Context: an optimization exercise on an open-source flow, tuned for small area, a short achievable clock period and few clock cycles. The choices shown serve that exercise and are no tape-out recipe.
Where RTL was checked, it was by simulation tests only, not by an equivalence proof against the original.
Some runs may be left out. An edit can pass the tests and still lose a function that they never use.
Function not checked in runs 3 to 7: the RTL went through the layout flow alone.

$ cat constraint.sdc
create_clock -name core_clock -period 10.0 [get_ports {CLK}]
set_input_delay 2.0000 -clock core_clock [delete_from_list [all_inputs] [get_ports {CLK}]]
set_output_delay 2.0000 -clock core_clock [all_outputs]
set_load 0.01 [all_outputs]
$ cat run.sh
#!/bin/bash
# synth_recipe.tcl (not shown) runs the flow's synth.tcl, then flattens the netlist and writes it again
# the make line also repeats each setting of config.mk as NAME=value (left out here)
make -C /OpenROAD-flow-scripts/flow DESIGN_CONFIG=/design/flow/config.mk WORK_HOME=/design/flow/orfs CLKGATE_MAP_FILE= SYNTH_SCRIPT=/design/flow/synth_recipe.tcl finish
$ cat design.v
module cost_min (
    input CLK,
    input RST,
    input Last,
    input [6:0] cost,
    output reg [9:0] MinCost,
    output reg [3:0] MatchCount,
    output reg Valid
);
    reg [9:0] Accumulator;
    reg [2:0] CheckCounter;
    reg RST_delay_0;
    reg RST_delay_1;
    reg RST_delay_2;
    reg RST_delay_3;
    wire Period_1;
    wire Period_5;
    assign Period_1 = (CheckCounter == 1);
    assign Period_5 = (CheckCounter == 5);
    always @(posedge CLK) begin
        RST_delay_0 <= RST;
        RST_delay_1 <= RST_delay_0;
        RST_delay_2 <= RST_delay_1;
        RST_delay_3 <= RST_delay_2;
    end
    always @(posedge CLK) begin
        if (RST_delay_1) begin
            Accumulator <= 0;
        end else begin
            if (Period_1) Accumulator <= cost;
            else Accumulator <= Accumulator + cost;
        end
    end
    always @(posedge CLK) begin
        if (RST_delay_1) begin
            CheckCounter <= 0;
        end else begin
            if (CheckCounter == 7) CheckCounter <= 0;
            else begin
                CheckCounter <= CheckCounter + 1;
            end
        end
    end
    reg [7:0] last_propagate;
    integer i;
    always @(posedge CLK) begin
        if (RST_delay_1) begin
            for (i = 0; i < 8; i = i + 1) last_propagate[i] <= 0;
            Valid <= 0;
        end else begin
            last_propagate[0] <= Last;
            for (i = 0; i < 7; i = i + 1) last_propagate[i+1] <= last_propagate[i];
            Valid <= last_propagate[7];
        end
    end
    reg [9:0] PreviousAcc;
    always @(posedge CLK) begin
        if (RST_delay_3)
            PreviousAcc <= {10{1'b1}}; 
        else begin
            if (Period_1) PreviousAcc <= Accumulator;
            else;   
        end
    end
    always @(posedge CLK) begin
        if (RST_delay_1) MinCost <= {10{1'b1}};
        else begin
            if (Period_1) begin
                MinCost <= (PreviousAcc < MinCost) ? PreviousAcc : MinCost;
            end else begin
                MinCost <= MinCost;   
            end
        end
    end
    always @(posedge CLK) begin
        if (RST) MatchCount <= 0;
        else begin
            if ((Period_5)) begin
                case ({
                    PreviousAcc < MinCost, PreviousAcc == MinCost
                })
                    2'b10:   MatchCount <= 1;
                    2'b01:   MatchCount <= MatchCount + 1;
                    default: MatchCount <= MatchCount;
                endcase
            end else begin
                MatchCount <= MatchCount;   
            end
        end
    end
endmodule
module order_output (
    input CLK,
    input RST,
    input [3*8-1:0] list,
    input enable,
    output reg [2:0] job,
    output reg [2:0] work,
    output reg last
);
    reg [2:0] worker_counter;
    reg [2:0] sequential_list[0:7];
    reg RST_delay;
    always @(posedge CLK) RST_delay <= RST;
    integer i;
    always @(posedge CLK) begin
        if (RST_delay) begin
            for (i = 0; i < 8; i = i + 1) sequential_list[i] <= i;
        end else if (enable) begin
            for (i = 0; i < 8; i = i + 1) sequential_list[i] <= list[i*3+:3];
        end else begin
            sequential_list[7] <= 3'd0;
            for (i = 0; i < 7; i = i + 1) sequential_list[i] <= sequential_list[i+1];
        end
    end
    always @(posedge CLK) begin
        if (RST_delay) begin
            job  <= 0;
            work <= 0;
        end else begin
            job  <= sequential_list[0];
            work <= worker_counter;
        end
    end
    always @(posedge CLK) begin
        if (RST_delay) begin
            worker_counter <= 0;
        end else begin
            if (enable) worker_counter <= 0;
            else worker_counter <= worker_counter + 1;
        end
    end
    wire last_one;
    assign last_one = (  (sequential_list[0]==7)&(sequential_list[1]==6)
                        &(sequential_list[2]==5)&(sequential_list[3]==4)
                        &(sequential_list[4]==3)&(sequential_list[5]==2)
                        &(sequential_list[6]==1)&(sequential_list[7]==0)
        &(worker_counter ==0) 
        ) ? 1'b1 : 1'b0;
    reg [2:0] last_one_propagte[0:7];
    always @(posedge CLK) begin   
        if (RST_delay) begin
            for (i = 0; i < 8; i = i + 1) last_one_propagte[i] <= 0;
            last <= 0;
        end else begin
            last_one_propagte[0] <= last_one;
            last <= last_one_propagte[7];
            for (i = 0; i < 7; i = i + 1) begin
                last_one_propagte[i+1] <= last_one_propagte[i];
            end
        end
    end
endmodule
module all_sort (
    input CLK,
    input RST,
    output [2:0] work,
    output [2:0] job,
    output all_sort_last
);
    localparam NUMBER_OF_WORK = 8;
    localparam COST_BIT = 7;
    localparam INDEX_BIT = 3;
    localparam COM_0 = 4;
    localparam COM_1 = 2;
    localparam ENABLE_CNT_NUM = 7;
    wire grt[0:NUMBER_OF_WORK-2];
    wire [2:0] switch_number_index;
    wire [COST_BIT-1:0] switch_value;
    wire [2:0] switch_point;
    reg [3*8-1:0] order_list;
    reg [2:0] list[0:NUMBER_OF_WORK-1];
    reg [2:0] list_0[0:NUMBER_OF_WORK-1];
    reg [2:0] list_1[0:NUMBER_OF_WORK-1];
    reg [2:0] list_2[0:NUMBER_OF_WORK-1];
    reg [2:0] list_3[0:NUMBER_OF_WORK-1];
    reg [2:0] switch_number_index_propagate[0:4];
    reg enable;
    reg [3:0] enable_cnt;
    reg [COST_BIT-1:0] list_switch_value[0:NUMBER_OF_WORK-1];
    reg [INDEX_BIT+COST_BIT-1:0] list_find_small_0[0:COM_0-1];
    reg [INDEX_BIT+COST_BIT-1:0] list_find_small_1[0:COM_1-1];
    reg [INDEX_BIT+COST_BIT-1:0] list_find_small_2;
    reg [2:0] list_switch[0:NUMBER_OF_WORK-1];
    reg [2:0] list_out[0:NUMBER_OF_WORK-1];
    reg [2:0] list_out_delay_0[0:NUMBER_OF_WORK-1];
    integer j;
    assign switch_value = list[(switch_number_index-1)];
    always @(posedge CLK) begin
        if (RST) begin
            for (j = 0; j < NUMBER_OF_WORK; j = j + 1) begin
                list[j]   <= 7 - j;
                list_0[j] <= 7 - j;
                list_1[j] <= 7 - j;
                list_2[j] <= 7 - j;
                list_3[j] <= 7 - j;
            end
        end else begin
            for (j = 0; j < NUMBER_OF_WORK; j = j + 1) begin
                list_0[j] <= list[j];
                list_1[j] <= list_0[j];
                list_2[j] <= list_1[j];
                list_3[j] <= list_2[j];
                if (enable) list[j] <= list_out_delay_0[j];
                else list[j] <= j;   
            end
        end
    end
    always @(posedge CLK) begin
        if (RST) begin
            for (j = 0; j < NUMBER_OF_WORK; j = j + 1) list_switch_value[j] <= j;
        end else begin
            for (j = 0; j < NUMBER_OF_WORK; j = j + 1)
            list_switch_value[j] <= (j > (switch_number_index - 1)) ? list[j] - switch_value : 7;  
        end
    end
    genvar t;
    generate
        for (t = 0; t < NUMBER_OF_WORK - 1; t = t + 1)
        begin : Greater_Than_Right
            assign grt[t] = list[t] < list[t+1];
        end
    endgenerate
    assign switch_number_index = 
                            grt[6] ? 4'd7   :
                            grt[5] ? 4'd6   :
                            grt[4] ? 4'd5   :
                            grt[3] ? 4'd4   :
                            grt[2] ? 4'd3   :
                            grt[1] ? 4'd2   :
                            grt[0] ? 4'd1   :   4'd0;
    always @(posedge CLK) begin
        if (RST) begin
            for (j = 0; j < COM_0; j = j + 1) list_find_small_0[j] <= 0;
        end else begin
            list_find_small_0[0] <= (list_switch_value[0] < list_switch_value[1]) ?  {{3'd0},{list_switch_value[0]}} : {{3'd1},{list_switch_value[1]}} ;
            list_find_small_0[1] <= (list_switch_value[2] < list_switch_value[3]) ?  {{3'd2},{list_switch_value[2]}} : {{3'd3},{list_switch_value[3]}} ;
            list_find_small_0[2] <= (list_switch_value[4] < list_switch_value[5]) ?  {{3'd4},{list_switch_value[4]}} : {{3'd5},{list_switch_value[5]}} ;
            list_find_small_0[3] <= (list_switch_value[6] < list_switch_value[7]) ?  {{3'd6},{list_switch_value[6]}} : {{3'd7},{list_switch_value[7]}} ;
        end
    end
    always @(posedge CLK) begin
        if (RST) begin
            for (j = 0; j < COM_1; j = j + 1) list_find_small_1[j] <= 0;
        end else begin
            list_find_small_1[0] <= list_find_small_0[0][COST_BIT-1:0] < list_find_small_0[1][COST_BIT-1:0] ? list_find_small_0[0]:list_find_small_0[1];
            list_find_small_1[1] <= list_find_small_0[2][COST_BIT-1:0] < list_find_small_0[3][COST_BIT-1:0] ? list_find_small_0[2]:list_find_small_0[3];
        end
    end
    always @(posedge CLK) begin
        if (RST) list_find_small_2 <= 0;
        else
            list_find_small_2 <=  list_find_small_1[0][COST_BIT-1:0]<list_find_small_1[1][COST_BIT-1:0] ? list_find_small_1[0]:list_find_small_1[1];
    end
    assign switch_point = list_find_small_2[INDEX_BIT+COST_BIT-1:INDEX_BIT+COST_BIT-3];
    always @(posedge CLK) begin
        if (RST) begin
            for (j = 0; j < 5; j = j + 1) switch_number_index_propagate[j] <= 7;
        end else begin
            switch_number_index_propagate[0] <= switch_number_index - 1;
            switch_number_index_propagate[1] <= switch_number_index_propagate[0];
            switch_number_index_propagate[2] <= switch_number_index_propagate[1];
            switch_number_index_propagate[3] <= switch_number_index_propagate[2];
            switch_number_index_propagate[4] <= switch_number_index_propagate[3];
        end
    end
    wire [2:0] reversed_point_switch;
    wire [2:0] reversed_point_reversed;
    assign reversed_point_switch = switch_number_index_propagate[3];
    assign reversed_point_reversed = (switch_number_index_propagate[3] == 7 ) ? 3'd6:switch_number_index_propagate[4];
    generate
        genvar k;
        for (k = 0; k < 8; k = k + 1) begin : SWITCH_TWO_NUMBER
            always @(posedge CLK) begin
                if (RST) begin
                    list_switch[k] <= k;
                end else begin   
                    if (reversed_point_switch == 7) begin   
                        list_switch[k] <= list_3[k];
                    end else begin
                        if (switch_point == k) list_switch[k] <= list_3[reversed_point_switch];
                        else if (reversed_point_switch == k) list_switch[k] <= list_3[switch_point];
                        else list_switch[k] <= list_3[k];
                    end
                end
            end
        end
    endgenerate
    always @(posedge CLK) begin
        if (RST) begin
            for (j = 0; j < NUMBER_OF_WORK; j = j + 1) begin
                list_out[j] <= j;
            end
        end else begin
            case (reversed_point_reversed)
                3'd0: begin
                    list_out[0] <= list_switch[0];
                    list_out[1] <= list_switch[7];
                    list_out[2] <= list_switch[6];
                    list_out[3] <= list_switch[5];
                    list_out[4] <= list_switch[4];
                    list_out[5] <= list_switch[3];
                    list_out[6] <= list_switch[2];
                    list_out[7] <= list_switch[1];
                end
                3'd1: begin
                    list_out[0] <= list_switch[0];
                    list_out[1] <= list_switch[1];
                    list_out[2] <= list_switch[7];
                    list_out[3] <= list_switch[6];
                    list_out[4] <= list_switch[5];
                    list_out[5] <= list_switch[4];
                    list_out[6] <= list_switch[3];
                    list_out[7] <= list_switch[2];
                end
                3'd2: begin
                    list_out[0] <= list_switch[0];
                    list_out[1] <= list_switch[1];
                    list_out[2] <= list_switch[2];
                    list_out[3] <= list_switch[7];
                    list_out[4] <= list_switch[6];
                    list_out[5] <= list_switch[5];
                    list_out[6] <= list_switch[4];
                    list_out[7] <= list_switch[3];
                end
                3'd3: begin
                    list_out[0] <= list_switch[0];
                    list_out[1] <= list_switch[1];
                    list_out[2] <= list_switch[2];
                    list_out[3] <= list_switch[3];
                    list_out[4] <= list_switch[7];
                    list_out[5] <= list_switch[6];
                    list_out[6] <= list_switch[5];
                    list_out[7] <= list_switch[4];
                end
                3'd4: begin
                    list_out[0] <= list_switch[0];
                    list_out[1] <= list_switch[1];
                    list_out[2] <= list_switch[2];
                    list_out[3] <= list_switch[3];
                    list_out[4] <= list_switch[4];
                    list_out[5] <= list_switch[7];
                    list_out[6] <= list_switch[6];
                    list_out[7] <= list_switch[5];
                end
                3'd5: begin
                    list_out[0] <= list_switch[0];
                    list_out[1] <= list_switch[1];
                    list_out[2] <= list_switch[2];
                    list_out[3] <= list_switch[3];
                    list_out[4] <= list_switch[4];
                    list_out[5] <= list_switch[5];
                    list_out[6] <= list_switch[7];
                    list_out[7] <= list_switch[6];
                end
                default: begin
                    list_out[0] <= list_switch[0];
                    list_out[1] <= list_switch[1];
                    list_out[2] <= list_switch[2];
                    list_out[3] <= list_switch[3];
                    list_out[4] <= list_switch[4];
                    list_out[5] <= list_switch[5];
                    list_out[6] <= list_switch[6];
                    list_out[7] <= list_switch[7];
                end
            endcase
        end
    end
    always @(posedge CLK) begin
        if (RST) begin
            for (j = 0; j < NUMBER_OF_WORK; j = j + 1) begin
                list_out_delay_0[j] <= 0;
            end
        end else begin
            for (j = 0; j < NUMBER_OF_WORK; j = j + 1) begin
                list_out_delay_0[j] <= list_out[j];
            end
        end
    end
    always @(posedge CLK) begin
        if (RST) begin
            enable_cnt <= 0;
        end else begin
            if (enable_cnt == ENABLE_CNT_NUM) begin
                enable_cnt <= 0;
            end else begin
                enable_cnt <= enable_cnt + 1'b1;
            end
        end
    end
    always @(posedge CLK) begin
        if (RST) begin
            enable <= 0;
        end else begin
            if (enable_cnt == ENABLE_CNT_NUM) begin
                enable <= 1;
            end else begin
                enable <= 0;
            end
        end
    end
    wire all_sort_enable;
    assign all_sort_enable = enable;
    always @(*) begin
        if (enable)
            order_list <= {
                list_out_delay_0[7],
                list_out_delay_0[6],
                list_out_delay_0[5],
                list_out_delay_0[4],
                list_out_delay_0[3],
                list_out_delay_0[2],
                list_out_delay_0[1],
                list_out_delay_0[0]
            };
        else order_list <= 24'b0;
    end
    wire ORDER_OUTPUT_last;
    order_output order_output_dut (
        .CLK(CLK),
        .RST(RST),
        .list(order_list),
        .enable(enable),
        .job(job),
        .work(work),
        .last(ORDER_OUTPUT_last)
    );
    assign all_sort_last = ORDER_OUTPUT_last;
endmodule
module JAM (
    input CLK,
    input RST,
    output [2:0] W,
    output [2:0] J,
    input [6:0] Cost,
    output [3:0] MatchCount,
    output [9:0] MinCost,
    output Valid
);
    wire Last_signal;
    cost_min cost_min_dut (
        .CLK(CLK),
        .RST(RST),
        .Last(Last_signal),
        .cost(Cost),
        .MinCost(MinCost),
        .MatchCount(MatchCount),
        .Valid(Valid)
    );
    all_sort all_sort_dut (
        .CLK(CLK),
        .RST(RST),
        .work(W),
        .job(J),
        .all_sort_last(Last_signal)
    );
endmodule
$ cat config.mk
export PLATFORM = sky130hd
export DESIGN_NAME = JAM
export DESIGN_NICKNAME = JAM
export VERILOG_FILES = /design/flow/design.v
export SDC_FILE = /design/flow/constraint.sdc
export NUM_CORES = 4
export LEC_CHECK = 0
export CAP_MARGIN = 20
export CORE_MARGIN = 2
export CORE_UTILIZATION = 40
export SLEW_MARGIN = 20
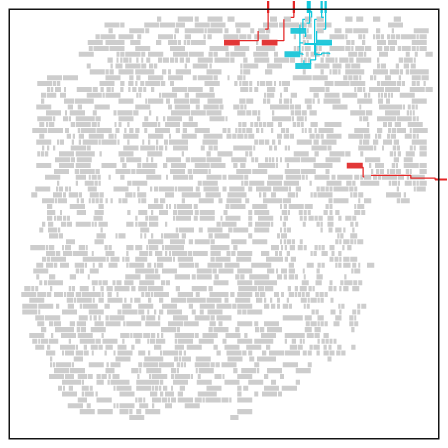
run_1/port_nets.png
colour	port	bits	direction	edge	end cells	buffers	wire
red	`J`	3	output	2 top, 1 right	3	3	78.5 um
cyan	`MatchCount`	4	output	top	4	4	119 um

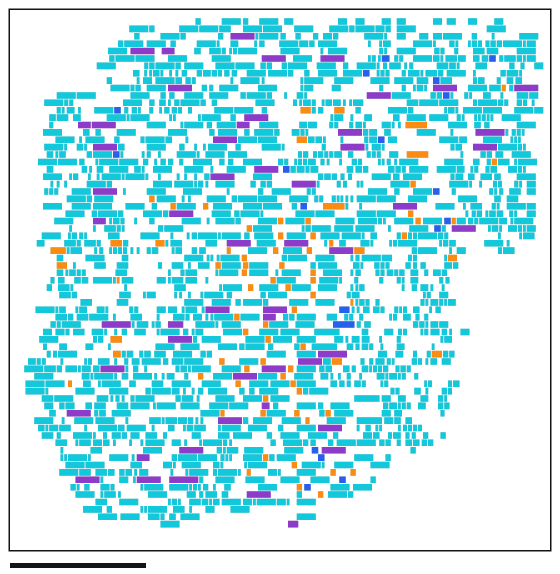
run_1/drive_strength.png
The bar under the picture is 50 um long.
colour	size	cells	most used
blue	drive 3 to 4	19	buf_4
orange	drive 2	77	or2_2
cyan	drive 1 or less	1,485	dfxtp_1
purple	drive 6 and up	53	clkbuf_16
nonclk buf count: 43
area added between synthesis and finish: 13.3%
post-route design area: 0.0172 mm^2
crit path setup slack, layout: 5.43 ns

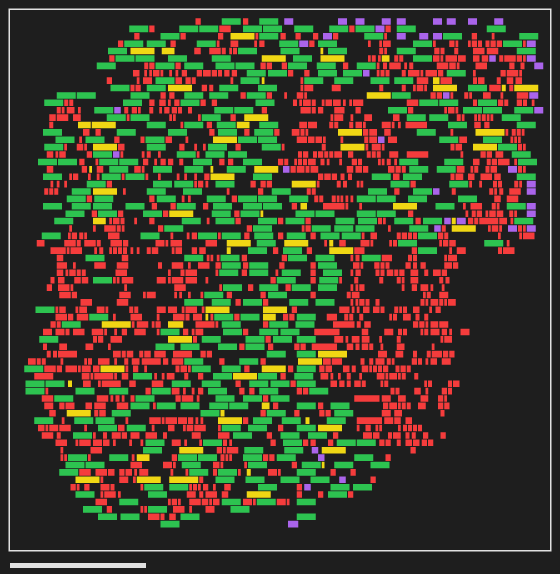
run_1/cell_classes.png
The bar under the picture is 50 um long.
colour	class	cells	share of their area
green	flip-flops	367	44%
yellow	clock drivers and dummy loads	70	8.0%
purple	other buffers and delay cells	43	2.4%
red	all other logic	1,154	45%

==> results.py, run 1 <==
metrics = {
    "finish": {
        "layout.area.seq_mm2": 0.00735,
        "final_layout_size_suffix_gt1_share_pct": 9.12,
        "layout.nets": 1709,
        "filler_cell_count": 3591,
    },
    "synth": {
        "ys_seq_area_share_pct": 48.4,
        "post_synth_inst_count": 1605,
        "ys.flop_type": "sky130_fd_sc_hd__dfxtp_1",
        "synth_commonest_cells": "367 x sky130_fd_sc_hd__dfxtp_1, 129 x sky130_fd_sc_hd__nor2_1, 123 x sky130_fd_sc_hd__nor2b_1, 117 x sky130_fd_sc_hd__nand2_1, 97 x sky130_fd_sc_hd__a21oi_1",
        "ys_seq_elements": 367,
        "synth.largest_area_cell": "sky130_fd_sc_hd__dfxtp_1",
        "total_number_of_yosys_warnings": 17,
        "synth_nets": 1709,
        "number_of_flops_mapped_to_enable_cells_by_yosys": 0,
    },
    "clock_tree": {
        "clk_latency_ns": 0.54,
        "tritoncts.num_buffers": 39,
        "ctsLongestPathBuffers": 3,
        "tritoncts": "built",
        "cts.reportedPaths.clkPinSlew_ns": 0.06,
    },
    "global_route": {
        "first_global_vias": 10800,
        "first_pass_grt_wire_length_mm": 60.1,
    },
    "timing": {
        "timing.final.max_slew_violations": 0,
        "finalCriticalPeriod_ns": 4.57,
        "timing.final.crit_share_pct": 45.7,
        "setup_total_negative_slack_ns": 0,
        "final_hold_viol_count": 0,
        "setup_violations": 0,
    },
    "detailed_routing": {
        "drc": 0,
        "ant_nets": 0,
        "vias_per_cell": 5.20,
        "number_of_vias_after_detailed_routing": 11100,
        "drt-total-wl_mm": 37.9,
        "drt-pass1-iter-count": 7,
    },
    "floorplanning": {
        "row_count": 71,
        "die_h_um": 199,
        "die_x_um": 199,
    },
    "worst_setup_path": {
        "r2r-start": "all_sort_dut.list[3][2]$_SDFF_PP1_",
        "worstReg2RegEnd": "all_sort_dut.list_switch_value[5][1]$_SDFF_PP0_",
        "chain_of_cells_forming_the_critical_path": "inv_1 > ha_1 > a21o_1 > o21ba_2 > a211oi_1 > o21ai_1 > inv_2 > ha_1 > xnor2_1 > a21oi_1 > or3_1 > ha_1 > fa_1 > nor3b_1 > a211oi_1",
        "start_kind": "register",
        "path_class": "reg2reg",
        "slowest_stage": "sky130_fd_sc_hd__xnor2_1",
        "worstPathMaxFanout": 11,
        "setup.worst_path.end": "all_sort_dut.list_switch_value[5][1]$_SDFF_PP0_",
    },
    "outcome": {
        "result_of_the_run": "finished clean",
    },
    "run": {
        "cap_viol_max_count": 0,
    },
    "min_path": {
        "hold_path_origin": "cost_min_dut.RST_delay_2$_DFF_P_",
        "hold-path-endpoint": "cost_min_dut.RST_delay_3$_DFF_P_",
        "worst_hold_path.num_cells": 0,
    },
    "placement": {
        "globalplace.congestion": 0.952,
    },
}
Testbench counts for the RTL of run 1, summed over its fixed seeds: cycles 5,806,278.
[run 1: critical path: cells and delay by family, from the launching register on]
family	cells	cell delay [ns]
AND/OR/NAND/NOR	2	0.77
adder cells (fa/ha/maj)	4	1.45
flip-flops	1	0.41
XOR/XNOR	1	0.57
AO/OA/AOI/OAI	6	0.93
buffers and inverters	2	0.27
[run 1: kinds of logic (layout without fill, tap and decap cells)]
group	Yosys count	in the layout	synth area share, %
muxes	49	49	4.04
buffers and inverters	165	194	4.27
xor gates and xnor gates	17	17	1.03
and+or+nand+nor	583	583	19.9
adders and majority gates	95	95	8.23
AOI/OAI and AO/OA	329	329	14.1
DFF	367	367	48.4
[run 1: layout by cell type, fill, tap and decap left out, types with 7 or more instances in the layout]
cell and count:
sky130_fd_sc_hd__a211oi_1 20, sky130_fd_sc_hd__a21o_1 29, sky130_fd_sc_hd__a21oi_1 97, sky130_fd_sc_hd__a221oi_1 8, sky130_fd_sc_hd__a22o_1 8, sky130_fd_sc_hd__a22oi_1 9
sky130_fd_sc_hd__a31oi_1 21, sky130_fd_sc_hd__and3_1 10, sky130_fd_sc_hd__buf_4 14, sky130_fd_sc_hd__clkbuf_1 7, sky130_fd_sc_hd__clkbuf_16 40, sky130_fd_sc_hd__clkdlybuf4s50_1 28
sky130_fd_sc_hd__clkinv_2 8, sky130_fd_sc_hd__dfxtp_1 367, sky130_fd_sc_hd__fa_1 8, sky130_fd_sc_hd__ha_1 87, sky130_fd_sc_hd__inv_1 77, sky130_fd_sc_hd__mux2i_1 35
sky130_fd_sc_hd__nand2_1 117, sky130_fd_sc_hd__nand2b_1 35, sky130_fd_sc_hd__nand3_1 32, sky130_fd_sc_hd__nand4_1 9, sky130_fd_sc_hd__nor2_1 129, sky130_fd_sc_hd__nor2b_1 123
sky130_fd_sc_hd__nor3_1 37, sky130_fd_sc_hd__nor3b_1 7, sky130_fd_sc_hd__o211ai_1 16, sky130_fd_sc_hd__o21ai_0 53, sky130_fd_sc_hd__o21bai_1 11, sky130_fd_sc_hd__or2_2 51
sky130_fd_sc_hd__xnor2_1 9, sky130_fd_sc_hd__xor2_1 7
[run 1: cell type report]
cell class	instances	area share, %
inverters	81	1.77
flip-flops and latches	367	42.8
multi-input cells	1073	41.8
clock buffers	53	6.46
clock inverters	17	1.22
well taps	511	3.72
repair buffers	43	2.31
[run 1: stage by stage]
step	util, %	hold slack [ns]	std cells	worst slack [ns]
2_1_floorplan	-	0.310	1605	6.14
5_1_grt	45.8	0.343	2145	5.02
3_5_place_dp	42.3	0.319	2075	5.49
6_report	45.8	0.330	2145	5.43
3_3_place_gp	42.3	0.312	2075	5.51
4_1_cts	45.8	0.334	2145	5.45
[run 1: sequential cells by signal, summed over array words and instances (netlist names), 15 cells and up]
| register | count |
|---|---|
| all_sort_dut.switch_number_index_propagate | 15 |
| all_sort_dut.list_2 | 24 |
| all_sort_dut.list | 24 |
| all_sort_dut.list_1 | 24 |
| all_sort_dut.list_out_delay_0 | 24 |
| all_sort_dut.list_find_small_0 | 19 |
| all_sort_dut.order_output_dut.sequential_list | 24 |
| all_sort_dut.list_switch | 24 |
| all_sort_dut.list_out | 24 |
| all_sort_dut.list_switch_value | 29 |
| all_sort_dut.list_0 | 24 |
| all_sort_dut.list_3 | 24 |
[run 1: routing by layer]
| metal | share of wire (%) | routed length [um] | global-route usage (%) | vias up |
|---|---|---|---|---|
| met2 | 45 | 17200 | 31.0 | 330 |
| met3 | 5.4 | 2030 | 3.24 | 90 |
| met1 | 46 | 17500 | 26.2 | 5212 |
| met4 | 3.2 | 1210 | 7.08 | 0 |
| met5 | 0 | 0 | 0 | - |
| li1 | - | - | - | 5515 |
## Run 2: files that changed since run 1, shown whole
==> design.v <==
module jam_cmb (
    input  [13:0] a,
    input  [13:0] b,
    output [13:0] y
);
    wire lt = a[9:0] < b[9:0];
    wire eq = a[9:0] == b[9:0];
    assign y[9:0] = lt ? a[9:0] : b[9:0];
    assign y[13:10] = eq ? a[13:10] + b[13:10] : (lt ? a[13:10] : b[13:10]);
endmodule
module jam_order (
    input  [5:0] k,
    output reg [5:0] a
);
    always @(*) begin
        case (k)
            6'd0: a = 6'd0;
            6'd1: a = 6'd1;
            6'd2: a = 6'd2;
            6'd3: a = 6'd6;
            6'd4: a = 6'd7;
            6'd5: a = 6'd9;
            6'd6: a = 6'd10;
            6'd7: a = 6'd14;
            6'd8: a = 6'd15;
            6'd9: a = 6'd8;
            6'd10: a = 6'd18;
            6'd11: a = 6'd22;
            6'd12: a = 6'd23;
            6'd13: a = 6'd3;
            6'd14: a = 6'd11;
            6'd15: a = 6'd17;
            6'd16: a = 6'd16;
            6'd17: a = 6'd19;
            6'd18: a = 6'd26;
            6'd19: a = 6'd30;
            6'd20: a = 6'd31;
            6'd21: a = 6'd25;
            6'd22: a = 6'd24;
            6'd23: a = 6'd27;
            6'd24: a = 6'd34;
            6'd25: a = 6'd38;
            6'd26: a = 6'd39;
            6'd27: a = 6'd4;
            6'd28: a = 6'd12;
            6'd29: a = 6'd33;
            6'd30: a = 6'd32;
            6'd31: a = 6'd20;
            6'd32: a = 6'd35;
            6'd33: a = 6'd28;
            6'd34: a = 6'd42;
            6'd35: a = 6'd43;
            6'd36: a = 6'd46;
            6'd37: a = 6'd47;
            6'd38: a = 6'd41;
            6'd39: a = 6'd40;
            6'd40: a = 6'd36;
            6'd41: a = 6'd44;
            6'd42: a = 6'd5;
            6'd43: a = 6'd13;
            6'd44: a = 6'd21;
            6'd45: a = 6'd29;
            6'd46: a = 6'd50;
            6'd47: a = 6'd51;
            6'd48: a = 6'd52;
            6'd49: a = 6'd54;
            6'd50: a = 6'd55;
            6'd51: a = 6'd49;
            6'd52: a = 6'd48;
            6'd53: a = 6'd37;
            6'd54: a = 6'd45;
            6'd55: a = 6'd53;
            6'd56: a = 6'd58;
            6'd57: a = 6'd59;
            6'd58: a = 6'd60;
            6'd59: a = 6'd61;
            6'd60: a = 6'd62;
            6'd61: a = 6'd63;
            6'd62: a = 6'd57;
            6'd63: a = 6'd56;
            default: a = 6'd0;
        endcase
    end
endmodule
module jam_cand (
    input  [13:0] v,
    input  [6:0]  c,
    input         ok,
    output [13:0] y
);
    wire [9:0] s = v[9:0] + {3'd0, c};
    assign y[9:0] = s | {10{~ok}};
    assign y[13:10] = v[13:10] & {4{ok}};
endmodule
module JAM (
    input CLK,
    input RST,
    output [2:0] W,
    output [2:0] J,
    input [6:0] Cost,
    output reg [3:0] MatchCount,
    output reg [9:0] MinCost,
    output reg Valid
);
    reg [5:0] rk;
    reg [5:0] wj;
    wire [5:0] rk_inc = (rk == 6'd63) ? 6'd63 : rk + 6'd1;
    wire [5:0] nxt_addr;
    jam_order u_ord (.k(RST ? 6'd0 : rk_inc), .a(nxt_addr));
    assign W = wj[5:3];
    assign J = wj[2:0];
    reg [5:0] a1, a2;
    reg [6:0] cin;
    always @(posedge CLK) begin
        if (RST) rk <= 6'd0; else rk <= rk_inc;
        wj <= nxt_addr;
        a1 <= wj;
        a2 <= a1;
        cin <= Cost;
    end
    reg [6:0] tab [0:63];
    integer ti;
    always @(posedge CLK) begin
        for (ti = 0; ti < 64; ti = ti + 1) if (a2 == ti) tab[ti] <= cin;
    end
    reg [7:0] g0_um2, g0_um1, g0_u0, g0_u1, g0_u2, g0_u3;
    reg [2:0] g0_rm1, g0_r0, g0_r1, g0_r2;
    wire [2:0] g0_pc = {2'd0, g0_um2[0]} + {2'd0, g0_um2[1]} + {2'd0, g0_um2[2]} + {2'd0, g0_um2[3]} + {2'd0, g0_um2[4]} + {2'd0, g0_um2[5]} + 3'd7;
    always @(posedge CLK) begin
        if (RST) g0_um2 <= 8'd240; else g0_um2 <= g0_um2 + 8'd1;
        g0_um1 <= g0_um2; g0_u0 <= g0_um1; g0_u1 <= g0_u0; g0_u2 <= g0_u1; g0_u3 <= g0_u2;
        g0_rm1 <= g0_pc; g0_r0 <= g0_rm1; g0_r1 <= g0_r0; g0_r2 <= g0_r1;
    end
    reg [6:0] g0_c0;
    always @(posedge CLK) g0_c0 <= tab[{g0_r2, 3'd0}];
    reg [6:0] g0_c1;
    always @(posedge CLK) g0_c1 <= tab[{g0_r1, 3'd1}];
    reg [6:0] g0_c2;
    always @(posedge CLK) g0_c2 <= tab[{g0_rm1, 3'd2}];
    reg [6:0] g0_c3;
    always @(posedge CLK) g0_c3 <= tab[{g0_rm1, 3'd3}];
    reg [6:0] g0_c4;
    always @(posedge CLK) g0_c4 <= tab[{g0_rm1, 3'd4}];
    reg [6:0] g0_c5;
    always @(posedge CLK) g0_c5 <= tab[{g0_rm1, 3'd5}];
    reg [7:0] g1_um2, g1_um1, g1_u0, g1_u1, g1_u2, g1_u3;
    reg [2:0] g1_rm1, g1_r0, g1_r1, g1_r2;
    wire [2:0] g1_pc = {2'd0, g1_um2[0]} + {2'd0, g1_um2[1]} + {2'd0, g1_um2[2]} + {2'd0, g1_um2[3]} + {2'd0, g1_um2[4]} + {2'd0, g1_um2[5]} + 3'd0;
    always @(posedge CLK) begin
        if (RST) g1_um2 <= 8'd236; else g1_um2 <= g1_um2 + 8'd1;
        g1_um1 <= g1_um2; g1_u0 <= g1_um1; g1_u1 <= g1_u0; g1_u2 <= g1_u1; g1_u3 <= g1_u2;
        g1_rm1 <= g1_pc; g1_r0 <= g1_rm1; g1_r1 <= g1_r0; g1_r2 <= g1_r1;
    end
    reg [6:0] g1_c0;
    always @(posedge CLK) g1_c0 <= tab[{g1_r2, 3'd0}];
    reg [6:0] g1_c1;
    always @(posedge CLK) g1_c1 <= tab[{g1_r1, 3'd1}];
    reg [6:0] g1_c2;
    always @(posedge CLK) g1_c2 <= tab[{g1_rm1, 3'd2}];
    reg [6:0] g1_c3;
    always @(posedge CLK) g1_c3 <= tab[{g1_rm1, 3'd3}];
    reg [6:0] g1_c4;
    always @(posedge CLK) g1_c4 <= tab[{g1_rm1, 3'd4}];
    reg [6:0] g1_c5;
    always @(posedge CLK) g1_c5 <= tab[{g1_rm1, 3'd5}];
    reg [6:0] g1_c6;
    always @(posedge CLK) g1_c6 <= tab[{g1_rm1, 3'd6}];
    reg [6:0] g1_c7;
    always @(posedge CLK) g1_c7 <= tab[{g1_rm1, 3'd7}];
    reg [7:0] g2_um2, g2_um1, g2_u0, g2_u1, g2_u2, g2_u3;
    reg [2:0] g2_rm1, g2_r0, g2_r1, g2_r2;
    wire [2:0] g2_pc = {2'd0, g2_um2[0]} + {2'd0, g2_um2[1]} + {2'd0, g2_um2[2]} + {2'd0, g2_um2[3]} + {2'd0, g2_um2[4]} + {2'd0, g2_um2[5]} + 3'd1;
    always @(posedge CLK) begin
        if (RST) g2_um2 <= 8'd232; else g2_um2 <= g2_um2 + 8'd1;
        g2_um1 <= g2_um2; g2_u0 <= g2_um1; g2_u1 <= g2_u0; g2_u2 <= g2_u1; g2_u3 <= g2_u2;
        g2_rm1 <= g2_pc; g2_r0 <= g2_rm1; g2_r1 <= g2_r0; g2_r2 <= g2_r1;
    end
    reg [6:0] g2_c0;
    always @(posedge CLK) g2_c0 <= tab[{g2_r2, 3'd0}];
    reg [6:0] g2_c1;
    always @(posedge CLK) g2_c1 <= tab[{g2_r1, 3'd1}];
    reg [6:0] g2_c2;
    always @(posedge CLK) g2_c2 <= tab[{g2_rm1, 3'd2}];
    reg [6:0] g2_c3;
    always @(posedge CLK) g2_c3 <= tab[{g2_rm1, 3'd3}];
    reg [6:0] g2_c4;
    always @(posedge CLK) g2_c4 <= tab[{g2_rm1, 3'd4}];
    reg [6:0] g2_c5;
    always @(posedge CLK) g2_c5 <= tab[{g2_rm1, 3'd5}];
    reg [6:0] g2_c6;
    always @(posedge CLK) g2_c6 <= tab[{g2_rm1, 3'd6}];
    reg [6:0] g2_c7;
    always @(posedge CLK) g2_c7 <= tab[{g2_rm1, 3'd7}];
    reg [13:0] q0 [0:28];
    wire [13:0] l0_x0;
    jam_cand l0_cx0 (.v(q0[0]), .c(g0_c2), .ok(g0_u0[2]), .y(l0_x0));
    wire [13:0] l0_x1;
    jam_cand l0_cx1 (.v(q0[4]), .c(g0_c3), .ok(g0_u0[3]), .y(l0_x1));
    wire [13:0] l0_x2;
    jam_cand l0_cx2 (.v(q0[12]), .c(g0_c4), .ok(g0_u0[4]), .y(l0_x2));
    wire [13:0] l0_x3;
    jam_cand l0_cx3 (.v(q0[28]), .c(g0_c5), .ok(g0_u0[5]), .y(l0_x3));
    wire [13:0] l0_y0;
    jam_cmb l0_cy0 (.a(l0_x0), .b(l0_x1), .y(l0_y0));
    wire [13:0] l0_y1;
    jam_cmb l0_cy1 (.a(l0_x2), .b(l0_x3), .y(l0_y1));
    reg [13:0] l0_p0 [0:1];
    always @(posedge CLK) begin
        l0_p0[0] <= l0_y0;
        l0_p0[1] <= l0_y1;
    end
    wire [13:0] l0_z0_0;
    jam_cmb l0_cz0_0 (.a(l0_p0[0]), .b(l0_p0[1]), .y(l0_z0_0));
    reg [13:0] l0_p1, l0_p2;
    always @(posedge CLK) l0_p1 <= l0_z0_0;
    wire [13:0] l0_t2, l0_s2;
    jam_cand l0_ct2 (.v(q0[0]), .c(g0_c1), .ok(g0_u2[1]), .y(l0_t2));
    jam_cmb l0_cs2 (.a(l0_t2), .b(l0_p1), .y(l0_s2));
    always @(posedge CLK) l0_p2 <= l0_s2;
    wire [13:0] l0_t1, l0_s3, l0_r;
    jam_cand l0_ct1 (.v(q0[0]), .c(g0_c0), .ok(g0_u3[0]), .y(l0_t1));
    jam_cmb l0_cs3 (.a(l0_t1), .b(l0_p2), .y(l0_s3));
    assign l0_r = (g0_u3 == 8'd0) ? 14'h0400 : l0_s3;
    integer qi0;
    always @(posedge CLK) begin
        q0[0] <= l0_r;
        for (qi0 = 1; qi0 < 29; qi0 = qi0 + 1) q0[qi0] <= q0[qi0-1];
    end
    reg [13:0] q1 [0:28];
    wire [13:0] l1_x0;
    jam_cand l1_cx0 (.v(q1[0]), .c(g1_c2), .ok(g1_u0[2]), .y(l1_x0));
    wire [13:0] l1_x1;
    jam_cand l1_cx1 (.v(q1[4]), .c(g1_c3), .ok(g1_u0[3]), .y(l1_x1));
    wire [13:0] l1_x2;
    jam_cand l1_cx2 (.v(q1[12]), .c(g1_c4), .ok(g1_u0[4]), .y(l1_x2));
    wire [13:0] l1_x3;
    jam_cand l1_cx3 (.v(q1[28]), .c(g1_c5), .ok(g1_u0[5]), .y(l1_x3));
    wire [13:0] l1_x4;
    jam_cand l1_cx4 (.v(q0[0]), .c(g1_c6), .ok(1'b1), .y(l1_x4));
    wire [13:0] l1_y0;
    jam_cmb l1_cy0 (.a(l1_x0), .b(l1_x1), .y(l1_y0));
    wire [13:0] l1_y1;
    jam_cmb l1_cy1 (.a(l1_x2), .b(l1_x3), .y(l1_y1));
    reg [13:0] l1_p0 [0:2];
    always @(posedge CLK) begin
        l1_p0[0] <= l1_y0;
        l1_p0[1] <= l1_y1;
        l1_p0[2] <= l1_x4;
    end
    wire [13:0] l1_z0_0;
    jam_cmb l1_cz0_0 (.a(l1_p0[0]), .b(l1_p0[1]), .y(l1_z0_0));
    wire [13:0] l1_z1_0;
    jam_cmb l1_cz1_0 (.a(l1_z0_0), .b(l1_p0[2]), .y(l1_z1_0));
    reg [13:0] l1_p1, l1_p2;
    always @(posedge CLK) l1_p1 <= l1_z1_0;
    wire [13:0] l1_t2, l1_s2;
    jam_cand l1_ct2 (.v(q1[0]), .c(g1_c1), .ok(g1_u2[1]), .y(l1_t2));
    jam_cmb l1_cs2 (.a(l1_t2), .b(l1_p1), .y(l1_s2));
    always @(posedge CLK) l1_p2 <= l1_s2;
    wire [13:0] l1_t1, l1_s3, l1_r;
    jam_cand l1_ct1 (.v(q1[0]), .c(g1_c0), .ok(g1_u3[0]), .y(l1_t1));
    jam_cmb l1_cs3 (.a(l1_t1), .b(l1_p2), .y(l1_s3));
    assign l1_r = l1_s3;
    integer qi1;
    always @(posedge CLK) begin
        q1[0] <= l1_r;
        for (qi1 = 1; qi1 < 29; qi1 = qi1 + 1) q1[qi1] <= q1[qi1-1];
    end
    reg [13:0] q2 [0:28];
    wire [13:0] l2_x0;
    jam_cand l2_cx0 (.v(q2[0]), .c(g1_c2), .ok(g1_u0[2]), .y(l2_x0));
    wire [13:0] l2_x1;
    jam_cand l2_cx1 (.v(q2[4]), .c(g1_c3), .ok(g1_u0[3]), .y(l2_x1));
    wire [13:0] l2_x2;
    jam_cand l2_cx2 (.v(q2[12]), .c(g1_c4), .ok(g1_u0[4]), .y(l2_x2));
    wire [13:0] l2_x3;
    jam_cand l2_cx3 (.v(q2[28]), .c(g1_c5), .ok(g1_u0[5]), .y(l2_x3));
    wire [13:0] l2_x4;
    jam_cand l2_cx4 (.v(q0[0]), .c(g1_c7), .ok(1'b1), .y(l2_x4));
    wire [13:0] l2_y0;
    jam_cmb l2_cy0 (.a(l2_x0), .b(l2_x1), .y(l2_y0));
    wire [13:0] l2_y1;
    jam_cmb l2_cy1 (.a(l2_x2), .b(l2_x3), .y(l2_y1));
    reg [13:0] l2_p0 [0:2];
    always @(posedge CLK) begin
        l2_p0[0] <= l2_y0;
        l2_p0[1] <= l2_y1;
        l2_p0[2] <= l2_x4;
    end
    wire [13:0] l2_z0_0;
    jam_cmb l2_cz0_0 (.a(l2_p0[0]), .b(l2_p0[1]), .y(l2_z0_0));
    wire [13:0] l2_z1_0;
    jam_cmb l2_cz1_0 (.a(l2_z0_0), .b(l2_p0[2]), .y(l2_z1_0));
    reg [13:0] l2_p1, l2_p2;
    always @(posedge CLK) l2_p1 <= l2_z1_0;
    wire [13:0] l2_t2, l2_s2;
    jam_cand l2_ct2 (.v(q2[0]), .c(g1_c1), .ok(g1_u2[1]), .y(l2_t2));
    jam_cmb l2_cs2 (.a(l2_t2), .b(l2_p1), .y(l2_s2));
    always @(posedge CLK) l2_p2 <= l2_s2;
    wire [13:0] l2_t1, l2_s3, l2_r;
    jam_cand l2_ct1 (.v(q2[0]), .c(g1_c0), .ok(g1_u3[0]), .y(l2_t1));
    jam_cmb l2_cs3 (.a(l2_t1), .b(l2_p2), .y(l2_s3));
    assign l2_r = l2_s3;
    integer qi2;
    always @(posedge CLK) begin
        q2[0] <= l2_r;
        for (qi2 = 1; qi2 < 29; qi2 = qi2 + 1) q2[qi2] <= q2[qi2-1];
    end
    reg [13:0] q3 [0:28];
    wire [13:0] l3_x0;
    jam_cand l3_cx0 (.v(q3[0]), .c(g2_c2), .ok(g2_u0[2]), .y(l3_x0));
    wire [13:0] l3_x1;
    jam_cand l3_cx1 (.v(q3[4]), .c(g2_c3), .ok(g2_u0[3]), .y(l3_x1));
    wire [13:0] l3_x2;
    jam_cand l3_cx2 (.v(q3[12]), .c(g2_c4), .ok(g2_u0[4]), .y(l3_x2));
    wire [13:0] l3_x3;
    jam_cand l3_cx3 (.v(q3[28]), .c(g2_c5), .ok(g2_u0[5]), .y(l3_x3));
    wire [13:0] l3_x4;
    jam_cand l3_cx4 (.v(q2[0]), .c(g2_c6), .ok(1'b1), .y(l3_x4));
    wire [13:0] l3_x5;
    jam_cand l3_cx5 (.v(q1[0]), .c(g2_c7), .ok(1'b1), .y(l3_x5));
    wire [13:0] l3_y0;
    jam_cmb l3_cy0 (.a(l3_x0), .b(l3_x1), .y(l3_y0));
    wire [13:0] l3_y1;
    jam_cmb l3_cy1 (.a(l3_x2), .b(l3_x3), .y(l3_y1));
    wire [13:0] l3_y2;
    jam_cmb l3_cy2 (.a(l3_x4), .b(l3_x5), .y(l3_y2));
    reg [13:0] l3_p0 [0:2];
    always @(posedge CLK) begin
        l3_p0[0] <= l3_y0;
        l3_p0[1] <= l3_y1;
        l3_p0[2] <= l3_y2;
    end
    wire [13:0] l3_z0_0;
    jam_cmb l3_cz0_0 (.a(l3_p0[0]), .b(l3_p0[1]), .y(l3_z0_0));
    wire [13:0] l3_z1_0;
    jam_cmb l3_cz1_0 (.a(l3_z0_0), .b(l3_p0[2]), .y(l3_z1_0));
    reg [13:0] l3_p1, l3_p2;
    always @(posedge CLK) l3_p1 <= l3_z1_0;
    wire [13:0] l3_t2, l3_s2;
    jam_cand l3_ct2 (.v(q3[0]), .c(g2_c1), .ok(g2_u2[1]), .y(l3_t2));
    jam_cmb l3_cs2 (.a(l3_t2), .b(l3_p1), .y(l3_s2));
    always @(posedge CLK) l3_p2 <= l3_s2;
    wire [13:0] l3_t1, l3_s3, l3_r;
    jam_cand l3_ct1 (.v(q3[0]), .c(g2_c0), .ok(g2_u3[0]), .y(l3_t1));
    jam_cmb l3_cs3 (.a(l3_t1), .b(l3_p2), .y(l3_s3));
    assign l3_r = l3_s3;
    integer qi3;
    always @(posedge CLK) begin
        q3[0] <= l3_r;
        for (qi3 = 1; qi3 < 29; qi3 = qi3 + 1) q3[qi3] <= q3[qi3-1];
    end
    always @(posedge CLK) begin
        if (RST) Valid <= 1'b0;
        else if (g2_u3 == 8'd63) begin
            Valid <= 1'b1;
            MinCost <= l3_r[9:0];
            MatchCount <= l3_r[13:10];
        end
    end
endmodule
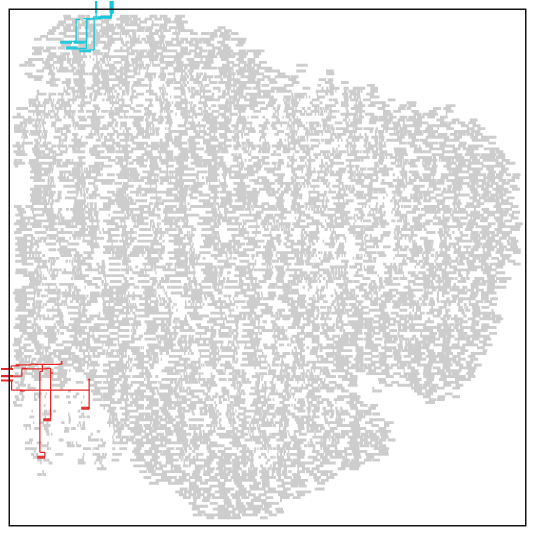
run_2/port_nets.png
colour	port	bits	direction	edge	end cells	buffers	wire
red	`J`	3	output	left	3	3	370 um
cyan	`MatchCount`	4	output	top	4	4	217 um

==> run 2 against run 1 <==
Compared with the run above:
- synthesized area rose to 6.1 times the previous value
- sequential share of layout area increased by 12 points
- synthesized cell count increased to 4.8 times the previous value
- clock-buffer cell count rose by 328
- hold slack worse by 0.056 ns
- via count grew to 5.2 times the previous value
- core utilization rose by 0.33 points
- clock skew increased by 0.061 ns
- setup slack got worse by 0.045 ns
- global-route usage rose by 0.20 points
- critical path depth grew 4
- highest routed layer is now met5
==> results.py, run 2 <==
metrics = {
    "clock_tree": {
        "clk_latency_ns": 0.95,
        "tritoncts.num_buffers": 288,
        "ctsLongestPathBuffers": 4,
        "cts.reportedPaths.clkPinSlew_ns": 0.06,
        "tritoncts": "built",
    },
    "synth": {
        "ys.flop_type": "sky130_fd_sc_hd__dfxtp_1",
        "post_synth_inst_count": 7681,
        "synth.largest_area_cell": "sky130_fd_sc_hd__dfxtp_1",
        "synth_commonest_cells": "2,223 x sky130_fd_sc_hd__dfxtp_1, 541 x sky130_fd_sc_hd__nor2_1, 527 x sky130_fd_sc_hd__ha_1, 497 x sky130_fd_sc_hd__a21oi_1, 474 x sky130_fd_sc_hd__nand2_1",
        "ys_seq_elements": 2685,
        "synth_area_in_compound_gates_pct": 10.3,
        "combinational_family_with_the_most_area_after_synthesis": "compound AO/OA/AOI/OAI gates",
        "synth_simple_gate_area_share_pct": 8.01,
        "ys_seq_area_share_pct": 62.8,
        "post_synth_adder_cell_area_pct": 8.41,
        "number_of_flops_mapped_to_enable_cells_by_yosys": 462,
        "yosys-mux-area-fraction_pct": 5.41,
        "total_number_of_yosys_warnings": 20,
        "synth-xor-area-share_pct": 2.38,
        "synth_nets": 8278,
    },
    "timing": {
        "final_hold_viol_count": 0,
        "timing.final.crit_share_pct": 46.2,
        "setup_violations": 0,
        "finalCriticalPeriod_ns": 4.62,
        "max_slew.worst_pin.slew_ns": 1.23,
        "setup_total_negative_slack_ns": 0,
    },
    "floorplanning": {
        "floorplan.die_area_mm2": 0.236,
        "die_x_um": 486,
        "row_count": 176,
        "die_h_um": 486,
    },
    "placement": {
        "place_ws_ns": 4.59,
        "placed_cells": 10600,
    },
    "worst_setup_path": {
        "worstPathMaxFanout": 19,
        "r2r-start": "l1_p0[1][4]$_DFF_P_",
        "start_kind": "register",
        "worstReg2RegEnd": "l1_p1[13]$_DFF_P_",
        "path_class": "reg2reg",
    },
    "finish": {
        "register_containing_the_most_flip_flops_in_the_final_layout": "tab",
        "fin_util_pct": 46.2,
        "final_cells": 11100,
        "layout.nets": 8414,
        "area_growth_pct": 14.5,
        "finalInstanceArea_mm2": 0.106,
        "final_common_cell": "sky130_fd_sc_hd__dfxtp_1",
        "most-common-layout-cells": "2,206 x sky130_fd_sc_hd__dfxtp_1, 539 x sky130_fd_sc_hd__nor2_1, 527 x sky130_fd_sc_hd__ha_1",
        "final_layout_size_suffix_gt1_share_pct": 9.34,
        "filler_cell_count": 20400,
    },
    "min_path": {
        "worst_hold_path.num_cells": 0,
        "hold_path_origin": "q0[6][5]$_DFF_P_",
        "hold-path-endpoint": "q0[7][5]$_DFF_P_",
    },
    "detailed_routing": {
        "ant_nets": 0,
        "drt-pass1-iter-count": 6,
        "number_of_vias_after_detailed_routing": 57400,
        "vias_per_cell": 5.19,
    },
    "run": {
        "cap_viol_max_count": 0,
    },
    "outcome": {
        "result_of_the_run": "finished clean",
    },
    "global_route": {
        "first_pass_grt_wire_length_mm": 350,
        "first_global_vias": 56500,
    },
}
Testbench counts for the RTL of run 2, summed over its fixed seeds: cycles 1,674.
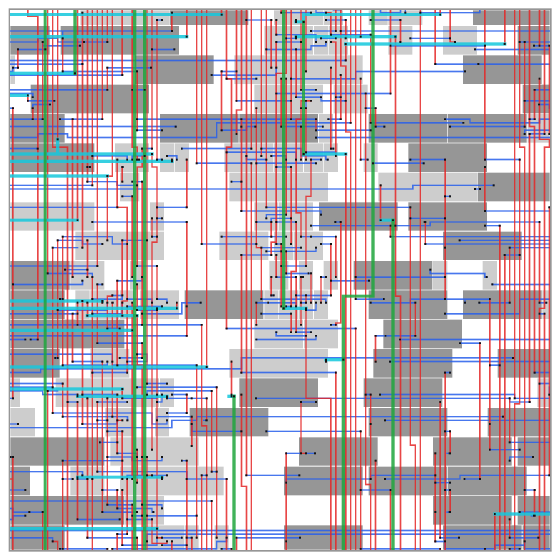
run_2/zoom.png
Region (218, 218) to (268, 268) um. Cells in grey, sequential cells in the stronger grey; small squares are vias.
colour	layer
red	met2
green	met4
cyan	met3
blue	met1
sequential cells in the window	40
netlist names of flops here include	`q1` (10), `tab` (7), `l1_p0` (6)
cells with their middle in the window	110
most frequent	dfxtp_1 (33), nand2_1 (9), inv_1 (8)

==> run 2: cell count changes after synthesis, sizes merged, moves of 113 or more <==
cell	change
mux2i	+151
o21ai	+261
edfxtp	+462
clkbuf	+148
dfxtp	+1856
nand2	+357
ha	+440
xnor2	+146
and2	+113
a21oi	+401
inv	+302
nor2	+412
a21o	+118
==> run 2: area by class of cell <==
class | count | area share (%)
Tap cell | 3026 | 3.56
Antenna cell | 24 | 0.0564
Timing Repair Buffer | 106 | 0.816
Inverter | 386 | 1.36
Clock inverter | 113 | 1.37
Clock buffer | 381 | 7.75
Multi-Input combinational cell | 4350 | 30.2
Sequential cell | 2685 | 54.9
==> run 2: layer usage <==
layer	track usage (%)	vias to the layer above	routed length, um
li1	-	27100	-
met2	30.2	2198	103000
met1	26.0	27500	102000
met3	3.88	585	18000
met5	0	-	76
met4	10.1	12	12800
==> run 2: stage by stage <==
step | hold slack (ns)
after floorplan | 0.310
after global placement | 0.310
after detailed placement | 0.312
after CTS | 0.274
after global routing | 0.272
final | 0.274
==> run 2: cells by family after synthesis <==
logic type / Yosys count
multiplexers: 366
AND/OR/NAND/NOR: 1617
flip-flops: 2685
XOR/XNOR: 252
AO/OA/AOI/OAI: 1527
adder cells (fa/ha/maj): 588
buffers and inverters: 646
==> run 2: how the worst max path moves through the flow <==
stage | startpoint | end | slack (ns) | cells after the start
final | l1_p0[1][4]$_DFF_P_ | l1_p1[13]$_DFF_P_ | 5.38 | 19
after CTS | l1_p0[1][4]$_DFF_P_ | l1_p1[13]$_DFF_P_ | 5.38 | 19
after detailed placement | RST | wj[1]$_DFF_P_ | 4.59 | 10
after global routing | l1_p0[1][4]$_DFF_P_ | l1_p1[13]$_DFF_P_ | 4.98 | 19
after floorplan | RST | MatchCount[0]$_DFFE_PP_ | 5.77 | 4
after global placement | RST | wj[2]$_DFF_P_ | 4.57 | 11
==> run 2: worst max-delay path: stages, from the launching register on <==
cell and delay (ns):
sky130_fd_sc_hd__dfxtp_1 0.31, sky130_fd_sc_hd__inv_1 0.06, sky130_fd_sc_hd__ha_1 0.32, sky130_fd_sc_hd__and3_1 0.17, sky130_fd_sc_hd__o21ai_0 0.20, sky130_fd_sc_hd__a21boi_0 0.18
sky130_fd_sc_hd__nor2_1 0.47, sky130_fd_sc_hd__buf_4 0.31, sky130_fd_sc_hd__nand2_1 0.07, sky130_fd_sc_hd__o21ai_0 0.14, sky130_fd_sc_hd__ha_1 0.30, sky130_fd_sc_hd__and3b_1 0.17
sky130_fd_sc_hd__o21a_1 0.16, sky130_fd_sc_hd__o21ai_0 0.19, sky130_fd_sc_hd__a21oi_1 0.12, sky130_fd_sc_hd__a211oi_2 0.62, sky130_fd_sc_hd__buf_4 0.33, sky130_fd_sc_hd__a2bb2oi_1 0.17
sky130_fd_sc_hd__o21ai_0 0.09, sky130_fd_sc_hd__a21oi_1 0.14
==> run 3: a larger rewrite; changed files in full <==
==> design.v <==
module jam_cmb (
    input  [13:0] a,
    input  [13:0] b,
    output [13:0] y
);
    wire l0_0 = ~a[0] & b[0];
    wire e0_0 = ~(a[0] ^ b[0]);
    wire l0_1 = ~a[1] & b[1];
    wire e0_1 = ~(a[1] ^ b[1]);
    wire l0_2 = ~a[2] & b[2];
    wire e0_2 = ~(a[2] ^ b[2]);
    wire l0_3 = ~a[3] & b[3];
    wire e0_3 = ~(a[3] ^ b[3]);
    wire l0_4 = ~a[4] & b[4];
    wire e0_4 = ~(a[4] ^ b[4]);
    wire l0_5 = ~a[5] & b[5];
    wire e0_5 = ~(a[5] ^ b[5]);
    wire l0_6 = ~a[6] & b[6];
    wire e0_6 = ~(a[6] ^ b[6]);
    wire l0_7 = ~a[7] & b[7];
    wire e0_7 = ~(a[7] ^ b[7]);
    wire l0_8 = ~a[8] & b[8];
    wire e0_8 = ~(a[8] ^ b[8]);
    wire l0_9 = ~a[9] & b[9];
    wire e0_9 = ~(a[9] ^ b[9]);
    wire l1_0 = l0_1 | (e0_1 & l0_0);
    wire e1_0 = e0_1 & e0_0;
    wire l1_1 = l0_3 | (e0_3 & l0_2);
    wire e1_1 = e0_3 & e0_2;
    wire l1_2 = l0_5 | (e0_5 & l0_4);
    wire e1_2 = e0_5 & e0_4;
    wire l1_3 = l0_7 | (e0_7 & l0_6);
    wire e1_3 = e0_7 & e0_6;
    wire l1_4 = l0_9 | (e0_9 & l0_8);
    wire e1_4 = e0_9 & e0_8;
    wire l2_0 = l1_1 | (e1_1 & l1_0);
    wire e2_0 = e1_1 & e1_0;
    wire l2_1 = l1_3 | (e1_3 & l1_2);
    wire e2_1 = e1_3 & e1_2;
    wire l3_0 = l2_1 | (e2_1 & l2_0);
    wire e3_0 = e2_1 & e2_0;
    wire l4_0 = l1_4 | (e1_4 & l3_0);
    wire e4_0 = e1_4 & e3_0;
    wire lt = l4_0;
    wire eq = e4_0;
    assign y[9:0] = lt ? a[9:0] : b[9:0];
    assign y[13:10] = eq ? a[13:10] + b[13:10] : (lt ? a[13:10] : b[13:10]);
endmodule
module jam_order (
    input  [5:0] k,
    output reg [5:0] a
);
    always @(*) begin
        case (k)
            6'd0: a = 6'd0;
            6'd1: a = 6'd1;
            6'd2: a = 6'd2;
            6'd3: a = 6'd6;
            6'd4: a = 6'd7;
            6'd5: a = 6'd8;
            6'd6: a = 6'd9;
            6'd7: a = 6'd10;
            6'd8: a = 6'd14;
            6'd9: a = 6'd15;
            6'd10: a = 6'd18;
            6'd11: a = 6'd22;
            6'd12: a = 6'd23;
            6'd13: a = 6'd3;
            6'd14: a = 6'd11;
            6'd15: a = 6'd16;
            6'd16: a = 6'd17;
            6'd17: a = 6'd19;
            6'd18: a = 6'd26;
            6'd19: a = 6'd30;
            6'd20: a = 6'd31;
            6'd21: a = 6'd24;
            6'd22: a = 6'd25;
            6'd23: a = 6'd27;
            6'd24: a = 6'd34;
            6'd25: a = 6'd38;
            6'd26: a = 6'd39;
            6'd27: a = 6'd4;
            6'd28: a = 6'd12;
            6'd29: a = 6'd32;
            6'd30: a = 6'd33;
            6'd31: a = 6'd20;
            6'd32: a = 6'd35;
            6'd33: a = 6'd28;
            6'd34: a = 6'd42;
            6'd35: a = 6'd43;
            6'd36: a = 6'd46;
            6'd37: a = 6'd47;
            6'd38: a = 6'd40;
            6'd39: a = 6'd41;
            6'd40: a = 6'd36;
            6'd41: a = 6'd44;
            6'd42: a = 6'd5;
            6'd43: a = 6'd13;
            6'd44: a = 6'd21;
            6'd45: a = 6'd29;
            6'd46: a = 6'd50;
            6'd47: a = 6'd51;
            6'd48: a = 6'd52;
            6'd49: a = 6'd54;
            6'd50: a = 6'd55;
            6'd51: a = 6'd48;
            6'd52: a = 6'd49;
            6'd53: a = 6'd37;
            6'd54: a = 6'd45;
            6'd55: a = 6'd53;
            6'd56: a = 6'd58;
            6'd57: a = 6'd59;
            6'd58: a = 6'd60;
            6'd59: a = 6'd61;
            6'd60: a = 6'd62;
            6'd61: a = 6'd63;
            6'd62: a = 6'd56;
            6'd63: a = 6'd57;
            default: a = 6'd0;
        endcase
    end
endmodule
module jam_cand (
    input  [13:0] v,
    input  [6:0]  c,
    input         ok,
    output [13:0] y
);
    wire g0_0 = v[0] & c[0];
    wire p0_0 = v[0] ^ c[0];
    wire g0_1 = v[1] & c[1];
    wire p0_1 = v[1] ^ c[1];
    wire g0_2 = v[2] & c[2];
    wire p0_2 = v[2] ^ c[2];
    wire g0_3 = v[3] & c[3];
    wire p0_3 = v[3] ^ c[3];
    wire g0_4 = v[4] & c[4];
    wire p0_4 = v[4] ^ c[4];
    wire g0_5 = v[5] & c[5];
    wire p0_5 = v[5] ^ c[5];
    wire g0_6 = v[6] & c[6];
    wire p0_6 = v[6] ^ c[6];
    wire g0_7 = 1'b0;
    wire p0_7 = v[7];
    wire g0_8 = 1'b0;
    wire p0_8 = v[8];
    wire g0_9 = 1'b0;
    wire p0_9 = v[9];
    wire g1_0 = g0_0;
    wire p1_0 = p0_0;
    wire g1_1 = g0_1 | (p0_1 & g0_0);
    wire p1_1 = p0_1 & p0_0;
    wire g1_2 = g0_2 | (p0_2 & g0_1);
    wire p1_2 = p0_2 & p0_1;
    wire g1_3 = g0_3 | (p0_3 & g0_2);
    wire p1_3 = p0_3 & p0_2;
    wire g1_4 = g0_4 | (p0_4 & g0_3);
    wire p1_4 = p0_4 & p0_3;
    wire g1_5 = g0_5 | (p0_5 & g0_4);
    wire p1_5 = p0_5 & p0_4;
    wire g1_6 = g0_6 | (p0_6 & g0_5);
    wire p1_6 = p0_6 & p0_5;
    wire g1_7 = g0_7 | (p0_7 & g0_6);
    wire p1_7 = p0_7 & p0_6;
    wire g1_8 = g0_8 | (p0_8 & g0_7);
    wire p1_8 = p0_8 & p0_7;
    wire g1_9 = g0_9 | (p0_9 & g0_8);
    wire p1_9 = p0_9 & p0_8;
    wire g2_0 = g1_0;
    wire p2_0 = p1_0;
    wire g2_1 = g1_1;
    wire p2_1 = p1_1;
    wire g2_2 = g1_2 | (p1_2 & g1_0);
    wire p2_2 = p1_2 & p1_0;
    wire g2_3 = g1_3 | (p1_3 & g1_1);
    wire p2_3 = p1_3 & p1_1;
    wire g2_4 = g1_4 | (p1_4 & g1_2);
    wire p2_4 = p1_4 & p1_2;
    wire g2_5 = g1_5 | (p1_5 & g1_3);
    wire p2_5 = p1_5 & p1_3;
    wire g2_6 = g1_6 | (p1_6 & g1_4);
    wire p2_6 = p1_6 & p1_4;
    wire g2_7 = g1_7 | (p1_7 & g1_5);
    wire p2_7 = p1_7 & p1_5;
    wire g2_8 = g1_8 | (p1_8 & g1_6);
    wire p2_8 = p1_8 & p1_6;
    wire g2_9 = g1_9 | (p1_9 & g1_7);
    wire p2_9 = p1_9 & p1_7;
    wire g3_0 = g2_0;
    wire p3_0 = p2_0;
    wire g3_1 = g2_1;
    wire p3_1 = p2_1;
    wire g3_2 = g2_2;
    wire p3_2 = p2_2;
    wire g3_3 = g2_3;
    wire p3_3 = p2_3;
    wire g3_4 = g2_4 | (p2_4 & g2_0);
    wire p3_4 = p2_4 & p2_0;
    wire g3_5 = g2_5 | (p2_5 & g2_1);
    wire p3_5 = p2_5 & p2_1;
    wire g3_6 = g2_6 | (p2_6 & g2_2);
    wire p3_6 = p2_6 & p2_2;
    wire g3_7 = g2_7 | (p2_7 & g2_3);
    wire p3_7 = p2_7 & p2_3;
    wire g3_8 = g2_8 | (p2_8 & g2_4);
    wire p3_8 = p2_8 & p2_4;
    wire g3_9 = g2_9 | (p2_9 & g2_5);
    wire p3_9 = p2_9 & p2_5;
    wire g4_0 = g3_0;
    wire p4_0 = p3_0;
    wire g4_1 = g3_1;
    wire p4_1 = p3_1;
    wire g4_2 = g3_2;
    wire p4_2 = p3_2;
    wire g4_3 = g3_3;
    wire p4_3 = p3_3;
    wire g4_4 = g3_4;
    wire p4_4 = p3_4;
    wire g4_5 = g3_5;
    wire p4_5 = p3_5;
    wire g4_6 = g3_6;
    wire p4_6 = p3_6;
    wire g4_7 = g3_7;
    wire p4_7 = p3_7;
    wire g4_8 = g3_8 | (p3_8 & g3_0);
    wire p4_8 = p3_8 & p3_0;
    wire g4_9 = g3_9 | (p3_9 & g3_1);
    wire p4_9 = p3_9 & p3_1;
    wire [9:0] s;
    assign s[0] = p0_0;
    assign s[1] = p0_1 ^ g4_0;
    assign s[2] = p0_2 ^ g4_1;
    assign s[3] = p0_3 ^ g4_2;
    assign s[4] = p0_4 ^ g4_3;
    assign s[5] = p0_5 ^ g4_4;
    assign s[6] = p0_6 ^ g4_5;
    assign s[7] = p0_7 ^ g4_6;
    assign s[8] = p0_8 ^ g4_7;
    assign s[9] = p0_9 ^ g4_8;
    assign y[9:0] = s | {10{~ok}};
    assign y[13:10] = v[13:10] & {4{ok}};
endmodule
module JAM (
    input CLK,
    input RST,
    output [2:0] W,
    output [2:0] J,
    input [6:0] Cost,
    output reg [3:0] MatchCount,
    output reg [9:0] MinCost,
    output reg Valid
);
    reg [5:0] rk;
    reg [5:0] wj;
    wire [5:0] rk_inc = (rk == 6'd63) ? 6'd63 : rk + 6'd1;
    wire [5:0] nxt_addr;
    jam_order u_ord (.k(rk_inc), .a(nxt_addr));
    assign W = wj[5:3];
    assign J = wj[2:0];
    reg [5:0] a1, a2;
    reg [6:0] cin;
    always @(posedge CLK) begin
        if (RST) rk <= 6'd0; else rk <= rk_inc;
        wj <= RST ? 6'd0 : nxt_addr;
        a1 <= wj;
        a2 <= a1;
        cin <= Cost;
    end
    reg [6:0] tab [0:63];
    integer ti;
    always @(posedge CLK) begin
        for (ti = 0; ti < 64; ti = ti + 1) if (a2 == ti) tab[ti] <= cin;
    end
    reg [7:0] g0_um2, g0_um1, g0_u0, g0_u1, g0_u2, g0_u3;
    reg [2:0] g0_rm1, g0_r0, g0_r1, g0_r2;
    wire [2:0] g0_pc = {2'd0, g0_um2[0]} + {2'd0, g0_um2[1]} + {2'd0, g0_um2[2]} + {2'd0, g0_um2[3]} + {2'd0, g0_um2[4]} + {2'd0, g0_um2[5]} + 3'd7;
    always @(posedge CLK) begin
        if (RST) g0_um2 <= 8'd240; else g0_um2 <= g0_um2 + 8'd1;
        g0_um1 <= g0_um2; g0_u0 <= g0_um1; g0_u1 <= g0_u0; g0_u2 <= g0_u1; g0_u3 <= g0_u2;
        g0_rm1 <= g0_pc; g0_r0 <= g0_rm1; g0_r1 <= g0_r0; g0_r2 <= g0_r1;
    end
    reg [6:0] g0_c0;
    always @(posedge CLK) g0_c0 <= tab[{g0_r1, 3'd0}];
    reg [6:0] g0_c1;
    always @(posedge CLK) g0_c1 <= tab[{g0_r1, 3'd1}];
    reg [6:0] g0_c2;
    always @(posedge CLK) g0_c2 <= tab[{g0_rm1, 3'd2}];
    reg [6:0] g0_c3;
    always @(posedge CLK) g0_c3 <= tab[{g0_rm1, 3'd3}];
    reg [6:0] g0_c4;
    always @(posedge CLK) g0_c4 <= tab[{g0_rm1, 3'd4}];
    reg [6:0] g0_c5;
    always @(posedge CLK) g0_c5 <= tab[{g0_rm1, 3'd5}];
    reg [7:0] g1_um2, g1_um1, g1_u0, g1_u1, g1_u2, g1_u3;
    reg [2:0] g1_rm1, g1_r0, g1_r1, g1_r2;
    wire [2:0] g1_pc = {2'd0, g1_um2[0]} + {2'd0, g1_um2[1]} + {2'd0, g1_um2[2]} + {2'd0, g1_um2[3]} + {2'd0, g1_um2[4]} + {2'd0, g1_um2[5]} + 3'd0;
    always @(posedge CLK) begin
        if (RST) g1_um2 <= 8'd236; else g1_um2 <= g1_um2 + 8'd1;
        g1_um1 <= g1_um2; g1_u0 <= g1_um1; g1_u1 <= g1_u0; g1_u2 <= g1_u1; g1_u3 <= g1_u2;
        g1_rm1 <= g1_pc; g1_r0 <= g1_rm1; g1_r1 <= g1_r0; g1_r2 <= g1_r1;
    end
    reg [6:0] g1_c0;
    always @(posedge CLK) g1_c0 <= tab[{g1_r1, 3'd0}];
    reg [6:0] g1_c1;
    always @(posedge CLK) g1_c1 <= tab[{g1_r1, 3'd1}];
    reg [6:0] g1_c2;
    always @(posedge CLK) g1_c2 <= tab[{g1_rm1, 3'd2}];
    reg [6:0] g1_c3;
    always @(posedge CLK) g1_c3 <= tab[{g1_rm1, 3'd3}];
    reg [6:0] g1_c4;
    always @(posedge CLK) g1_c4 <= tab[{g1_rm1, 3'd4}];
    reg [6:0] g1_c5;
    always @(posedge CLK) g1_c5 <= tab[{g1_rm1, 3'd5}];
    reg [6:0] g1_c6;
    always @(posedge CLK) g1_c6 <= tab[{g1_rm1, 3'd6}];
    reg [6:0] g1_c7;
    always @(posedge CLK) g1_c7 <= tab[{g1_rm1, 3'd7}];
    reg [7:0] g2_um2, g2_um1, g2_u0, g2_u1, g2_u2, g2_u3;
    reg [2:0] g2_rm1, g2_r0, g2_r1, g2_r2;
    wire [2:0] g2_pc = {2'd0, g2_um2[0]} + {2'd0, g2_um2[1]} + {2'd0, g2_um2[2]} + {2'd0, g2_um2[3]} + {2'd0, g2_um2[4]} + {2'd0, g2_um2[5]} + 3'd1;
    always @(posedge CLK) begin
        if (RST) g2_um2 <= 8'd232; else g2_um2 <= g2_um2 + 8'd1;
        g2_um1 <= g2_um2; g2_u0 <= g2_um1; g2_u1 <= g2_u0; g2_u2 <= g2_u1; g2_u3 <= g2_u2;
        g2_rm1 <= g2_pc; g2_r0 <= g2_rm1; g2_r1 <= g2_r0; g2_r2 <= g2_r1;
    end
    reg [6:0] g2_c0;
    always @(posedge CLK) g2_c0 <= tab[{g2_r1, 3'd0}];
    reg [6:0] g2_c1;
    always @(posedge CLK) g2_c1 <= tab[{g2_r1, 3'd1}];
    reg [6:0] g2_c2;
    always @(posedge CLK) g2_c2 <= tab[{g2_rm1, 3'd2}];
    reg [6:0] g2_c3;
    always @(posedge CLK) g2_c3 <= tab[{g2_rm1, 3'd3}];
    reg [6:0] g2_c4;
    always @(posedge CLK) g2_c4 <= tab[{g2_rm1, 3'd4}];
    reg [6:0] g2_c5;
    always @(posedge CLK) g2_c5 <= tab[{g2_rm1, 3'd5}];
    reg [6:0] g2_c6;
    always @(posedge CLK) g2_c6 <= tab[{g2_rm1, 3'd6}];
    reg [6:0] g2_c7;
    always @(posedge CLK) g2_c7 <= tab[{g2_rm1, 3'd7}];
    reg [13:0] q0 [0:28];
    wire [13:0] l0_x0;
    jam_cand l0_cx0 (.v(q0[0]), .c(g0_c2), .ok(g0_u0[2]), .y(l0_x0));
    wire [13:0] l0_x1;
    jam_cand l0_cx1 (.v(q0[4]), .c(g0_c3), .ok(g0_u0[3]), .y(l0_x1));
    wire [13:0] l0_x2;
    jam_cand l0_cx2 (.v(q0[12]), .c(g0_c4), .ok(g0_u0[4]), .y(l0_x2));
    wire [13:0] l0_x3;
    jam_cand l0_cx3 (.v(q0[28]), .c(g0_c5), .ok(g0_u0[5]), .y(l0_x3));
    wire [13:0] l0_y0;
    jam_cmb l0_cy0 (.a(l0_x0), .b(l0_x1), .y(l0_y0));
    wire [13:0] l0_y1;
    jam_cmb l0_cy1 (.a(l0_x2), .b(l0_x3), .y(l0_y1));
    reg [13:0] l0_p0 [0:1];
    always @(posedge CLK) begin
        l0_p0[0] <= l0_y0;
        l0_p0[1] <= l0_y1;
    end
    reg [13:0] l0_a1, l0_b1;
    wire [13:0] l0_z1;
    jam_cmb l0_cz1 (.a(l0_p0[0]), .b(l0_p0[1]), .y(l0_z1));
    always @(posedge CLK) l0_a1 <= l0_z1;
    reg [13:0] l0_pr, l0_t2, l0_t1;
    wire [13:0] l0_t2s, l0_prv, l0_t1s;
    jam_cand l0_ct2 (.v(q0[0]), .c(g0_c1), .ok(g0_u2[1]), .y(l0_t2s));
    jam_cmb l0_cpv (.a(l0_pr), .b(l0_t2), .y(l0_prv));
    jam_cand l0_ct1 (.v(l0_prv), .c(g0_c0), .ok(g0_u2[0]), .y(l0_t1s));
    always @(posedge CLK) begin
        l0_pr <= ((g0_u2 == 8'd0) ? 14'h0400 : l0_a1);
        l0_t2 <= l0_t2s;
        l0_t1 <= l0_t1s;
    end
    wire [13:0] l0_m3, l0_r;
    jam_cmb l0_cm3 (.a(l0_t1), .b(l0_t2), .y(l0_m3));
    jam_cmb l0_cr3 (.a(l0_m3), .b(l0_pr), .y(l0_r));
    integer qi0;
    always @(posedge CLK) begin
        q0[0] <= l0_r;
        for (qi0 = 1; qi0 < 29; qi0 = qi0 + 1) q0[qi0] <= q0[qi0-1];
    end
    reg [13:0] q1 [0:28];
    wire [13:0] l1_x0;
    jam_cand l1_cx0 (.v(q1[0]), .c(g1_c2), .ok(g1_u0[2]), .y(l1_x0));
    wire [13:0] l1_x1;
    jam_cand l1_cx1 (.v(q1[4]), .c(g1_c3), .ok(g1_u0[3]), .y(l1_x1));
    wire [13:0] l1_x2;
    jam_cand l1_cx2 (.v(q1[12]), .c(g1_c4), .ok(g1_u0[4]), .y(l1_x2));
    wire [13:0] l1_x3;
    jam_cand l1_cx3 (.v(q1[28]), .c(g1_c5), .ok(g1_u0[5]), .y(l1_x3));
    wire [13:0] l1_x4;
    jam_cand l1_cx4 (.v(q0[0]), .c(g1_c6), .ok(1'b1), .y(l1_x4));
    wire [13:0] l1_y0;
    jam_cmb l1_cy0 (.a(l1_x0), .b(l1_x1), .y(l1_y0));
    wire [13:0] l1_y1;
    jam_cmb l1_cy1 (.a(l1_x2), .b(l1_x3), .y(l1_y1));
    reg [13:0] l1_p0 [0:2];
    always @(posedge CLK) begin
        l1_p0[0] <= l1_y0;
        l1_p0[1] <= l1_y1;
        l1_p0[2] <= l1_x4;
    end
    reg [13:0] l1_a1, l1_b1;
    wire [13:0] l1_z1;
    jam_cmb l1_cz1 (.a(l1_p0[0]), .b(l1_p0[1]), .y(l1_z1));
    always @(posedge CLK) l1_a1 <= l1_z1;
    reg [13:0] l1_pr, l1_t2, l1_t1;
    always @(posedge CLK) l1_b1 <= l1_p0[2];
    wire [13:0] l1_z2;
    jam_cmb l1_cz2 (.a(l1_a1), .b(l1_b1), .y(l1_z2));
    wire [13:0] l1_t2s, l1_prv, l1_t1s;
    jam_cand l1_ct2 (.v(q1[0]), .c(g1_c1), .ok(g1_u2[1]), .y(l1_t2s));
    jam_cmb l1_cpv (.a(l1_pr), .b(l1_t2), .y(l1_prv));
    jam_cand l1_ct1 (.v(l1_prv), .c(g1_c0), .ok(g1_u2[0]), .y(l1_t1s));
    always @(posedge CLK) begin
        l1_pr <= l1_z2;
        l1_t2 <= l1_t2s;
        l1_t1 <= l1_t1s;
    end
    wire [13:0] l1_m3, l1_r;
    jam_cmb l1_cm3 (.a(l1_t1), .b(l1_t2), .y(l1_m3));
    jam_cmb l1_cr3 (.a(l1_m3), .b(l1_pr), .y(l1_r));
    integer qi1;
    always @(posedge CLK) begin
        q1[0] <= l1_r;
        for (qi1 = 1; qi1 < 29; qi1 = qi1 + 1) q1[qi1] <= q1[qi1-1];
    end
    reg [13:0] q2 [0:28];
    wire [13:0] l2_x0;
    jam_cand l2_cx0 (.v(q2[0]), .c(g1_c2), .ok(g1_u0[2]), .y(l2_x0));
    wire [13:0] l2_x1;
    jam_cand l2_cx1 (.v(q2[4]), .c(g1_c3), .ok(g1_u0[3]), .y(l2_x1));
    wire [13:0] l2_x2;
    jam_cand l2_cx2 (.v(q2[12]), .c(g1_c4), .ok(g1_u0[4]), .y(l2_x2));
    wire [13:0] l2_x3;
    jam_cand l2_cx3 (.v(q2[28]), .c(g1_c5), .ok(g1_u0[5]), .y(l2_x3));
    wire [13:0] l2_x4;
    jam_cand l2_cx4 (.v(q0[0]), .c(g1_c7), .ok(1'b1), .y(l2_x4));
    wire [13:0] l2_y0;
    jam_cmb l2_cy0 (.a(l2_x0), .b(l2_x1), .y(l2_y0));
    wire [13:0] l2_y1;
    jam_cmb l2_cy1 (.a(l2_x2), .b(l2_x3), .y(l2_y1));
    reg [13:0] l2_p0 [0:2];
    always @(posedge CLK) begin
        l2_p0[0] <= l2_y0;
        l2_p0[1] <= l2_y1;
        l2_p0[2] <= l2_x4;
    end
    reg [13:0] l2_a1, l2_b1;
    wire [13:0] l2_z1;
    jam_cmb l2_cz1 (.a(l2_p0[0]), .b(l2_p0[1]), .y(l2_z1));
    always @(posedge CLK) l2_a1 <= l2_z1;
    reg [13:0] l2_pr, l2_t2, l2_t1;
    always @(posedge CLK) l2_b1 <= l2_p0[2];
    wire [13:0] l2_z2;
    jam_cmb l2_cz2 (.a(l2_a1), .b(l2_b1), .y(l2_z2));
    wire [13:0] l2_t2s, l2_prv, l2_t1s;
    jam_cand l2_ct2 (.v(q2[0]), .c(g1_c1), .ok(g1_u2[1]), .y(l2_t2s));
    jam_cmb l2_cpv (.a(l2_pr), .b(l2_t2), .y(l2_prv));
    jam_cand l2_ct1 (.v(l2_prv), .c(g1_c0), .ok(g1_u2[0]), .y(l2_t1s));
    always @(posedge CLK) begin
        l2_pr <= l2_z2;
        l2_t2 <= l2_t2s;
        l2_t1 <= l2_t1s;
    end
    wire [13:0] l2_m3, l2_r;
    jam_cmb l2_cm3 (.a(l2_t1), .b(l2_t2), .y(l2_m3));
    jam_cmb l2_cr3 (.a(l2_m3), .b(l2_pr), .y(l2_r));
    integer qi2;
    always @(posedge CLK) begin
        q2[0] <= l2_r;
        for (qi2 = 1; qi2 < 29; qi2 = qi2 + 1) q2[qi2] <= q2[qi2-1];
    end
    reg [13:0] q3 [0:28];
    wire [13:0] l3_x0;
    jam_cand l3_cx0 (.v(q3[0]), .c(g2_c2), .ok(g2_u0[2]), .y(l3_x0));
    wire [13:0] l3_x1;
    jam_cand l3_cx1 (.v(q3[4]), .c(g2_c3), .ok(g2_u0[3]), .y(l3_x1));
    wire [13:0] l3_x2;
    jam_cand l3_cx2 (.v(q3[12]), .c(g2_c4), .ok(g2_u0[4]), .y(l3_x2));
    wire [13:0] l3_x3;
    jam_cand l3_cx3 (.v(q3[28]), .c(g2_c5), .ok(g2_u0[5]), .y(l3_x3));
    wire [13:0] l3_x4;
    jam_cand l3_cx4 (.v(q2[0]), .c(g2_c6), .ok(1'b1), .y(l3_x4));
    wire [13:0] l3_x5;
    jam_cand l3_cx5 (.v(q1[0]), .c(g2_c7), .ok(1'b1), .y(l3_x5));
    wire [13:0] l3_y0;
    jam_cmb l3_cy0 (.a(l3_x0), .b(l3_x1), .y(l3_y0));
    wire [13:0] l3_y1;
    jam_cmb l3_cy1 (.a(l3_x2), .b(l3_x3), .y(l3_y1));
    wire [13:0] l3_y2;
    jam_cmb l3_cy2 (.a(l3_x4), .b(l3_x5), .y(l3_y2));
    reg [13:0] l3_p0 [0:2];
    always @(posedge CLK) begin
        l3_p0[0] <= l3_y0;
        l3_p0[1] <= l3_y1;
        l3_p0[2] <= l3_y2;
    end
    reg [13:0] l3_a1, l3_b1;
    wire [13:0] l3_z1;
    jam_cmb l3_cz1 (.a(l3_p0[0]), .b(l3_p0[1]), .y(l3_z1));
    always @(posedge CLK) l3_a1 <= l3_z1;
    reg [13:0] l3_pr, l3_t2, l3_t1;
    always @(posedge CLK) l3_b1 <= l3_p0[2];
    wire [13:0] l3_z2;
    jam_cmb l3_cz2 (.a(l3_a1), .b(l3_b1), .y(l3_z2));
    wire [13:0] l3_t2s, l3_prv, l3_t1s;
    jam_cand l3_ct2 (.v(q3[0]), .c(g2_c1), .ok(g2_u2[1]), .y(l3_t2s));
    jam_cmb l3_cpv (.a(l3_pr), .b(l3_t2), .y(l3_prv));
    jam_cand l3_ct1 (.v(l3_prv), .c(g2_c0), .ok(g2_u2[0]), .y(l3_t1s));
    always @(posedge CLK) begin
        l3_pr <= l3_z2;
        l3_t2 <= l3_t2s;
        l3_t1 <= l3_t1s;
    end
    wire [13:0] l3_m3, l3_r;
    jam_cmb l3_cm3 (.a(l3_t1), .b(l3_t2), .y(l3_m3));
    jam_cmb l3_cr3 (.a(l3_m3), .b(l3_pr), .y(l3_r));
    integer qi3;
    always @(posedge CLK) begin
        q3[0] <= l3_r;
        for (qi3 = 1; qi3 < 29; qi3 = qi3 + 1) q3[qi3] <= q3[qi3-1];
    end
    always @(posedge CLK) begin
        if (RST) Valid <= 1'b0;
        else if (g2_u3 == 8'd63) begin
            Valid <= 1'b1;
            MinCost <= l3_r[9:0];
            MatchCount <= l3_r[13:10];
        end
    end
endmodule
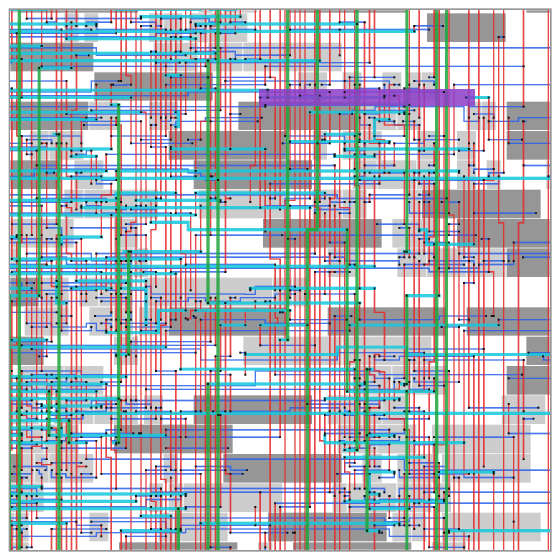
run_3/zoom.png
Region (225, 225) to (275, 275) um. Cells in grey, sequential cells in the stronger grey; small squares are vias.

==> run 3 against run 2 <==
Compared with the run above:
- routed wire length grew 7.5%
- synthesized cell count is 8.2% higher
- final area up 5.6%
- first-iteration DRC count is 1.4% higher
- setup slack improved by 0.10 ns
- sequential cell count rose by 128
- clock skew is 0.015 ns lower
- critical endpoint is now MatchCount[3]$_DFFE_PP_
==> results.py, run 3 <==
metrics = {
    "outcome": {
        "result_of_the_run": "finished clean",
    },
    "timing": {
        "timing.final.crit_share_pct": 45.2,
        "max_slew.worst_pin.slew_ns": 1.23,
        "holdWs_ns": 0.287,
        "setup_total_negative_slack_ns": 0,
        "clock_skew_ns": 0.0672,
        "setup_violations": 0,
    },
    "clock_tree": {
        "ctsLongestPathBuffers": 4,
        "clk_latency_ns": 0.94,
    },
    "worst_setup_path": {
        "cp.buffers_inverters": 1,
        "worstPathMaxFanout": 17,
        "chain_of_cells_forming_the_critical_path": "inv_1 > ha_1 > a211o_1 > o211ai_1 > o21ai_0 > or2_2 > mux2i_1 > ha_1 > a21o_1 > a21o_1 > a21oi_1 > o21ai_0 > nand2_1 > nor3b_1 > nor4_1",
        "start_kind": "register",
        "slowest_stage": "sky130_fd_sc_hd__nand2_1",
        "critical_path.top_delay_family": "simple AND/OR/NAND/NOR gates",
        "path_class": "reg2reg",
        "r2r-start": "l3_t1[5]$_DFF_P_",
        "crit_path_max_incr_delay_ns": 0.72,
    },
    "synth": {
        "post_synth_inst_count": 8314,
        "number_of_flops_mapped_to_enable_cells_by_yosys": 462,
        "ys.flop_type": "sky130_fd_sc_hd__dfxtp_1",
        "synth.largest_area_cell": "sky130_fd_sc_hd__dfxtp_1",
        "ys_seq_elements": 2813,
        "synth_nets": 8967,
        "total_number_of_yosys_warnings": 20,
        "synth_commonest_cells": "2,351 x sky130_fd_sc_hd__dfxtp_1, 627 x sky130_fd_sc_hd__nor2_1, 602 x sky130_fd_sc_hd__nand2_1, 579 x sky130_fd_sc_hd__ha_1, 477 x sky130_fd_sc_hd__a21oi_1",
    },
    "placement": {
        "place_ws_ns": 5.63,
        "placed_cells": 11400,
    },
    "finish": {
        "area_growth_pct": 14.2,
        "final_common_cell": "sky130_fd_sc_hd__dfxtp_1",
        "final_layout_size_suffix_gt1_share_pct": 8.88,
        "filler_cell_count": 21900,
        "most-common-layout-cells": "2,331 x sky130_fd_sc_hd__dfxtp_1, 623 x sky130_fd_sc_hd__nor2_1, 599 x sky130_fd_sc_hd__nand2_1",
        "register_containing_the_most_flip_flops_in_the_final_layout": "tab",
    },
    "floorplanning": {
        "row_count": 182,
        "die_h_um": 500,
    },
    "detailed_routing": {
        "ant_nets": 0,
        "number_of_vias_after_detailed_routing": 61800,
        "drt-pass1-iter-count": 7,
        "vias_per_cell": 5.19,
    },
    "global_route": {
        "first_global_vias": 60600,
        "first_pass_grt_wire_length_mm": 377,
    },
    "min_path": {
        "hold-path-endpoint": "q1[4][6]$_DFF_P_",
    },
    "run": {
        "cap_viol_max_count": 0,
    },
}
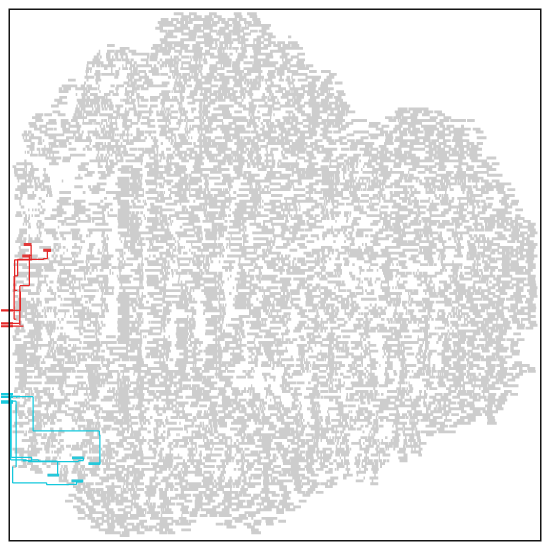
run_3/port_nets.png
colour	port	bits	direction	edge	end cells	buffers	wire
cyan	`MatchCount`	4	output	left	4	4	561 um
red	`J`	3	output	left	3	3	288 um
Ports: 30
Port Buffer Count: 29

==> run 3: stage by stage <==
step | utilization [%] | cell area (um^2)
3_5_place_dp | 41.8 | 102000
3_3_place_gp | 41.8 | 102000
4_1_cts | 45.8 | 112000
2_1_floorplan | - | 98400
5_1_grt | 45.8 | 112000
6_report | 45.8 | 112000
==> run 3: area by class of cell <==
| class | instances | share of cell area (%) |
|---|---|---|
| Inverter | 467 | 1.56 |
| Multi-Input combinational cell | 4764 | 30.9 |
| Tap cell | 3220 | 3.59 |
| Sequential cell | 2813 | 54.3 |
| Timing Repair Buffer | 114 | 0.827 |
| Clock buffer | 401 | 7.61 |
| Clock inverter | 116 | 1.15 |
| Antenna cell | 16 | 0.0356 |
==> run 3: cell families after synthesis <==
kind of cell    after synthesis  synth area share, %
xor+xnor                    216                 1.92
compound gates             1639                 10.6
fa+ha+maj                   644                 8.68
simple gates               1851                 8.54
mux                         414                 5.49
flops                      2813                 61.9
buf+inv                     737                 2.84
==> run 3: worst max path at each step <==
stage | start | to | slack, ns | cells after the start
6_report | l3_t1[5]$_DFF_P_ | MatchCount[3]$_DFFE_PP_ | 5.48 | 15
5_1_grt | l3_t1[5]$_DFF_P_ | MatchCount[3]$_DFFE_PP_ | 5.11 | 15
4_1_cts | l3_t1[5]$_DFF_P_ | MatchCount[3]$_DFFE_PP_ | 5.55 | 15
3_5_place_dp | l3_t1[5]$_DFF_P_ | MatchCount[3]$_DFFE_PP_ | 5.63 | 15
3_3_place_gp | l3_t1[5]$_DFF_P_ | MatchCount[3]$_DFFE_PP_ | 5.68 | 15
2_1_floorplan | l0_pr[5]$_SDFF_PN0_ | l0_t1[8]$_DFF_P_ | 5.99 | 20
==> run 3: metal layers <==
layer | global-route usage [%] | up-vias | routed length (um) | part of all wire (%)
met5 | 0 | - | 97 | 0.038
met4 | 10.0 | 12 | 13300 | 5.3
met3 | 3.60 | 632 | 17800 | 7.0
met2 | 31.2 | 2225 | 113000 | 44
met1 | 26.3 | 29700 | 109000 | 43
li1 | - | 29300 | - | -
==> inputs of run 4 (changes only) <==
==> flow/run.sh (new file) <==
#!/bin/bash
# Standard layout, but the port buffers use a normal buffer cell (buf_4) instead of
# the default pick, so the output ports are driven with a normal buffer.
set -euo pipefail
export BUFFER_PORTS_ARGS="-buffer_cell sky130_fd_sc_hd__buf_4"
bash standard.sh finish > standard_flow.log 2>&1
==> standard.sh (new file) <==
#!/bin/bash
# synth_recipe.tcl (not shown) runs the flow's synth.tcl, then flattens the netlist and writes it again
# the make line also repeats each setting of config.mk as NAME=value (left out here)
make -C /OpenROAD-flow-scripts/flow DESIGN_CONFIG=/design/flow/config.mk WORK_HOME=/design/flow/orfs CLKGATE_MAP_FILE= SYNTH_SCRIPT=/design/flow/synth_recipe.tcl "${@:-finish}"
removed: run.sh
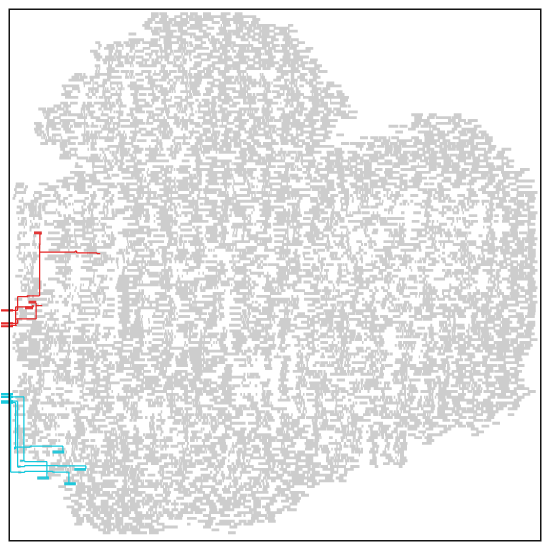
run_4/port_nets.png
colour	port	bits	direction	edge	end cells	buffers	wire
cyan	`MatchCount`	4	output	left	4	4	509 um
red	`J`	3	output	left	3	3	255 um

==> run 4 against run 3 <==
Compared with the run above:
- maximum frequency fell by 0.89%
- non-clock buffer count rose by 3
- global-route usage fell by 0.063 points
- hold slack got worse by 0.016 ns
- core utilization barely moved
- clock skew rose by 0.032 ns
- die area did not move
- setup slack got worse by 0.040 ns
- register-to-register slack got worse by 0.04 ns
- via count fell by 0.56%
- synthesized area did not move
- critical path type unchanged
- critical endpoint unchanged
- largest cell class unchanged
==> results.py, run 4 <==
metrics = {
    "outcome": {
        "result_of_the_run": "finished clean",
    },
    "worst_setup_path": {
        "start_kind": "register",
        "critical_path_data_required_time_ns": 10.71,
        "r2r-start": "l3_t2[5]$_DFF_P_",
        "timing.critical_path.from": "l3_t2[5]$_DFF_P_",
        "path_class": "reg2reg",
        "worstPathMaxFanout": 17,
    },
    "timing": {
        "timing.final.crit_share_pct": 45.6,
        "setup_total_negative_slack_ns": 0,
        "finalCriticalPeriod_ns": 4.56,
        "max_slew.worst_pin.slew_ns": 1.16,
        "clock_skew_ns": 0.0993,
        "setup_violations": 0,
    },
    "detailed_routing": {
        "drt-pass1-iter-count": 5,
        "ant_nets": 0,
        "routed_length_per_placed_instance_um": 21.2,
        "vias_per_cell": 5.16,
        "number_of_vias_after_detailed_routing": 61500,
    },
    "finish": {
        "final_layout_size_suffix_gt1_share_pct": 9.46,
        "register_containing_the_most_flip_flops_in_the_final_layout": "tab",
        "most-common-layout-cells": "2,330 x sky130_fd_sc_hd__dfxtp_1, 621 x sky130_fd_sc_hd__nor2_1, 600 x sky130_fd_sc_hd__nand2_1",
        "layout.area.seq_mm2": 0.0610,
        "filler_cell_count": 21900,
        "finalInstanceArea_mm2": 0.112,
        "layout.nets": 9118,
        "final_common_cell": "sky130_fd_sc_hd__dfxtp_1",
        "fin_util_pct": 45.8,
        "area_growth_pct": 14.3,
    },
    "synth": {
        "number_of_flops_mapped_to_enable_cells_by_yosys": 462,
        "ys.flop_type": "sky130_fd_sc_hd__dfxtp_1",
        "ys_seq_elements": 2813,
        "synth_nets": 8967,
        "ys_seq_area_share_pct": 61.9,
        "post_synth_inst_count": 8314,
        "synth_commonest_cells": "2,351 x sky130_fd_sc_hd__dfxtp_1, 627 x sky130_fd_sc_hd__nor2_1, 602 x sky130_fd_sc_hd__nand2_1, 579 x sky130_fd_sc_hd__ha_1, 477 x sky130_fd_sc_hd__a21oi_1",
        "synth.largest_area_cell": "sky130_fd_sc_hd__dfxtp_1",
        "total_number_of_yosys_warnings": 20,
    },
    "min_path": {
        "hold_path_origin": "q1[18][5]$_DFF_P_",
    },
    "clock_tree": {
        "cts_repair_resize_count": 0,
        "cts.reportedPaths.clkPinSlew_ns": 0.06,
        "clk_latency_ns": 0.95,
        "ctsLongestPathBuffers": 4,
    },
    "floorplanning": {
        "row_count": 182,
        "core_area_mm2": 0.245,
        "io_pins": 30,
        "die_h_um": 500,
    },
    "placement": {
        "place_ws_ns": 5.55,
        "port-buffer-count": 29,
        "place_area_mm2": 0.102,
    },
    "run": {
        "cap_viol_max_count": 0,
    },
    "global_route": {
        "first_pass_grt_wire_length_mm": 376,
        "first_global_vias": 61000,
    },
}
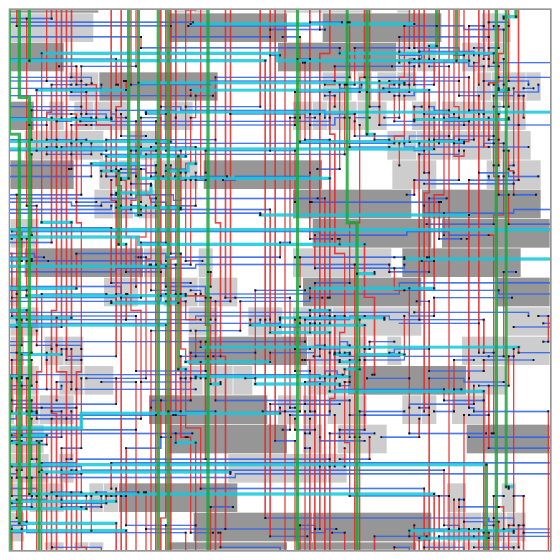
run_4/zoom.png
Region (225, 225) to (275, 275) um. Cells in grey, sequential cells in the stronger grey; small squares are vias.
colour	layer
red	met2
blue	met1
cyan	met3
green	met4
netlist names of flops here include	`tab` (21), `g1_c2` (1)
sequential cells in the window	22
most frequent	edfxtp_1 (21), o21ai_0 (16), nor2_1 (12)
cells with their middle in the window	122

[run 4: cell count changes in the layout (fill, tap and decap cells not counted), moves of 3 or more]
cell                              before  now
sky130_fd_sc_hd__clkbuf_8             49   41
sky130_fd_sc_hd__clkinv_4              9   12
sky130_fd_sc_hd__clkbuf_16           308  316
sky130_fd_sc_hd__inv_6                17   11
sky130_fd_sc_hd__clkinvlp_4           13   22
sky130_fd_sc_hd__clkinv_2             42   50
sky130_fd_sc_hd__buf_4                85  116
sky130_fd_sc_hd__inv_4                 3    6
sky130_fd_sc_hd__clkdlybuf4s50_1      29    0
sky130_fd_sc_hd__clkbuf_1             44   37
[run 4: through the flow]
| stage | hold slack [ns] | cells |
|---|---|---|
| 4_1_cts | 0.276 | 11900 |
| 2_1_floorplan | 0.310 | 8314 |
| 3_5_place_dp | 0.312 | 11400 |
| 6_report | 0.271 | 11900 |
| 3_3_place_gp | 0.310 | 11400 |
| 5_1_grt | 0.281 | 11900 |
[run 4: layer usage]
metal	vias to the layer above	part of all wire (%)	GRT usage (%)
li1	29300	-	-
met5	-	0.026	0
met1	29400	43	25.9
met3	621	6.7	3.78
met2	2140	45	31.2
met4	10	5.3	10.5
[run 4: final cells by class]
class / instances / share of cell area, %
tap: 3220 / 3.58
sequential: 2813 / 54.2
antenna: 16 / 0.0356
timing repair buffer: 117 / 0.788
clock buffer: 395 / 7.66
inverter: 467 / 1.56
clock inverter: 129 / 1.23
multi-input combinational: 4764 / 30.9
[run 4: worst max-delay path: stages, from the launching register on]
cell and delay [ns]:
sky130_fd_sc_hd__dfxtp_1 0.34, sky130_fd_sc_hd__ha_1 0.32, sky130_fd_sc_hd__a211o_1 0.27, sky130_fd_sc_hd__o211ai_1 0.13, sky130_fd_sc_hd__o21ai_0 0.19, sky130_fd_sc_hd__or2_2 0.51, sky130_fd_sc_hd__mux2i_1 0.29, sky130_fd_sc_hd__ha_1 0.29
sky130_fd_sc_hd__a21o_1 0.19, sky130_fd_sc_hd__a21o_1 0.17, sky130_fd_sc_hd__a21oi_1 0.22, sky130_fd_sc_hd__o21ai_0 0.14, sky130_fd_sc_hd__nand2_1 0.72, sky130_fd_sc_hd__nor3b_1 0.12, sky130_fd_sc_hd__nor4_1 0.41
[run 4: cell families after synthesis]
| logic type | after synthesis | synth area share [%] |
|---|---|---|
| simple gates | 1851 | 8.54 |
| compound gates | 1639 | 10.6 |
| fa+ha+maj | 644 | 8.68 |
| flops | 2813 | 61.9 |
| mux | 414 | 5.49 |
| xor+xnor | 216 | 1.92 |
| buf+inv | 737 | 2.84 |
[run 4: final timing paths]
kind | endpoint | slack, ns | cells after the start
hold / removal | q1[19][5]$_DFF_P_ | 0.27 | 0
setup reg to reg | MatchCount[3]$_DFFE_PP_ | 5.44 | 14
setup / recovery | MatchCount[3]$_DFFE_PP_ | 5.44 | 14
hold reg to reg | q1[19][5]$_DFF_P_ | 0.27 | 0
--- run 5: outline of the changes from run 4 ---
design.v: 532 -> 580 lines; modules unchanged: 2
  jam_cmp: new, 47 lines
  jam_cmb: edited, 48 -> 10 lines
  jam_min3: new, 21 lines
  jam_cand2: new, 15 lines
  JAM: edited, 290 -> 293 lines
==> module jam_min3 as of run 5 <==
module jam_min3 (
    input  [13:0] a,
    input  [13:0] b,
    input  [13:0] c,
    output [13:0] y
);
    wire lab, eab, lac, eac, lbc, ebc;
    jam_cmp u_ab (.a(a[9:0]), .b(b[9:0]), .lt(lab), .eq(eab));
    jam_cmp u_ac (.a(a[9:0]), .b(c[9:0]), .lt(lac), .eq(eac));
    jam_cmp u_bc (.a(b[9:0]), .b(c[9:0]), .lt(lbc), .eq(ebc));
    wire am = (lab | eab) & (lac | eac);
    wire bm = ~lab & (lbc | ebc);
    wire cm = ~lac & ~lbc;
    assign y[9:0] = am ? a[9:0] : (bm ? b[9:0] : c[9:0]);
    wire [3:0] sab = a[13:10] + b[13:10];
    wire [3:0] sac = a[13:10] + c[13:10];
    wire [3:0] sbc = b[13:10] + c[13:10];
    wire [3:0] sabc = sab + c[13:10];
    assign y[13:10] = am ? (bm ? (cm ? sabc : sab) : (cm ? sac : a[13:10]))
                         : (bm ? (cm ? sbc : b[13:10]) : c[13:10]);
endmodule
==> module jam_cand2 as of run 5 <==
module jam_cand2 (
    input  [13:0] a,
    input  [13:0] b,
    input  [6:0]  c,
    input         ok,
    output [13:0] y
);
    wire lt, eq;
    jam_cmp u_c (.a(a[9:0]), .b(b[9:0]), .lt(lt), .eq(eq));
    wire [13:0] sa, sb;
    jam_cand u_a (.v(a), .c(c), .ok(ok), .y(sa));
    jam_cand u_b (.v(b), .c(c), .ok(ok), .y(sb));
    assign y[9:0] = lt ? sa[9:0] : sb[9:0];
    assign y[13:10] = {4{ok}} & (eq ? a[13:10] + b[13:10] : (lt ? a[13:10] : b[13:10]));
endmodule
==> module jam_cmb as of run 5 <==
module jam_cmb (
    input  [13:0] a,
    input  [13:0] b,
    output [13:0] y
);
    wire lt, eq;
    jam_cmp u_c (.a(a[9:0]), .b(b[9:0]), .lt(lt), .eq(eq));
    assign y[9:0] = lt ? a[9:0] : b[9:0];
    assign y[13:10] = eq ? a[13:10] + b[13:10] : (lt ? a[13:10] : b[13:10]);
endmodule
==> module jam_cmp as of run 5 <==
module jam_cmp (
    input  [9:0] a,
    input  [9:0] b,
    output lt,
    output eq
);
    wire l0_0 = ~a[0] & b[0];
    wire e0_0 = ~(a[0] ^ b[0]);
    wire l0_1 = ~a[1] & b[1];
    wire e0_1 = ~(a[1] ^ b[1]);
    wire l0_2 = ~a[2] & b[2];
    wire e0_2 = ~(a[2] ^ b[2]);
    wire l0_3 = ~a[3] & b[3];
    wire e0_3 = ~(a[3] ^ b[3]);
    wire l0_4 = ~a[4] & b[4];
    wire e0_4 = ~(a[4] ^ b[4]);
    wire l0_5 = ~a[5] & b[5];
    wire e0_5 = ~(a[5] ^ b[5]);
    wire l0_6 = ~a[6] & b[6];
    wire e0_6 = ~(a[6] ^ b[6]);
    wire l0_7 = ~a[7] & b[7];
    wire e0_7 = ~(a[7] ^ b[7]);
    wire l0_8 = ~a[8] & b[8];
    wire e0_8 = ~(a[8] ^ b[8]);
    wire l0_9 = ~a[9] & b[9];
    wire e0_9 = ~(a[9] ^ b[9]);
    wire l1_0 = l0_1 | (e0_1 & l0_0);
    wire e1_0 = e0_1 & e0_0;
    wire l1_1 = l0_3 | (e0_3 & l0_2);
    wire e1_1 = e0_3 & e0_2;
    wire l1_2 = l0_5 | (e0_5 & l0_4);
    wire e1_2 = e0_5 & e0_4;
    wire l1_3 = l0_7 | (e0_7 & l0_6);
    wire e1_3 = e0_7 & e0_6;
    wire l1_4 = l0_9 | (e0_9 & l0_8);
    wire e1_4 = e0_9 & e0_8;
    wire l2_0 = l1_1 | (e1_1 & l1_0);
    wire e2_0 = e1_1 & e1_0;
    wire l2_1 = l1_3 | (e1_3 & l1_2);
    wire e2_1 = e1_3 & e1_2;
    wire l3_0 = l2_1 | (e2_1 & l2_0);
    wire e3_0 = e2_1 & e2_0;
    wire l4_0 = l1_4 | (e1_4 & l3_0);
    wire e4_0 = e1_4 & e3_0;
    assign lt = l4_0;
    assign eq = e4_0;
endmodule
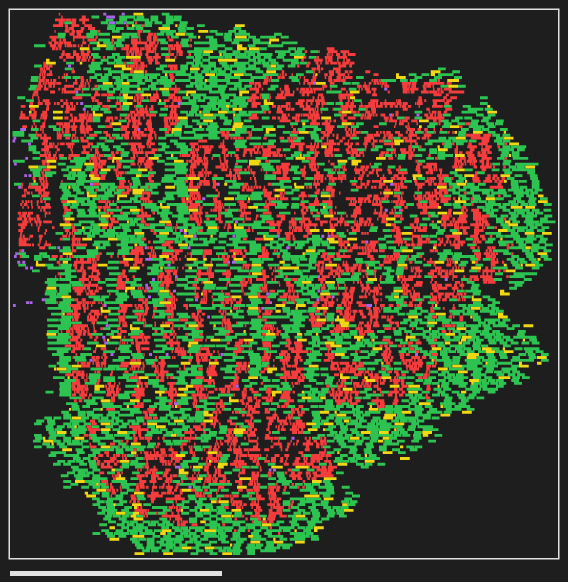
run_5/cell_classes.png
The bar under the picture is 200 um long.
colour	class	cells	share of their area
red	all other logic	5,564	35%
purple	other buffers and delay cells	97	0.65%
yellow	clock drivers and dummy loads	543	8.8%
green	flip-flops	2,941	55%

==> run 5 against run 4 <==
Compared with the run above:
- still clean
- die area is 6.7% higher
- critical path depth is 13 lower
- setup slack better by 1.1 ns
- routed wire length is 5.2% higher
- non-clock buffer count is 20 lower
- sequential share of layout area is 0.99 points lower
- global-route usage is 0.17 points lower
- clock-buffer cell count is 10 higher
==> results.py, run 5 <==
metrics = {
    "worst_setup_path": {
        "cp.buffers_inverters": 1,
        "path_class": "reg2out",
        "critical_path_data_required_time_ns": 8.00,
        "worstPathMaxFanout": 1,
        "critical_path.top_delay_family": "flip-flops",
        "start_kind": "register",
    },
    "floorplanning": {
        "io_pins": 30,
        "die_h_um": 517,
        "row_count": 188,
    },
    "placement": {
        "place_ws_ns": 6.76,
    },
    "finish": {
        "layout.nets": 9731,
        "layout.area.seq_mm2": 0.0635,
        "register_containing_the_most_flip_flops_in_the_final_layout": "tab",
    },
    "clock_tree": {
        "ctsLongestPathBuffers": 4,
        "cts_repair_resize_count": 0,
    },
    "global_route": {
        "first_global_vias": 64900,
        "grt.met3_usage_pct": 3.84,
    },
    "outcome": {
        "result_of_the_run": "finished clean",
    },
    "timing": {
        "timing.final.crit_share_pct": 35.0,
        "setup_total_negative_slack_ns": 0,
        "clock_skew_ns": 0.0905,
        "holdWs_ns": 0.264,
    },
    "synth": {
        "ys_seq_area_share_pct": 60.4,
        "total_number_of_yosys_warnings": 20,
    },
    "detailed_routing": {
        "number_of_vias_after_detailed_routing": 65100,
    },
}
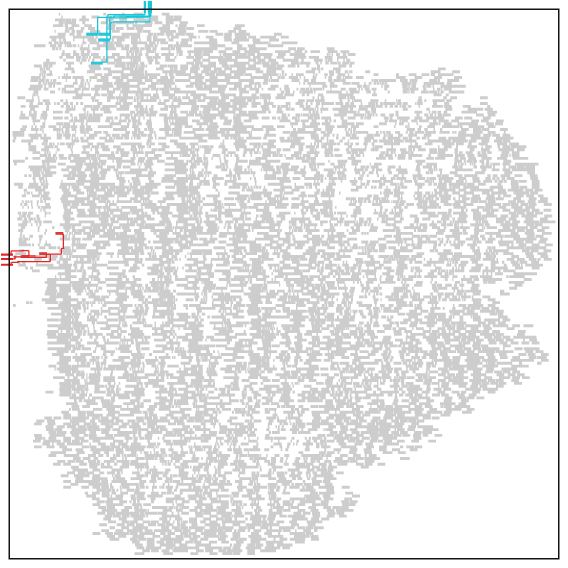
run_5/port_nets.png
colour	port	bits	direction	edge	end cells	buffers	wire
red	`J`	3	output	left	3	3	161 um
cyan	`MatchCount`	4	output	top	4	4	282 um

-- run 5: changes by cell type in the layout (fill, tap and decap cells not counted), moves of 74 or more --
cell / previous run / this run
sky130_fd_sc_hd__mux2_2: 52 / 130
sky130_fd_sc_hd__a211oi_1: 51 / 125
sky130_fd_sc_hd__dfxtp_1: 2330 / 2466
sky130_fd_sc_hd__ha_1: 579 / 732
sky130_fd_sc_hd__nand2_1: 600 / 507
sky130_fd_sc_hd__a21oi_1: 477 / 565
sky130_fd_sc_hd__inv_1: 462 / 545
-- run 5: cell type report --
| cell class | count | area share, % |
|---|---|---|
| clock inverters | 138 | 1.24 |
| multi-input cells | 5013 | 32.2 |
| well taps | 3515 | 3.69 |
| flip-flops and latches | 2941 | 53.2 |
| clock buffers | 405 | 7.21 |
| repair buffers | 97 | 0.623 |
| inverters | 551 | 1.73 |
| diodes | 10 | 0.0210 |
-- run 5: through the flow --
step | cells | instance area (um^2) | utilization [%]
after floorplan | 8789 | 105000 | -
after global placement | 12100 | 109000 | 41.7
after detailed placement | 12100 | 109000 | 41.7
after CTS | 12700 | 119000 | 45.6
after global routing | 12700 | 119000 | 45.6
final | 12700 | 119000 | 45.6
-- run 5: cell families after synthesis --
group	share of synthesized area (%)
muxes	5.80
and+or+nand+nor	7.16
adders and majority gates	10.3
DFF	60.4
buffers and inverters	3.05
AOI/OAI and AO/OA	10.7
xor gates and xnor gates	2.61
-- run 5: per-layer routing --
| metal | vias up | part of all wire, % |
|---|---|---|
| li1 | 31000 | - |
| met1 | 31400 | 44 |
| met2 | 2233 | 45 |
| met3 | 579 | 7.1 |
| met4 | 8 | 4.7 |
| met5 | - | 0.041 |
-- run 5: path summary, 6_finish.rpt --
check,cells past startpoint,end,slack [ns],start
max,1,MinCost[6],6.50,MinCost[6]$_DFFE_PN_
min,0,q1[16][4]$_DFF_P_,0.26,q1[15][4]$_DFF_P_
max reg2reg,9,MatchCount[3]$_DFFE_PN_,6.75,l3_pr[7]$_DFF_P_
min reg2reg,0,q1[16][4]$_DFF_P_,0.26,q1[15][4]$_DFF_P_
==> inputs of run 6 (changes only) <==
--- a/design.v
+++ b/design.v
@@ -572,9 +572,7 @@
         else if (g2_u3 == 8'd63) Valid <= 1'b1;
     end
-    always @(posedge CLK) begin
-        if (g2_u3 == 8'd63) begin
-            MinCost <= l3_r[9:0];
-            MatchCount <= l3_r[13:10];
-        end
+    always @(*) begin
+        MinCost = q3[0][9:0];
+        MatchCount = q3[0][13:10];
     end
 endmodule
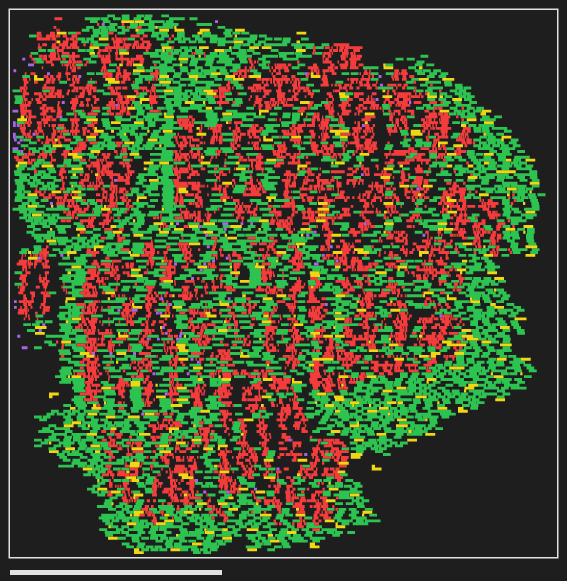
run_6/cell_classes.png
The bar under the picture is 200 um long.
colour	class	cells	share of their area
green	flip-flops	2,927	55%
yellow	clock drivers and dummy loads	551	8.9%
red	all other logic	5,613	35%
purple	other buffers and delay cells	99	0.66%

==> run 6 against run 5 <==
Compared with the run above:
- critical endpoint is now MinCost[1]
- sequential share of layout area shrank 0.18 points
- hold slack gained 0.0082 ns
==> results.py, run 6 <==
metrics = {
    "outcome": {
        "result_of_the_run": "finished clean",
    },
    "floorplanning": {
        "die_h_um": 516,
        "floorplan.die_area_mm2": 0.266,
        "io_pins": 30,
        "row_count": 187,
        "die_x_um": 516,
    },
    "synth": {
        "synth.largest_area_cell": "sky130_fd_sc_hd__dfxtp_1",
        "total_number_of_yosys_warnings": 20,
        "ys_seq_area_share_pct": 60.3,
        "ys_seq_elements": 2927,
        "yosysUniqueCellTypes": 83,
        "synth_top_area_share_pct": 47.4,
        "yosys.cell_count.top_type": "sky130_fd_sc_hd__dfxtp_1",
    },
    "timing": {
        "maximum_clock_rate_mhz": 266,
        "holdWs_ns": 0.272,
        "finalCriticalPeriod_ns": 3.75,
        "clock_skew_ns": 0.0681,
        "max_slew.worst_pin.slew_ns": 1.15,
        "timing.final.crit_share_pct": 37.5,
        "setup_total_negative_slack_ns": 0,
        "timing.final.max_slew_violations": 0,
        "grt_setup_unrepaired": "false",
    },
    "clock_tree": {
        "clk_latency_ns": 0.88,
        "ctsLongestPathBuffers": 4,
        "tritoncts": "built",
        "cts_repair_resize_count": 0,
    },
    "detailed_routing": {
        "drc": 0,
        "drt_iter0_drc": 5594,
        "number_of_vias_after_detailed_routing": 65600,
        "routed_length_per_placed_instance_um": 21.2,
    },
    "min_path": {
        "hold_class": "reg2reg",
    },
    "worst_setup_path": {
        "path_class": "reg2out",
        "critical_path.top_delay_family": "flip-flops",
        "worstPathMaxFanout": 6,
        "start_kind": "register",
        "critical_path_data_required_time_ns": 8.00,
        "cp.buffers_inverters": 1,
        "slowest_stage": "sky130_fd_sc_hd__dfxtp_1",
    },
    "finish": {
        "layout.nets": 9769,
        "register_containing_the_most_flip_flops_in_the_final_layout": "tab",
    },
    "global_route": {
        "first_global_vias": 64900,
        "grt_max_degree": 65,
    },
}
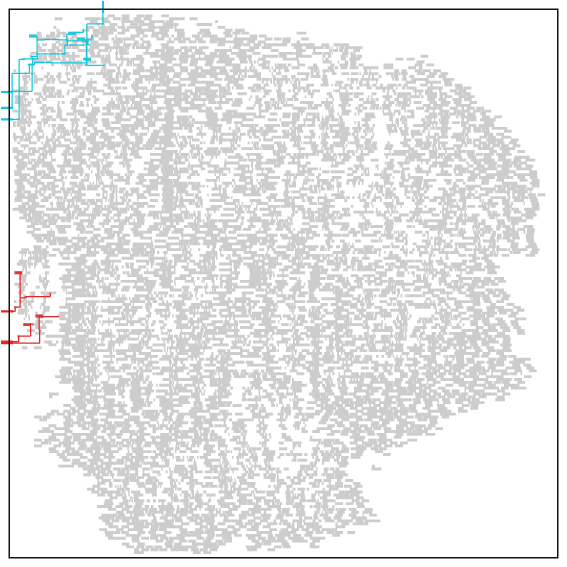
run_6/port_nets.png

[run 6: cell types whose count changed after synthesis, sizes merged, moves of 14 or more]
| cell | change |
|---|---|
| a221oi | +22 |
| buf | +17 |
| edfxtp | -14 |
| mux2 | -20 |
| mux2i | +20 |
| mux4 | -24 |
[run 6: layout make-up]
type	count	area [um^2]	area share [%]
flip-flops and latches	2927	63100	53.1
clock inverters	150	1740	1.46
clock buffers	401	8400	7.07
inverters	548	2060	1.73
diodes	16	40.0	0.0337
multi-input cells	5065	38500	32.3
well taps	3496	4370	3.68
repair buffers	99	752	0.632
[run 6: worst paths after layout]
kind | startpoint | to | slack [ns] | cells after the start
setup / recovery | q3[0][1]$_DFF_P_ | MinCost[1] | 6.25 | 1
hold / removal | q1[20][3]$_DFF_P_ | q1[21][3]$_DFF_P_ | 0.27 | 0
setup reg to reg | g1_rm1[1]$_DFF_P_ | g1_c7[3]$_DFF_P_ | 6.71 | 8
hold reg to reg | q1[20][3]$_DFF_P_ | q1[21][3]$_DFF_P_ | 0.27 | 0
[run 6: routing by layer]
metal	GRT usage (%)	up-vias	share of wire [%]
met1	26.7	31600	44
li1	-	31100	-
met5	0	-	0.014
met3	3.57	603	6.7
met2	31.3	2273	44
met4	8.70	6	4.5
[run 6: logic make-up (layout without fill, tap and decap cells)]
logic type,Yosys count,after routing,share of synthesized area (%)
xor gates and xnor gates,313,313,2.62
muxes,436,436,5.28
other,0,16,0
buffers and inverters,840,1198,3.09
DFF,2927,2927,60.3
adders and majority gates,814,814,10.3
AOI/OAI and AO/OA,1838,1838,11.2
and+or+nand+nor,1664,1664,7.23
[run 6: through the flow]
stage | instance area (um^2) | setup slack [ns] | std cells | utilization (%)
after CTS | 119000 | 6.17 | 12700 | 45.7
after detailed placement | 109000 | 6.68 | 12100 | 41.8
after global placement | 109000 | 6.73 | 12100 | 41.8
after global routing | 119000 | 6.16 | 12700 | 45.7
after floorplan | 105000 | 7.42 | 8832 | -
final | 119000 | 6.25 | 12700 | 45.8
==> inputs of run 7 (changes only) <==
==> flow/run.sh (replaced) <==
#!/bin/bash
# Standard layout with two changes: the port buffers use a normal buffer cell (buf_4)
# instead of the default pick, and clock tree synthesis builds its tree from clkbuf_8
# without dummy loads.
set -euo pipefail
export BUFFER_PORTS_ARGS="-buffer_cell sky130_fd_sc_hd__buf_4"
export CTS_ARGS="-sink_clustering_enable -repair_clock_nets -dont_use_dummy_load -buf_list sky130_fd_sc_hd__clkbuf_8"
bash standard.sh finish > standard_flow.log 2>&1
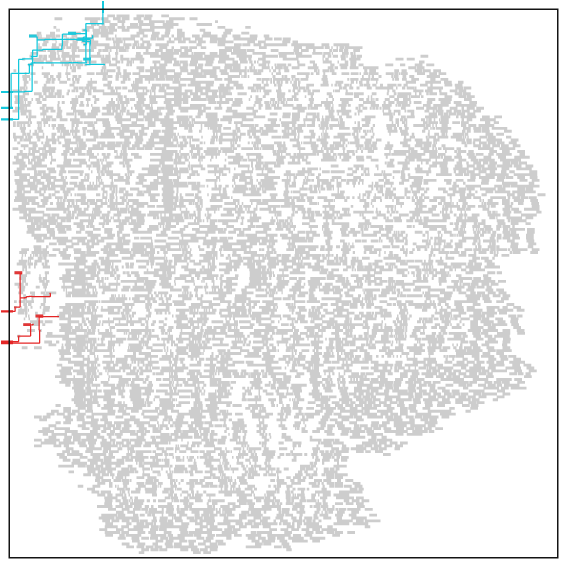
run_7/port_nets.png

==> run 7 against run 6 <==
Compared with the run above:
- register-to-register slack improved by 0.05 ns
- hold slack worse by 0.075 ns
- routed wire length is 0.27% lower
- maximum frequency down 3.7%
- final area shrank 3.4%
- synthesized area did not move
- clock skew rose by 0.074 ns
- critical endpoint unchanged
- largest cell class unchanged
==> results.py, run 7 <==
metrics = {
    "synth": {
        "ys_seq_area_share_pct": 60.3,
        "yosys.cell_count.top_type": "sky130_fd_sc_hd__dfxtp_1",
        "ys_seq_elements": 2927,
        "synth_top_area_share_pct": 47.4,
        "total_number_of_yosys_warnings": 20,
    },
    "detailed_routing": {
        "drc": 0,
        "number_of_vias_after_detailed_routing": 65300,
        "routed_length_per_placed_instance_um": 21.3,
        "drt_iter0_drc": 5331,
    },
    "worst_setup_path": {
        "cp.buffers_inverters": 1,
        "worstPathMaxFanout": 6,
        "slowest_stage": "sky130_fd_sc_hd__dfxtp_1",
        "critPathCaptureType": "output pin",
        "start_kind": "register",
        "critical_path_data_required_time_ns": 8.00,
        "path_class": "reg2out",
    },
    "timing": {
        "maximum_clock_rate_mhz": 256,
        "setup_total_negative_slack_ns": 0,
        "timing.final.max_slew_violations": 0,
        "finalCriticalPeriod_ns": 3.90,
        "clock_skew_ns": 0.142,
    },
    "floorplanning": {
        "io_pins": 30,
        "die_x_um": 516,
        "die_h_um": 516,
        "floorplan.die_area_mm2": 0.266,
    },
    "finish": {
        "register_containing_the_most_flip_flops_in_the_final_layout": "tab",
        "layout.nets": 9909,
    },
    "min_path": {
        "hold_class": "reg2reg",
    },
    "clock_tree": {
        "tritoncts": "built",
        "ctsLongestPathBuffers": 4,
    },
    "global_route": {
        "first_global_vias": 65500,
    },
    "outcome": {
        "result_of_the_run": "finished clean",
    },
}
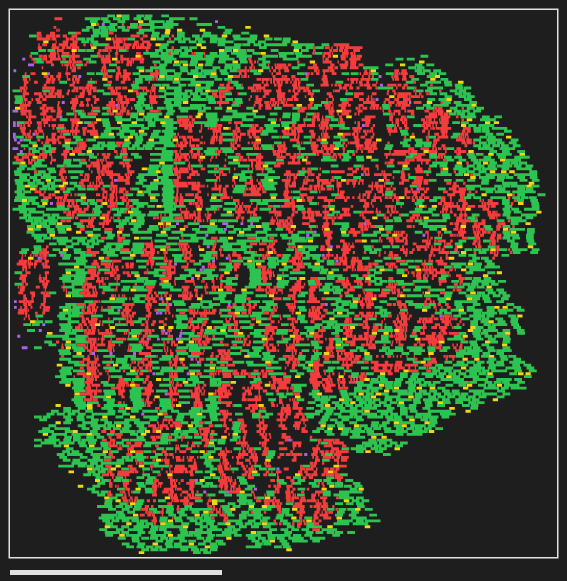
run_7/cell_classes.png
The bar under the picture is 200 um long.
area of the core region: 0.260 mm^2
site row count: 187

## run 7: cell count changes in the layout (fill, tap and decap cells not counted), moves of 20 or more
cell	before	now
sky130_fd_sc_hd__clkinv_2	51	0
sky130_fd_sc_hd__inv_6	20	0
sky130_fd_sc_hd__clkbuf_16	309	0
sky130_fd_sc_hd__bufinv_16	25	0
sky130_fd_sc_hd__clkbuf_1	58	0
sky130_fd_sc_hd__clkbuf_8	32	447
## run 7: worst paths after layout
path / from / slack, ns / endpoint / depth (start not counted)
worst max-delay path: q3[0][1]$_DFF_P_ / 6.10 / MinCost[1] / 1
worst min-delay path: q1[23][3]$_DFF_P_ / 0.20 / q1[24][3]$_DFF_P_ / 0
worst max register to register: g2_rm1[1]$_DFF_P_ / 6.76 / g2_c7[1]$_DFF_P_ / 7
worst min register to register: q1[23][3]$_DFF_P_ / 0.20 / q1[24][3]$_DFF_P_ / 0
## run 7: layout make-up
type	instances	area [um^2]
inverter	548	2060
multi-input combinational	5065	38500
antenna	12	30.0
sequential	2927	63100
timing repair buffer	97	726
fill	23700	145000
tap	3496	4370
clock buffer	447	6150
## run 7: kinds of logic (layout without fill, tap and decap cells)
group           Yosys count  after routing  synth area share (%)
compound gates         1838           1838                  11.2
xor+xnor                313            313                  2.62
fa+ha+maj               814            814                  10.3
buf+inv                 840           1092                  3.09
flops                  2927           2927                  60.3
mux                     436            436                  5.28
other cells               0             12                     0
simple gates           1664           1664                  7.23
## run 7: layer usage
layer | track usage, % | wire length, um | up-vias
met3 | 4.29 | 19400 | 612
met4 | 8.94 | 12300 | 16
met1 | 26.2 | 118000 | 31300
met5 | 0 | 116 | -
met2 | 31.1 | 119000 | 2294
li1 | - | - | 31100
## run 7: through the flow
stage	std cells	hold WS [ns]	setup WS [ns]	util (%)	cell area, um^2
after floorplan	8832	0.310	7.42	-	105000
after global routing	12600	0.173	6.01	44.2	115000
after global placement	12100	0.310	6.73	41.8	109000
after CTS	12600	0.167	5.99	44.2	115000
after detailed placement	12100	0.312	6.68	41.8	109000
final	12600	0.198	6.10	44.2	115000
==> inputs of run 8 (changes only) <==
--- a/design.v
+++ b/design.v
@@ -316,10 +316,16 @@
         for (ti = 0; ti < 64; ti = ti + 1) if (a1 == ti) tab[ti] <= Cost;
     end
-    reg [7:0] g0_um2, g0_um1, g0_u0, g0_u1, g0_u2, g0_u3;
+    reg [7:0] g0_um2;
+    reg [5:0] g0_um1, g0_u0;
+    reg [1:0] g0_u1, g0_u2;
+    reg g0_zm1, g0_z0, g0_z1, g0_z2;       
+    reg g0_lm1, g0_l0, g0_l1, g0_l2, g0_l3;   
     reg [2:0] g0_rm1, g0_r0, g0_r1, g0_r2;
     wire [2:0] g0_pc = {2'd0, g0_um2[0]} + {2'd0, g0_um2[1]} + {2'd0, g0_um2[2]} + {2'd0, g0_um2[3]} + {2'd0, g0_um2[4]} + {2'd0, g0_um2[5]} + 3'd7;
     always @(posedge CLK) begin
         if (rst_q) g0_um2 <= 8'd242; else g0_um2 <= g0_um2 + 8'd1;
-        g0_um1 <= g0_um2; g0_u0 <= g0_um1; g0_u1 <= g0_u0; g0_u2 <= g0_u1; g0_u3 <= g0_u2;
+        g0_um1 <= g0_um2[5:0]; g0_u0 <= g0_um1; g0_u1 <= g0_u0[1:0]; g0_u2 <= g0_u1;
+        g0_zm1 <= (g0_um2 == 8'd0); g0_z0 <= g0_zm1; g0_z1 <= g0_z0; g0_z2 <= g0_z1;
+        g0_lm1 <= (g0_um2 == 8'd63); g0_l0 <= g0_lm1; g0_l1 <= g0_l0; g0_l2 <= g0_l1; g0_l3 <= g0_l2;
         g0_rm1 <= g0_pc; g0_r0 <= g0_rm1; g0_r1 <= g0_r0; g0_r2 <= g0_r1;
     end
@@ -336,10 +342,16 @@
     reg [6:0] g0_c5;
     always @(posedge CLK) g0_c5 <= tab[{g0_rm1, 3'd5}];
-    reg [7:0] g1_um2, g1_um1, g1_u0, g1_u1, g1_u2, g1_u3;
+    reg [7:0] g1_um2;
+    reg [5:0] g1_um1, g1_u0;
+    reg [1:0] g1_u1, g1_u2;
+    reg g1_zm1, g1_z0, g1_z1, g1_z2;       
+    reg g1_lm1, g1_l0, g1_l1, g1_l2, g1_l3;   
     reg [2:0] g1_rm1, g1_r0, g1_r1, g1_r2;
     wire [2:0] g1_pc = {2'd0, g1_um2[0]} + {2'd0, g1_um2[1]} + {2'd0, g1_um2[2]} + {2'd0, g1_um2[3]} + {2'd0, g1_um2[4]} + {2'd0, g1_um2[5]} + 3'd0;
     always @(posedge CLK) begin
         if (rst_q) g1_um2 <= 8'd238; else g1_um2 <= g1_um2 + 8'd1;
-        g1_um1 <= g1_um2; g1_u0 <= g1_um1; g1_u1 <= g1_u0; g1_u2 <= g1_u1; g1_u3 <= g1_u2;
+        g1_um1 <= g1_um2[5:0]; g1_u0 <= g1_um1; g1_u1 <= g1_u0[1:0]; g1_u2 <= g1_u1;
+        g1_zm1 <= (g1_um2 == 8'd0); g1_z0 <= g1_zm1; g1_z1 <= g1_z0; g1_z2 <= g1_z1;
+        g1_lm1 <= (g1_um2 == 8'd63); g1_l0 <= g1_lm1; g1_l1 <= g1_l0; g1_l2 <= g1_l1; g1_l3 <= g1_l2;
         g1_rm1 <= g1_pc; g1_r0 <= g1_rm1; g1_r1 <= g1_r0; g1_r2 <= g1_r1;
     end
@@ -360,10 +372,16 @@
     reg [6:0] g1_c7;
     always @(posedge CLK) g1_c7 <= tab[{g1_rm1, 3'd7}];
-    reg [7:0] g2_um2, g2_um1, g2_u0, g2_u1, g2_u2, g2_u3;
+    reg [7:0] g2_um2;
+    reg [5:0] g2_um1, g2_u0;
+    reg [1:0] g2_u1, g2_u2;
+    reg g2_zm1, g2_z0, g2_z1, g2_z2;       
+    reg g2_lm1, g2_l0, g2_l1, g2_l2, g2_l3;   
     reg [2:0] g2_rm1, g2_r0, g2_r1, g2_r2;
     wire [2:0] g2_pc = {2'd0, g2_um2[0]} + {2'd0, g2_um2[1]} + {2'd0, g2_um2[2]} + {2'd0, g2_um2[3]} + {2'd0, g2_um2[4]} + {2'd0, g2_um2[5]} + 3'd1;
     always @(posedge CLK) begin
         if (rst_q) g2_um2 <= 8'd234; else g2_um2 <= g2_um2 + 8'd1;
-        g2_um1 <= g2_um2; g2_u0 <= g2_um1; g2_u1 <= g2_u0; g2_u2 <= g2_u1; g2_u3 <= g2_u2;
+        g2_um1 <= g2_um2[5:0]; g2_u0 <= g2_um1; g2_u1 <= g2_u0[1:0]; g2_u2 <= g2_u1;
+        g2_zm1 <= (g2_um2 == 8'd0); g2_z0 <= g2_zm1; g2_z1 <= g2_z0; g2_z2 <= g2_z1;
+        g2_lm1 <= (g2_um2 == 8'd63); g2_l0 <= g2_lm1; g2_l1 <= g2_l0; g2_l2 <= g2_l1; g2_l3 <= g2_l2;
         g2_rm1 <= g2_pc; g2_r0 <= g2_rm1; g2_r1 <= g2_r0; g2_r2 <= g2_r1;
     end
@@ -416,5 +434,5 @@
     jam_cand2 l0_ct1 (.a(l0_pr), .b(l0_t2), .c(g0_c0), .ok(g0_u2[0]), .y(l0_t1s));
     always @(posedge CLK) begin
-        l0_pr <= ((g0_u2 == 8'd0) ? 14'h0400 : l0_z2);
+        l0_pr <= (g0_z2 ? 14'h0400 : l0_z2);
         l0_t2 <= l0_t2s;
         l0_t1 <= l0_t1s;
@@ -570,9 +588,9 @@
     always @(posedge CLK) begin
         if (rst_q) Valid <= 1'b0;
-        else if (g2_u3 == 8'd63) Valid <= 1'b1;
+        else if (g2_l3) Valid <= 1'b1;
     end
-    always @(*) begin
-        MinCost = q3[0][9:0];
-        MatchCount = q3[0][13:10];
+    always @(posedge CLK) begin
+        MinCost <= l3_r[9:0];
+        MatchCount <= l3_r[13:10];
     end
 endmodule
--- a/config.mk
+++ b/config.mk
@@ -8,4 +8,4 @@
 export CAP_MARGIN = 20
 export CORE_MARGIN = 2
-export CORE_UTILIZATION = 40
+export CORE_UTILIZATION = 60
 export SLEW_MARGIN = 20
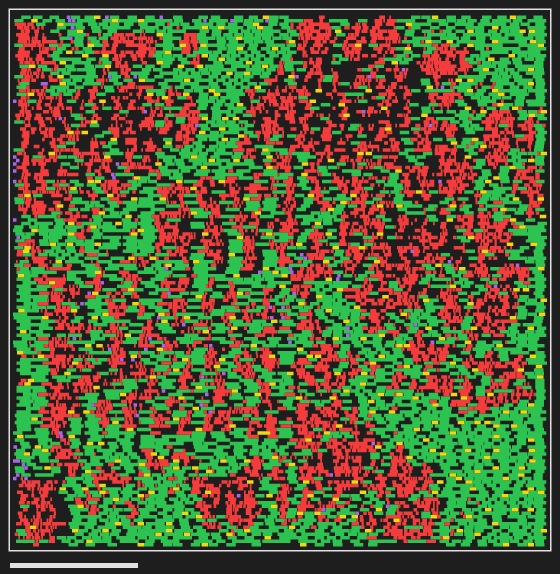
run_8/cell_classes.png
The bar under the picture is 100 um long.
Seq/total area: 55.5%
site row count: 152

==> run 8 against run 7 <==
Compared with the run above:
- sequential cell count is 31 lower
- clock skew is 0.048 ns lower
- still clean on timing, DRC and antenna
- setup slack worse by 0.026 ns
- sequential share of layout area is 0.54 points higher
- maximum frequency is 0.65% lower
- synthesized area is 0.55% lower
==> results.py, run 8 <==
metrics = {
    "global_route": {
        "top_usage_layer": "met2",
        "grtUsageMet1_pct": 39.9,
        "first_global_vias": 64700,
        "grt.met3_usage_pct": 7.62,
    },
    "worst_setup_path": {
        "start_kind": "register",
        "critPathCaptureType": "output pin",
        "cp.buffers_inverters": 1,
        "critical_path_data_required_time_ns": 8.00,
        "path_class": "reg2out",
        "slowest_stage": "sky130_fd_sc_hd__dfxtp_1",
        "worstPathMaxFanout": 4,
    },
    "synth": {
        "total_number_of_yosys_warnings": 20,
        "post_synth_adder_cell_area_pct": 10.4,
        "ys_seq_elements": 2896,
        "synth_top_area_share_pct": 47.1,
        "synth-xor-area-share_pct": 2.61,
        "combinational_family_with_the_most_area_after_synthesis": "compound AO/OA/AOI/OAI gates",
        "yosys.cell_count.top_type": "sky130_fd_sc_hd__dfxtp_1",
    },
    "clock_tree": {
        "ctsLongestPathBuffers": 4,
        "tritoncts": "built",
    },
    "detailed_routing": {
        "drc": 0,
        "drt_iter0_drc": 6327,
        "number_of_vias_after_detailed_routing": 65800,
    },
    "min_path": {
        "hold_class": "reg2reg",
    },
    "timing": {
        "finalCriticalPeriod_ns": 3.92,
        "setup_total_negative_slack_ns": 0,
        "maximum_clock_rate_mhz": 255,
    },
    "finish": {
        "final_cells": 11300,
        "register_containing_the_most_flip_flops_in_the_final_layout": "tab",
        "filler_cell_count": 13200,
    },
    "floorplanning": {
        "die_h_um": 421,
        "io_pins": 30,
        "die_x_um": 421,
    },
    "outcome": {
        "result_of_the_run": "finished clean",
    },
    "placement": {
        "placed_cells": 10900,
    },
}
Testbench counts for the RTL of run 8, summed over its fixed seeds: cycles 1,656.
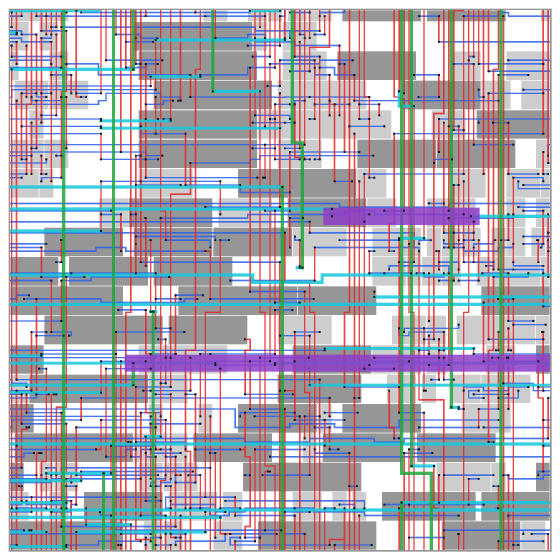
run_8/zoom.png
Region (185, 185) to (235, 235) um. Cells in grey, sequential cells in the stronger grey; small squares are vias.
colour	layer
cyan	met3
green	met4
red	met2
blue	met1
purple	met5
netlist names of flops here include	`tab` (14), `g2_c7` (6), `g0_r0` (3)
most frequent	dfxtp_1 (24), edfxtp_1 (14), inv_1 (10)
cells with their middle in the window	127
sequential cells in the window	41

[run 8: layout make-up]
cell class / instances / area [um^2] / area share (%)
diodes: 10 / 25.0 / 0.0222
clock buffers: 437 / 6010 / 5.34
inverters: 559 / 2100 / 1.86
multi-input cells: 5028 / 38400 / 34.1
flip-flops and latches: 2896 / 62500 / 55.5
well taps: 2310 / 2890 / 2.57
repair buffers: 96 / 721 / 0.640
[run 8: stage by stage]
stage	utilization, %	worst slack [ns]	instance area [um^2]	hold slack, ns
floorplan	-	7.34	104000	0.310
global placement	62.0	6.83	107000	0.310
detailed placement	62.0	6.75	107000	0.312
CTS	65.5	5.91	113000	0.263
global route	65.5	5.97	113000	0.250
finish	65.5	6.08	113000	0.257
[run 8: routing by layer]
layer  wire (um)  share of wire [%]  vias to the layer above
met1      113000                 43                    31400
li1            -                  -                    31000
met3       23800                9.1                      634
met4       12400                4.7                       12
met5         129              0.049                        -
met2      114000                 43                     2798
[run 8: path summary, 6_finish.rpt]
check              startpoint  slack, ns          endpoint  depth (start not counted)
max          q3[0][0]$_DFF_P_       6.08        MinCost[0]                          1
min          q1[1][7]$_DFF_P_       0.26  q1[2][7]$_DFF_P_                          0
max reg2reg  l1_pr[5]$_DFF_P_       6.66  q1[0][3]$_DFF_P_                         10
min reg2reg  q1[1][7]$_DFF_P_       0.26  q1[2][7]$_DFF_P_                          0
[run 8: kinds of logic (layout without fill, tap and decap cells)]
kind of cell | Yosys count | count (layout)
and+or+nand+nor | 1614 | 1614
muxes | 438 | 438
adders and majority gates | 816 | 816
other | 0 | 10
AOI/OAI and AO/OA | 1850 | 1850
buffers and inverters | 851 | 1092
xor gates and xnor gates | 310 | 310
DFF | 2896 | 2896

static timing again, ports no longer ideal:
How much do the figures lean on ideal ports? The routed layouts below were timed once more, with nothing changed but the port constraints.
Step 1 assumes that a clkbuf_16 drives the clock port and a buf_2 every other input.
Step 2 also shifts input and output timing later by t, the mid clock arrival at the registers, as if the neighbouring blocks saw the same clock.
Three values: no drivers, after step 1, after step 2; two values: the first two.
run | t (ns) | setup WS [ns] | worst setup path after step 2
run 1 | 0.577 | 5.425 / 5.425 / 5.425 | register to register
run 2 | 0.982 | 5.380 / 5.380 / 4.702 | input to register
run 3 | 1.006 | 5.485 / 5.485 / 5.485 | register to register
run 4 | 1.002 | 5.444 / 5.444 / 5.444 | register to register
run 5 | 0.925 | 6.503 / 6.406 / 6.745 | register to register
run 6 | 0.945 | 6.245 / 6.147 / 6.711 | register to register
run 7 | 1.076 | 6.101 / 6.008 / 6.763 | register to register
run 8 | 1.105 | 6.075 / 5.985 / 6.663 | register to register
After both steps every run listed still meets setup and hold. For run 2, which loses most, drivers alone change the setup slack by 0.000 ns; drivers and shift together by -0.678 ns.
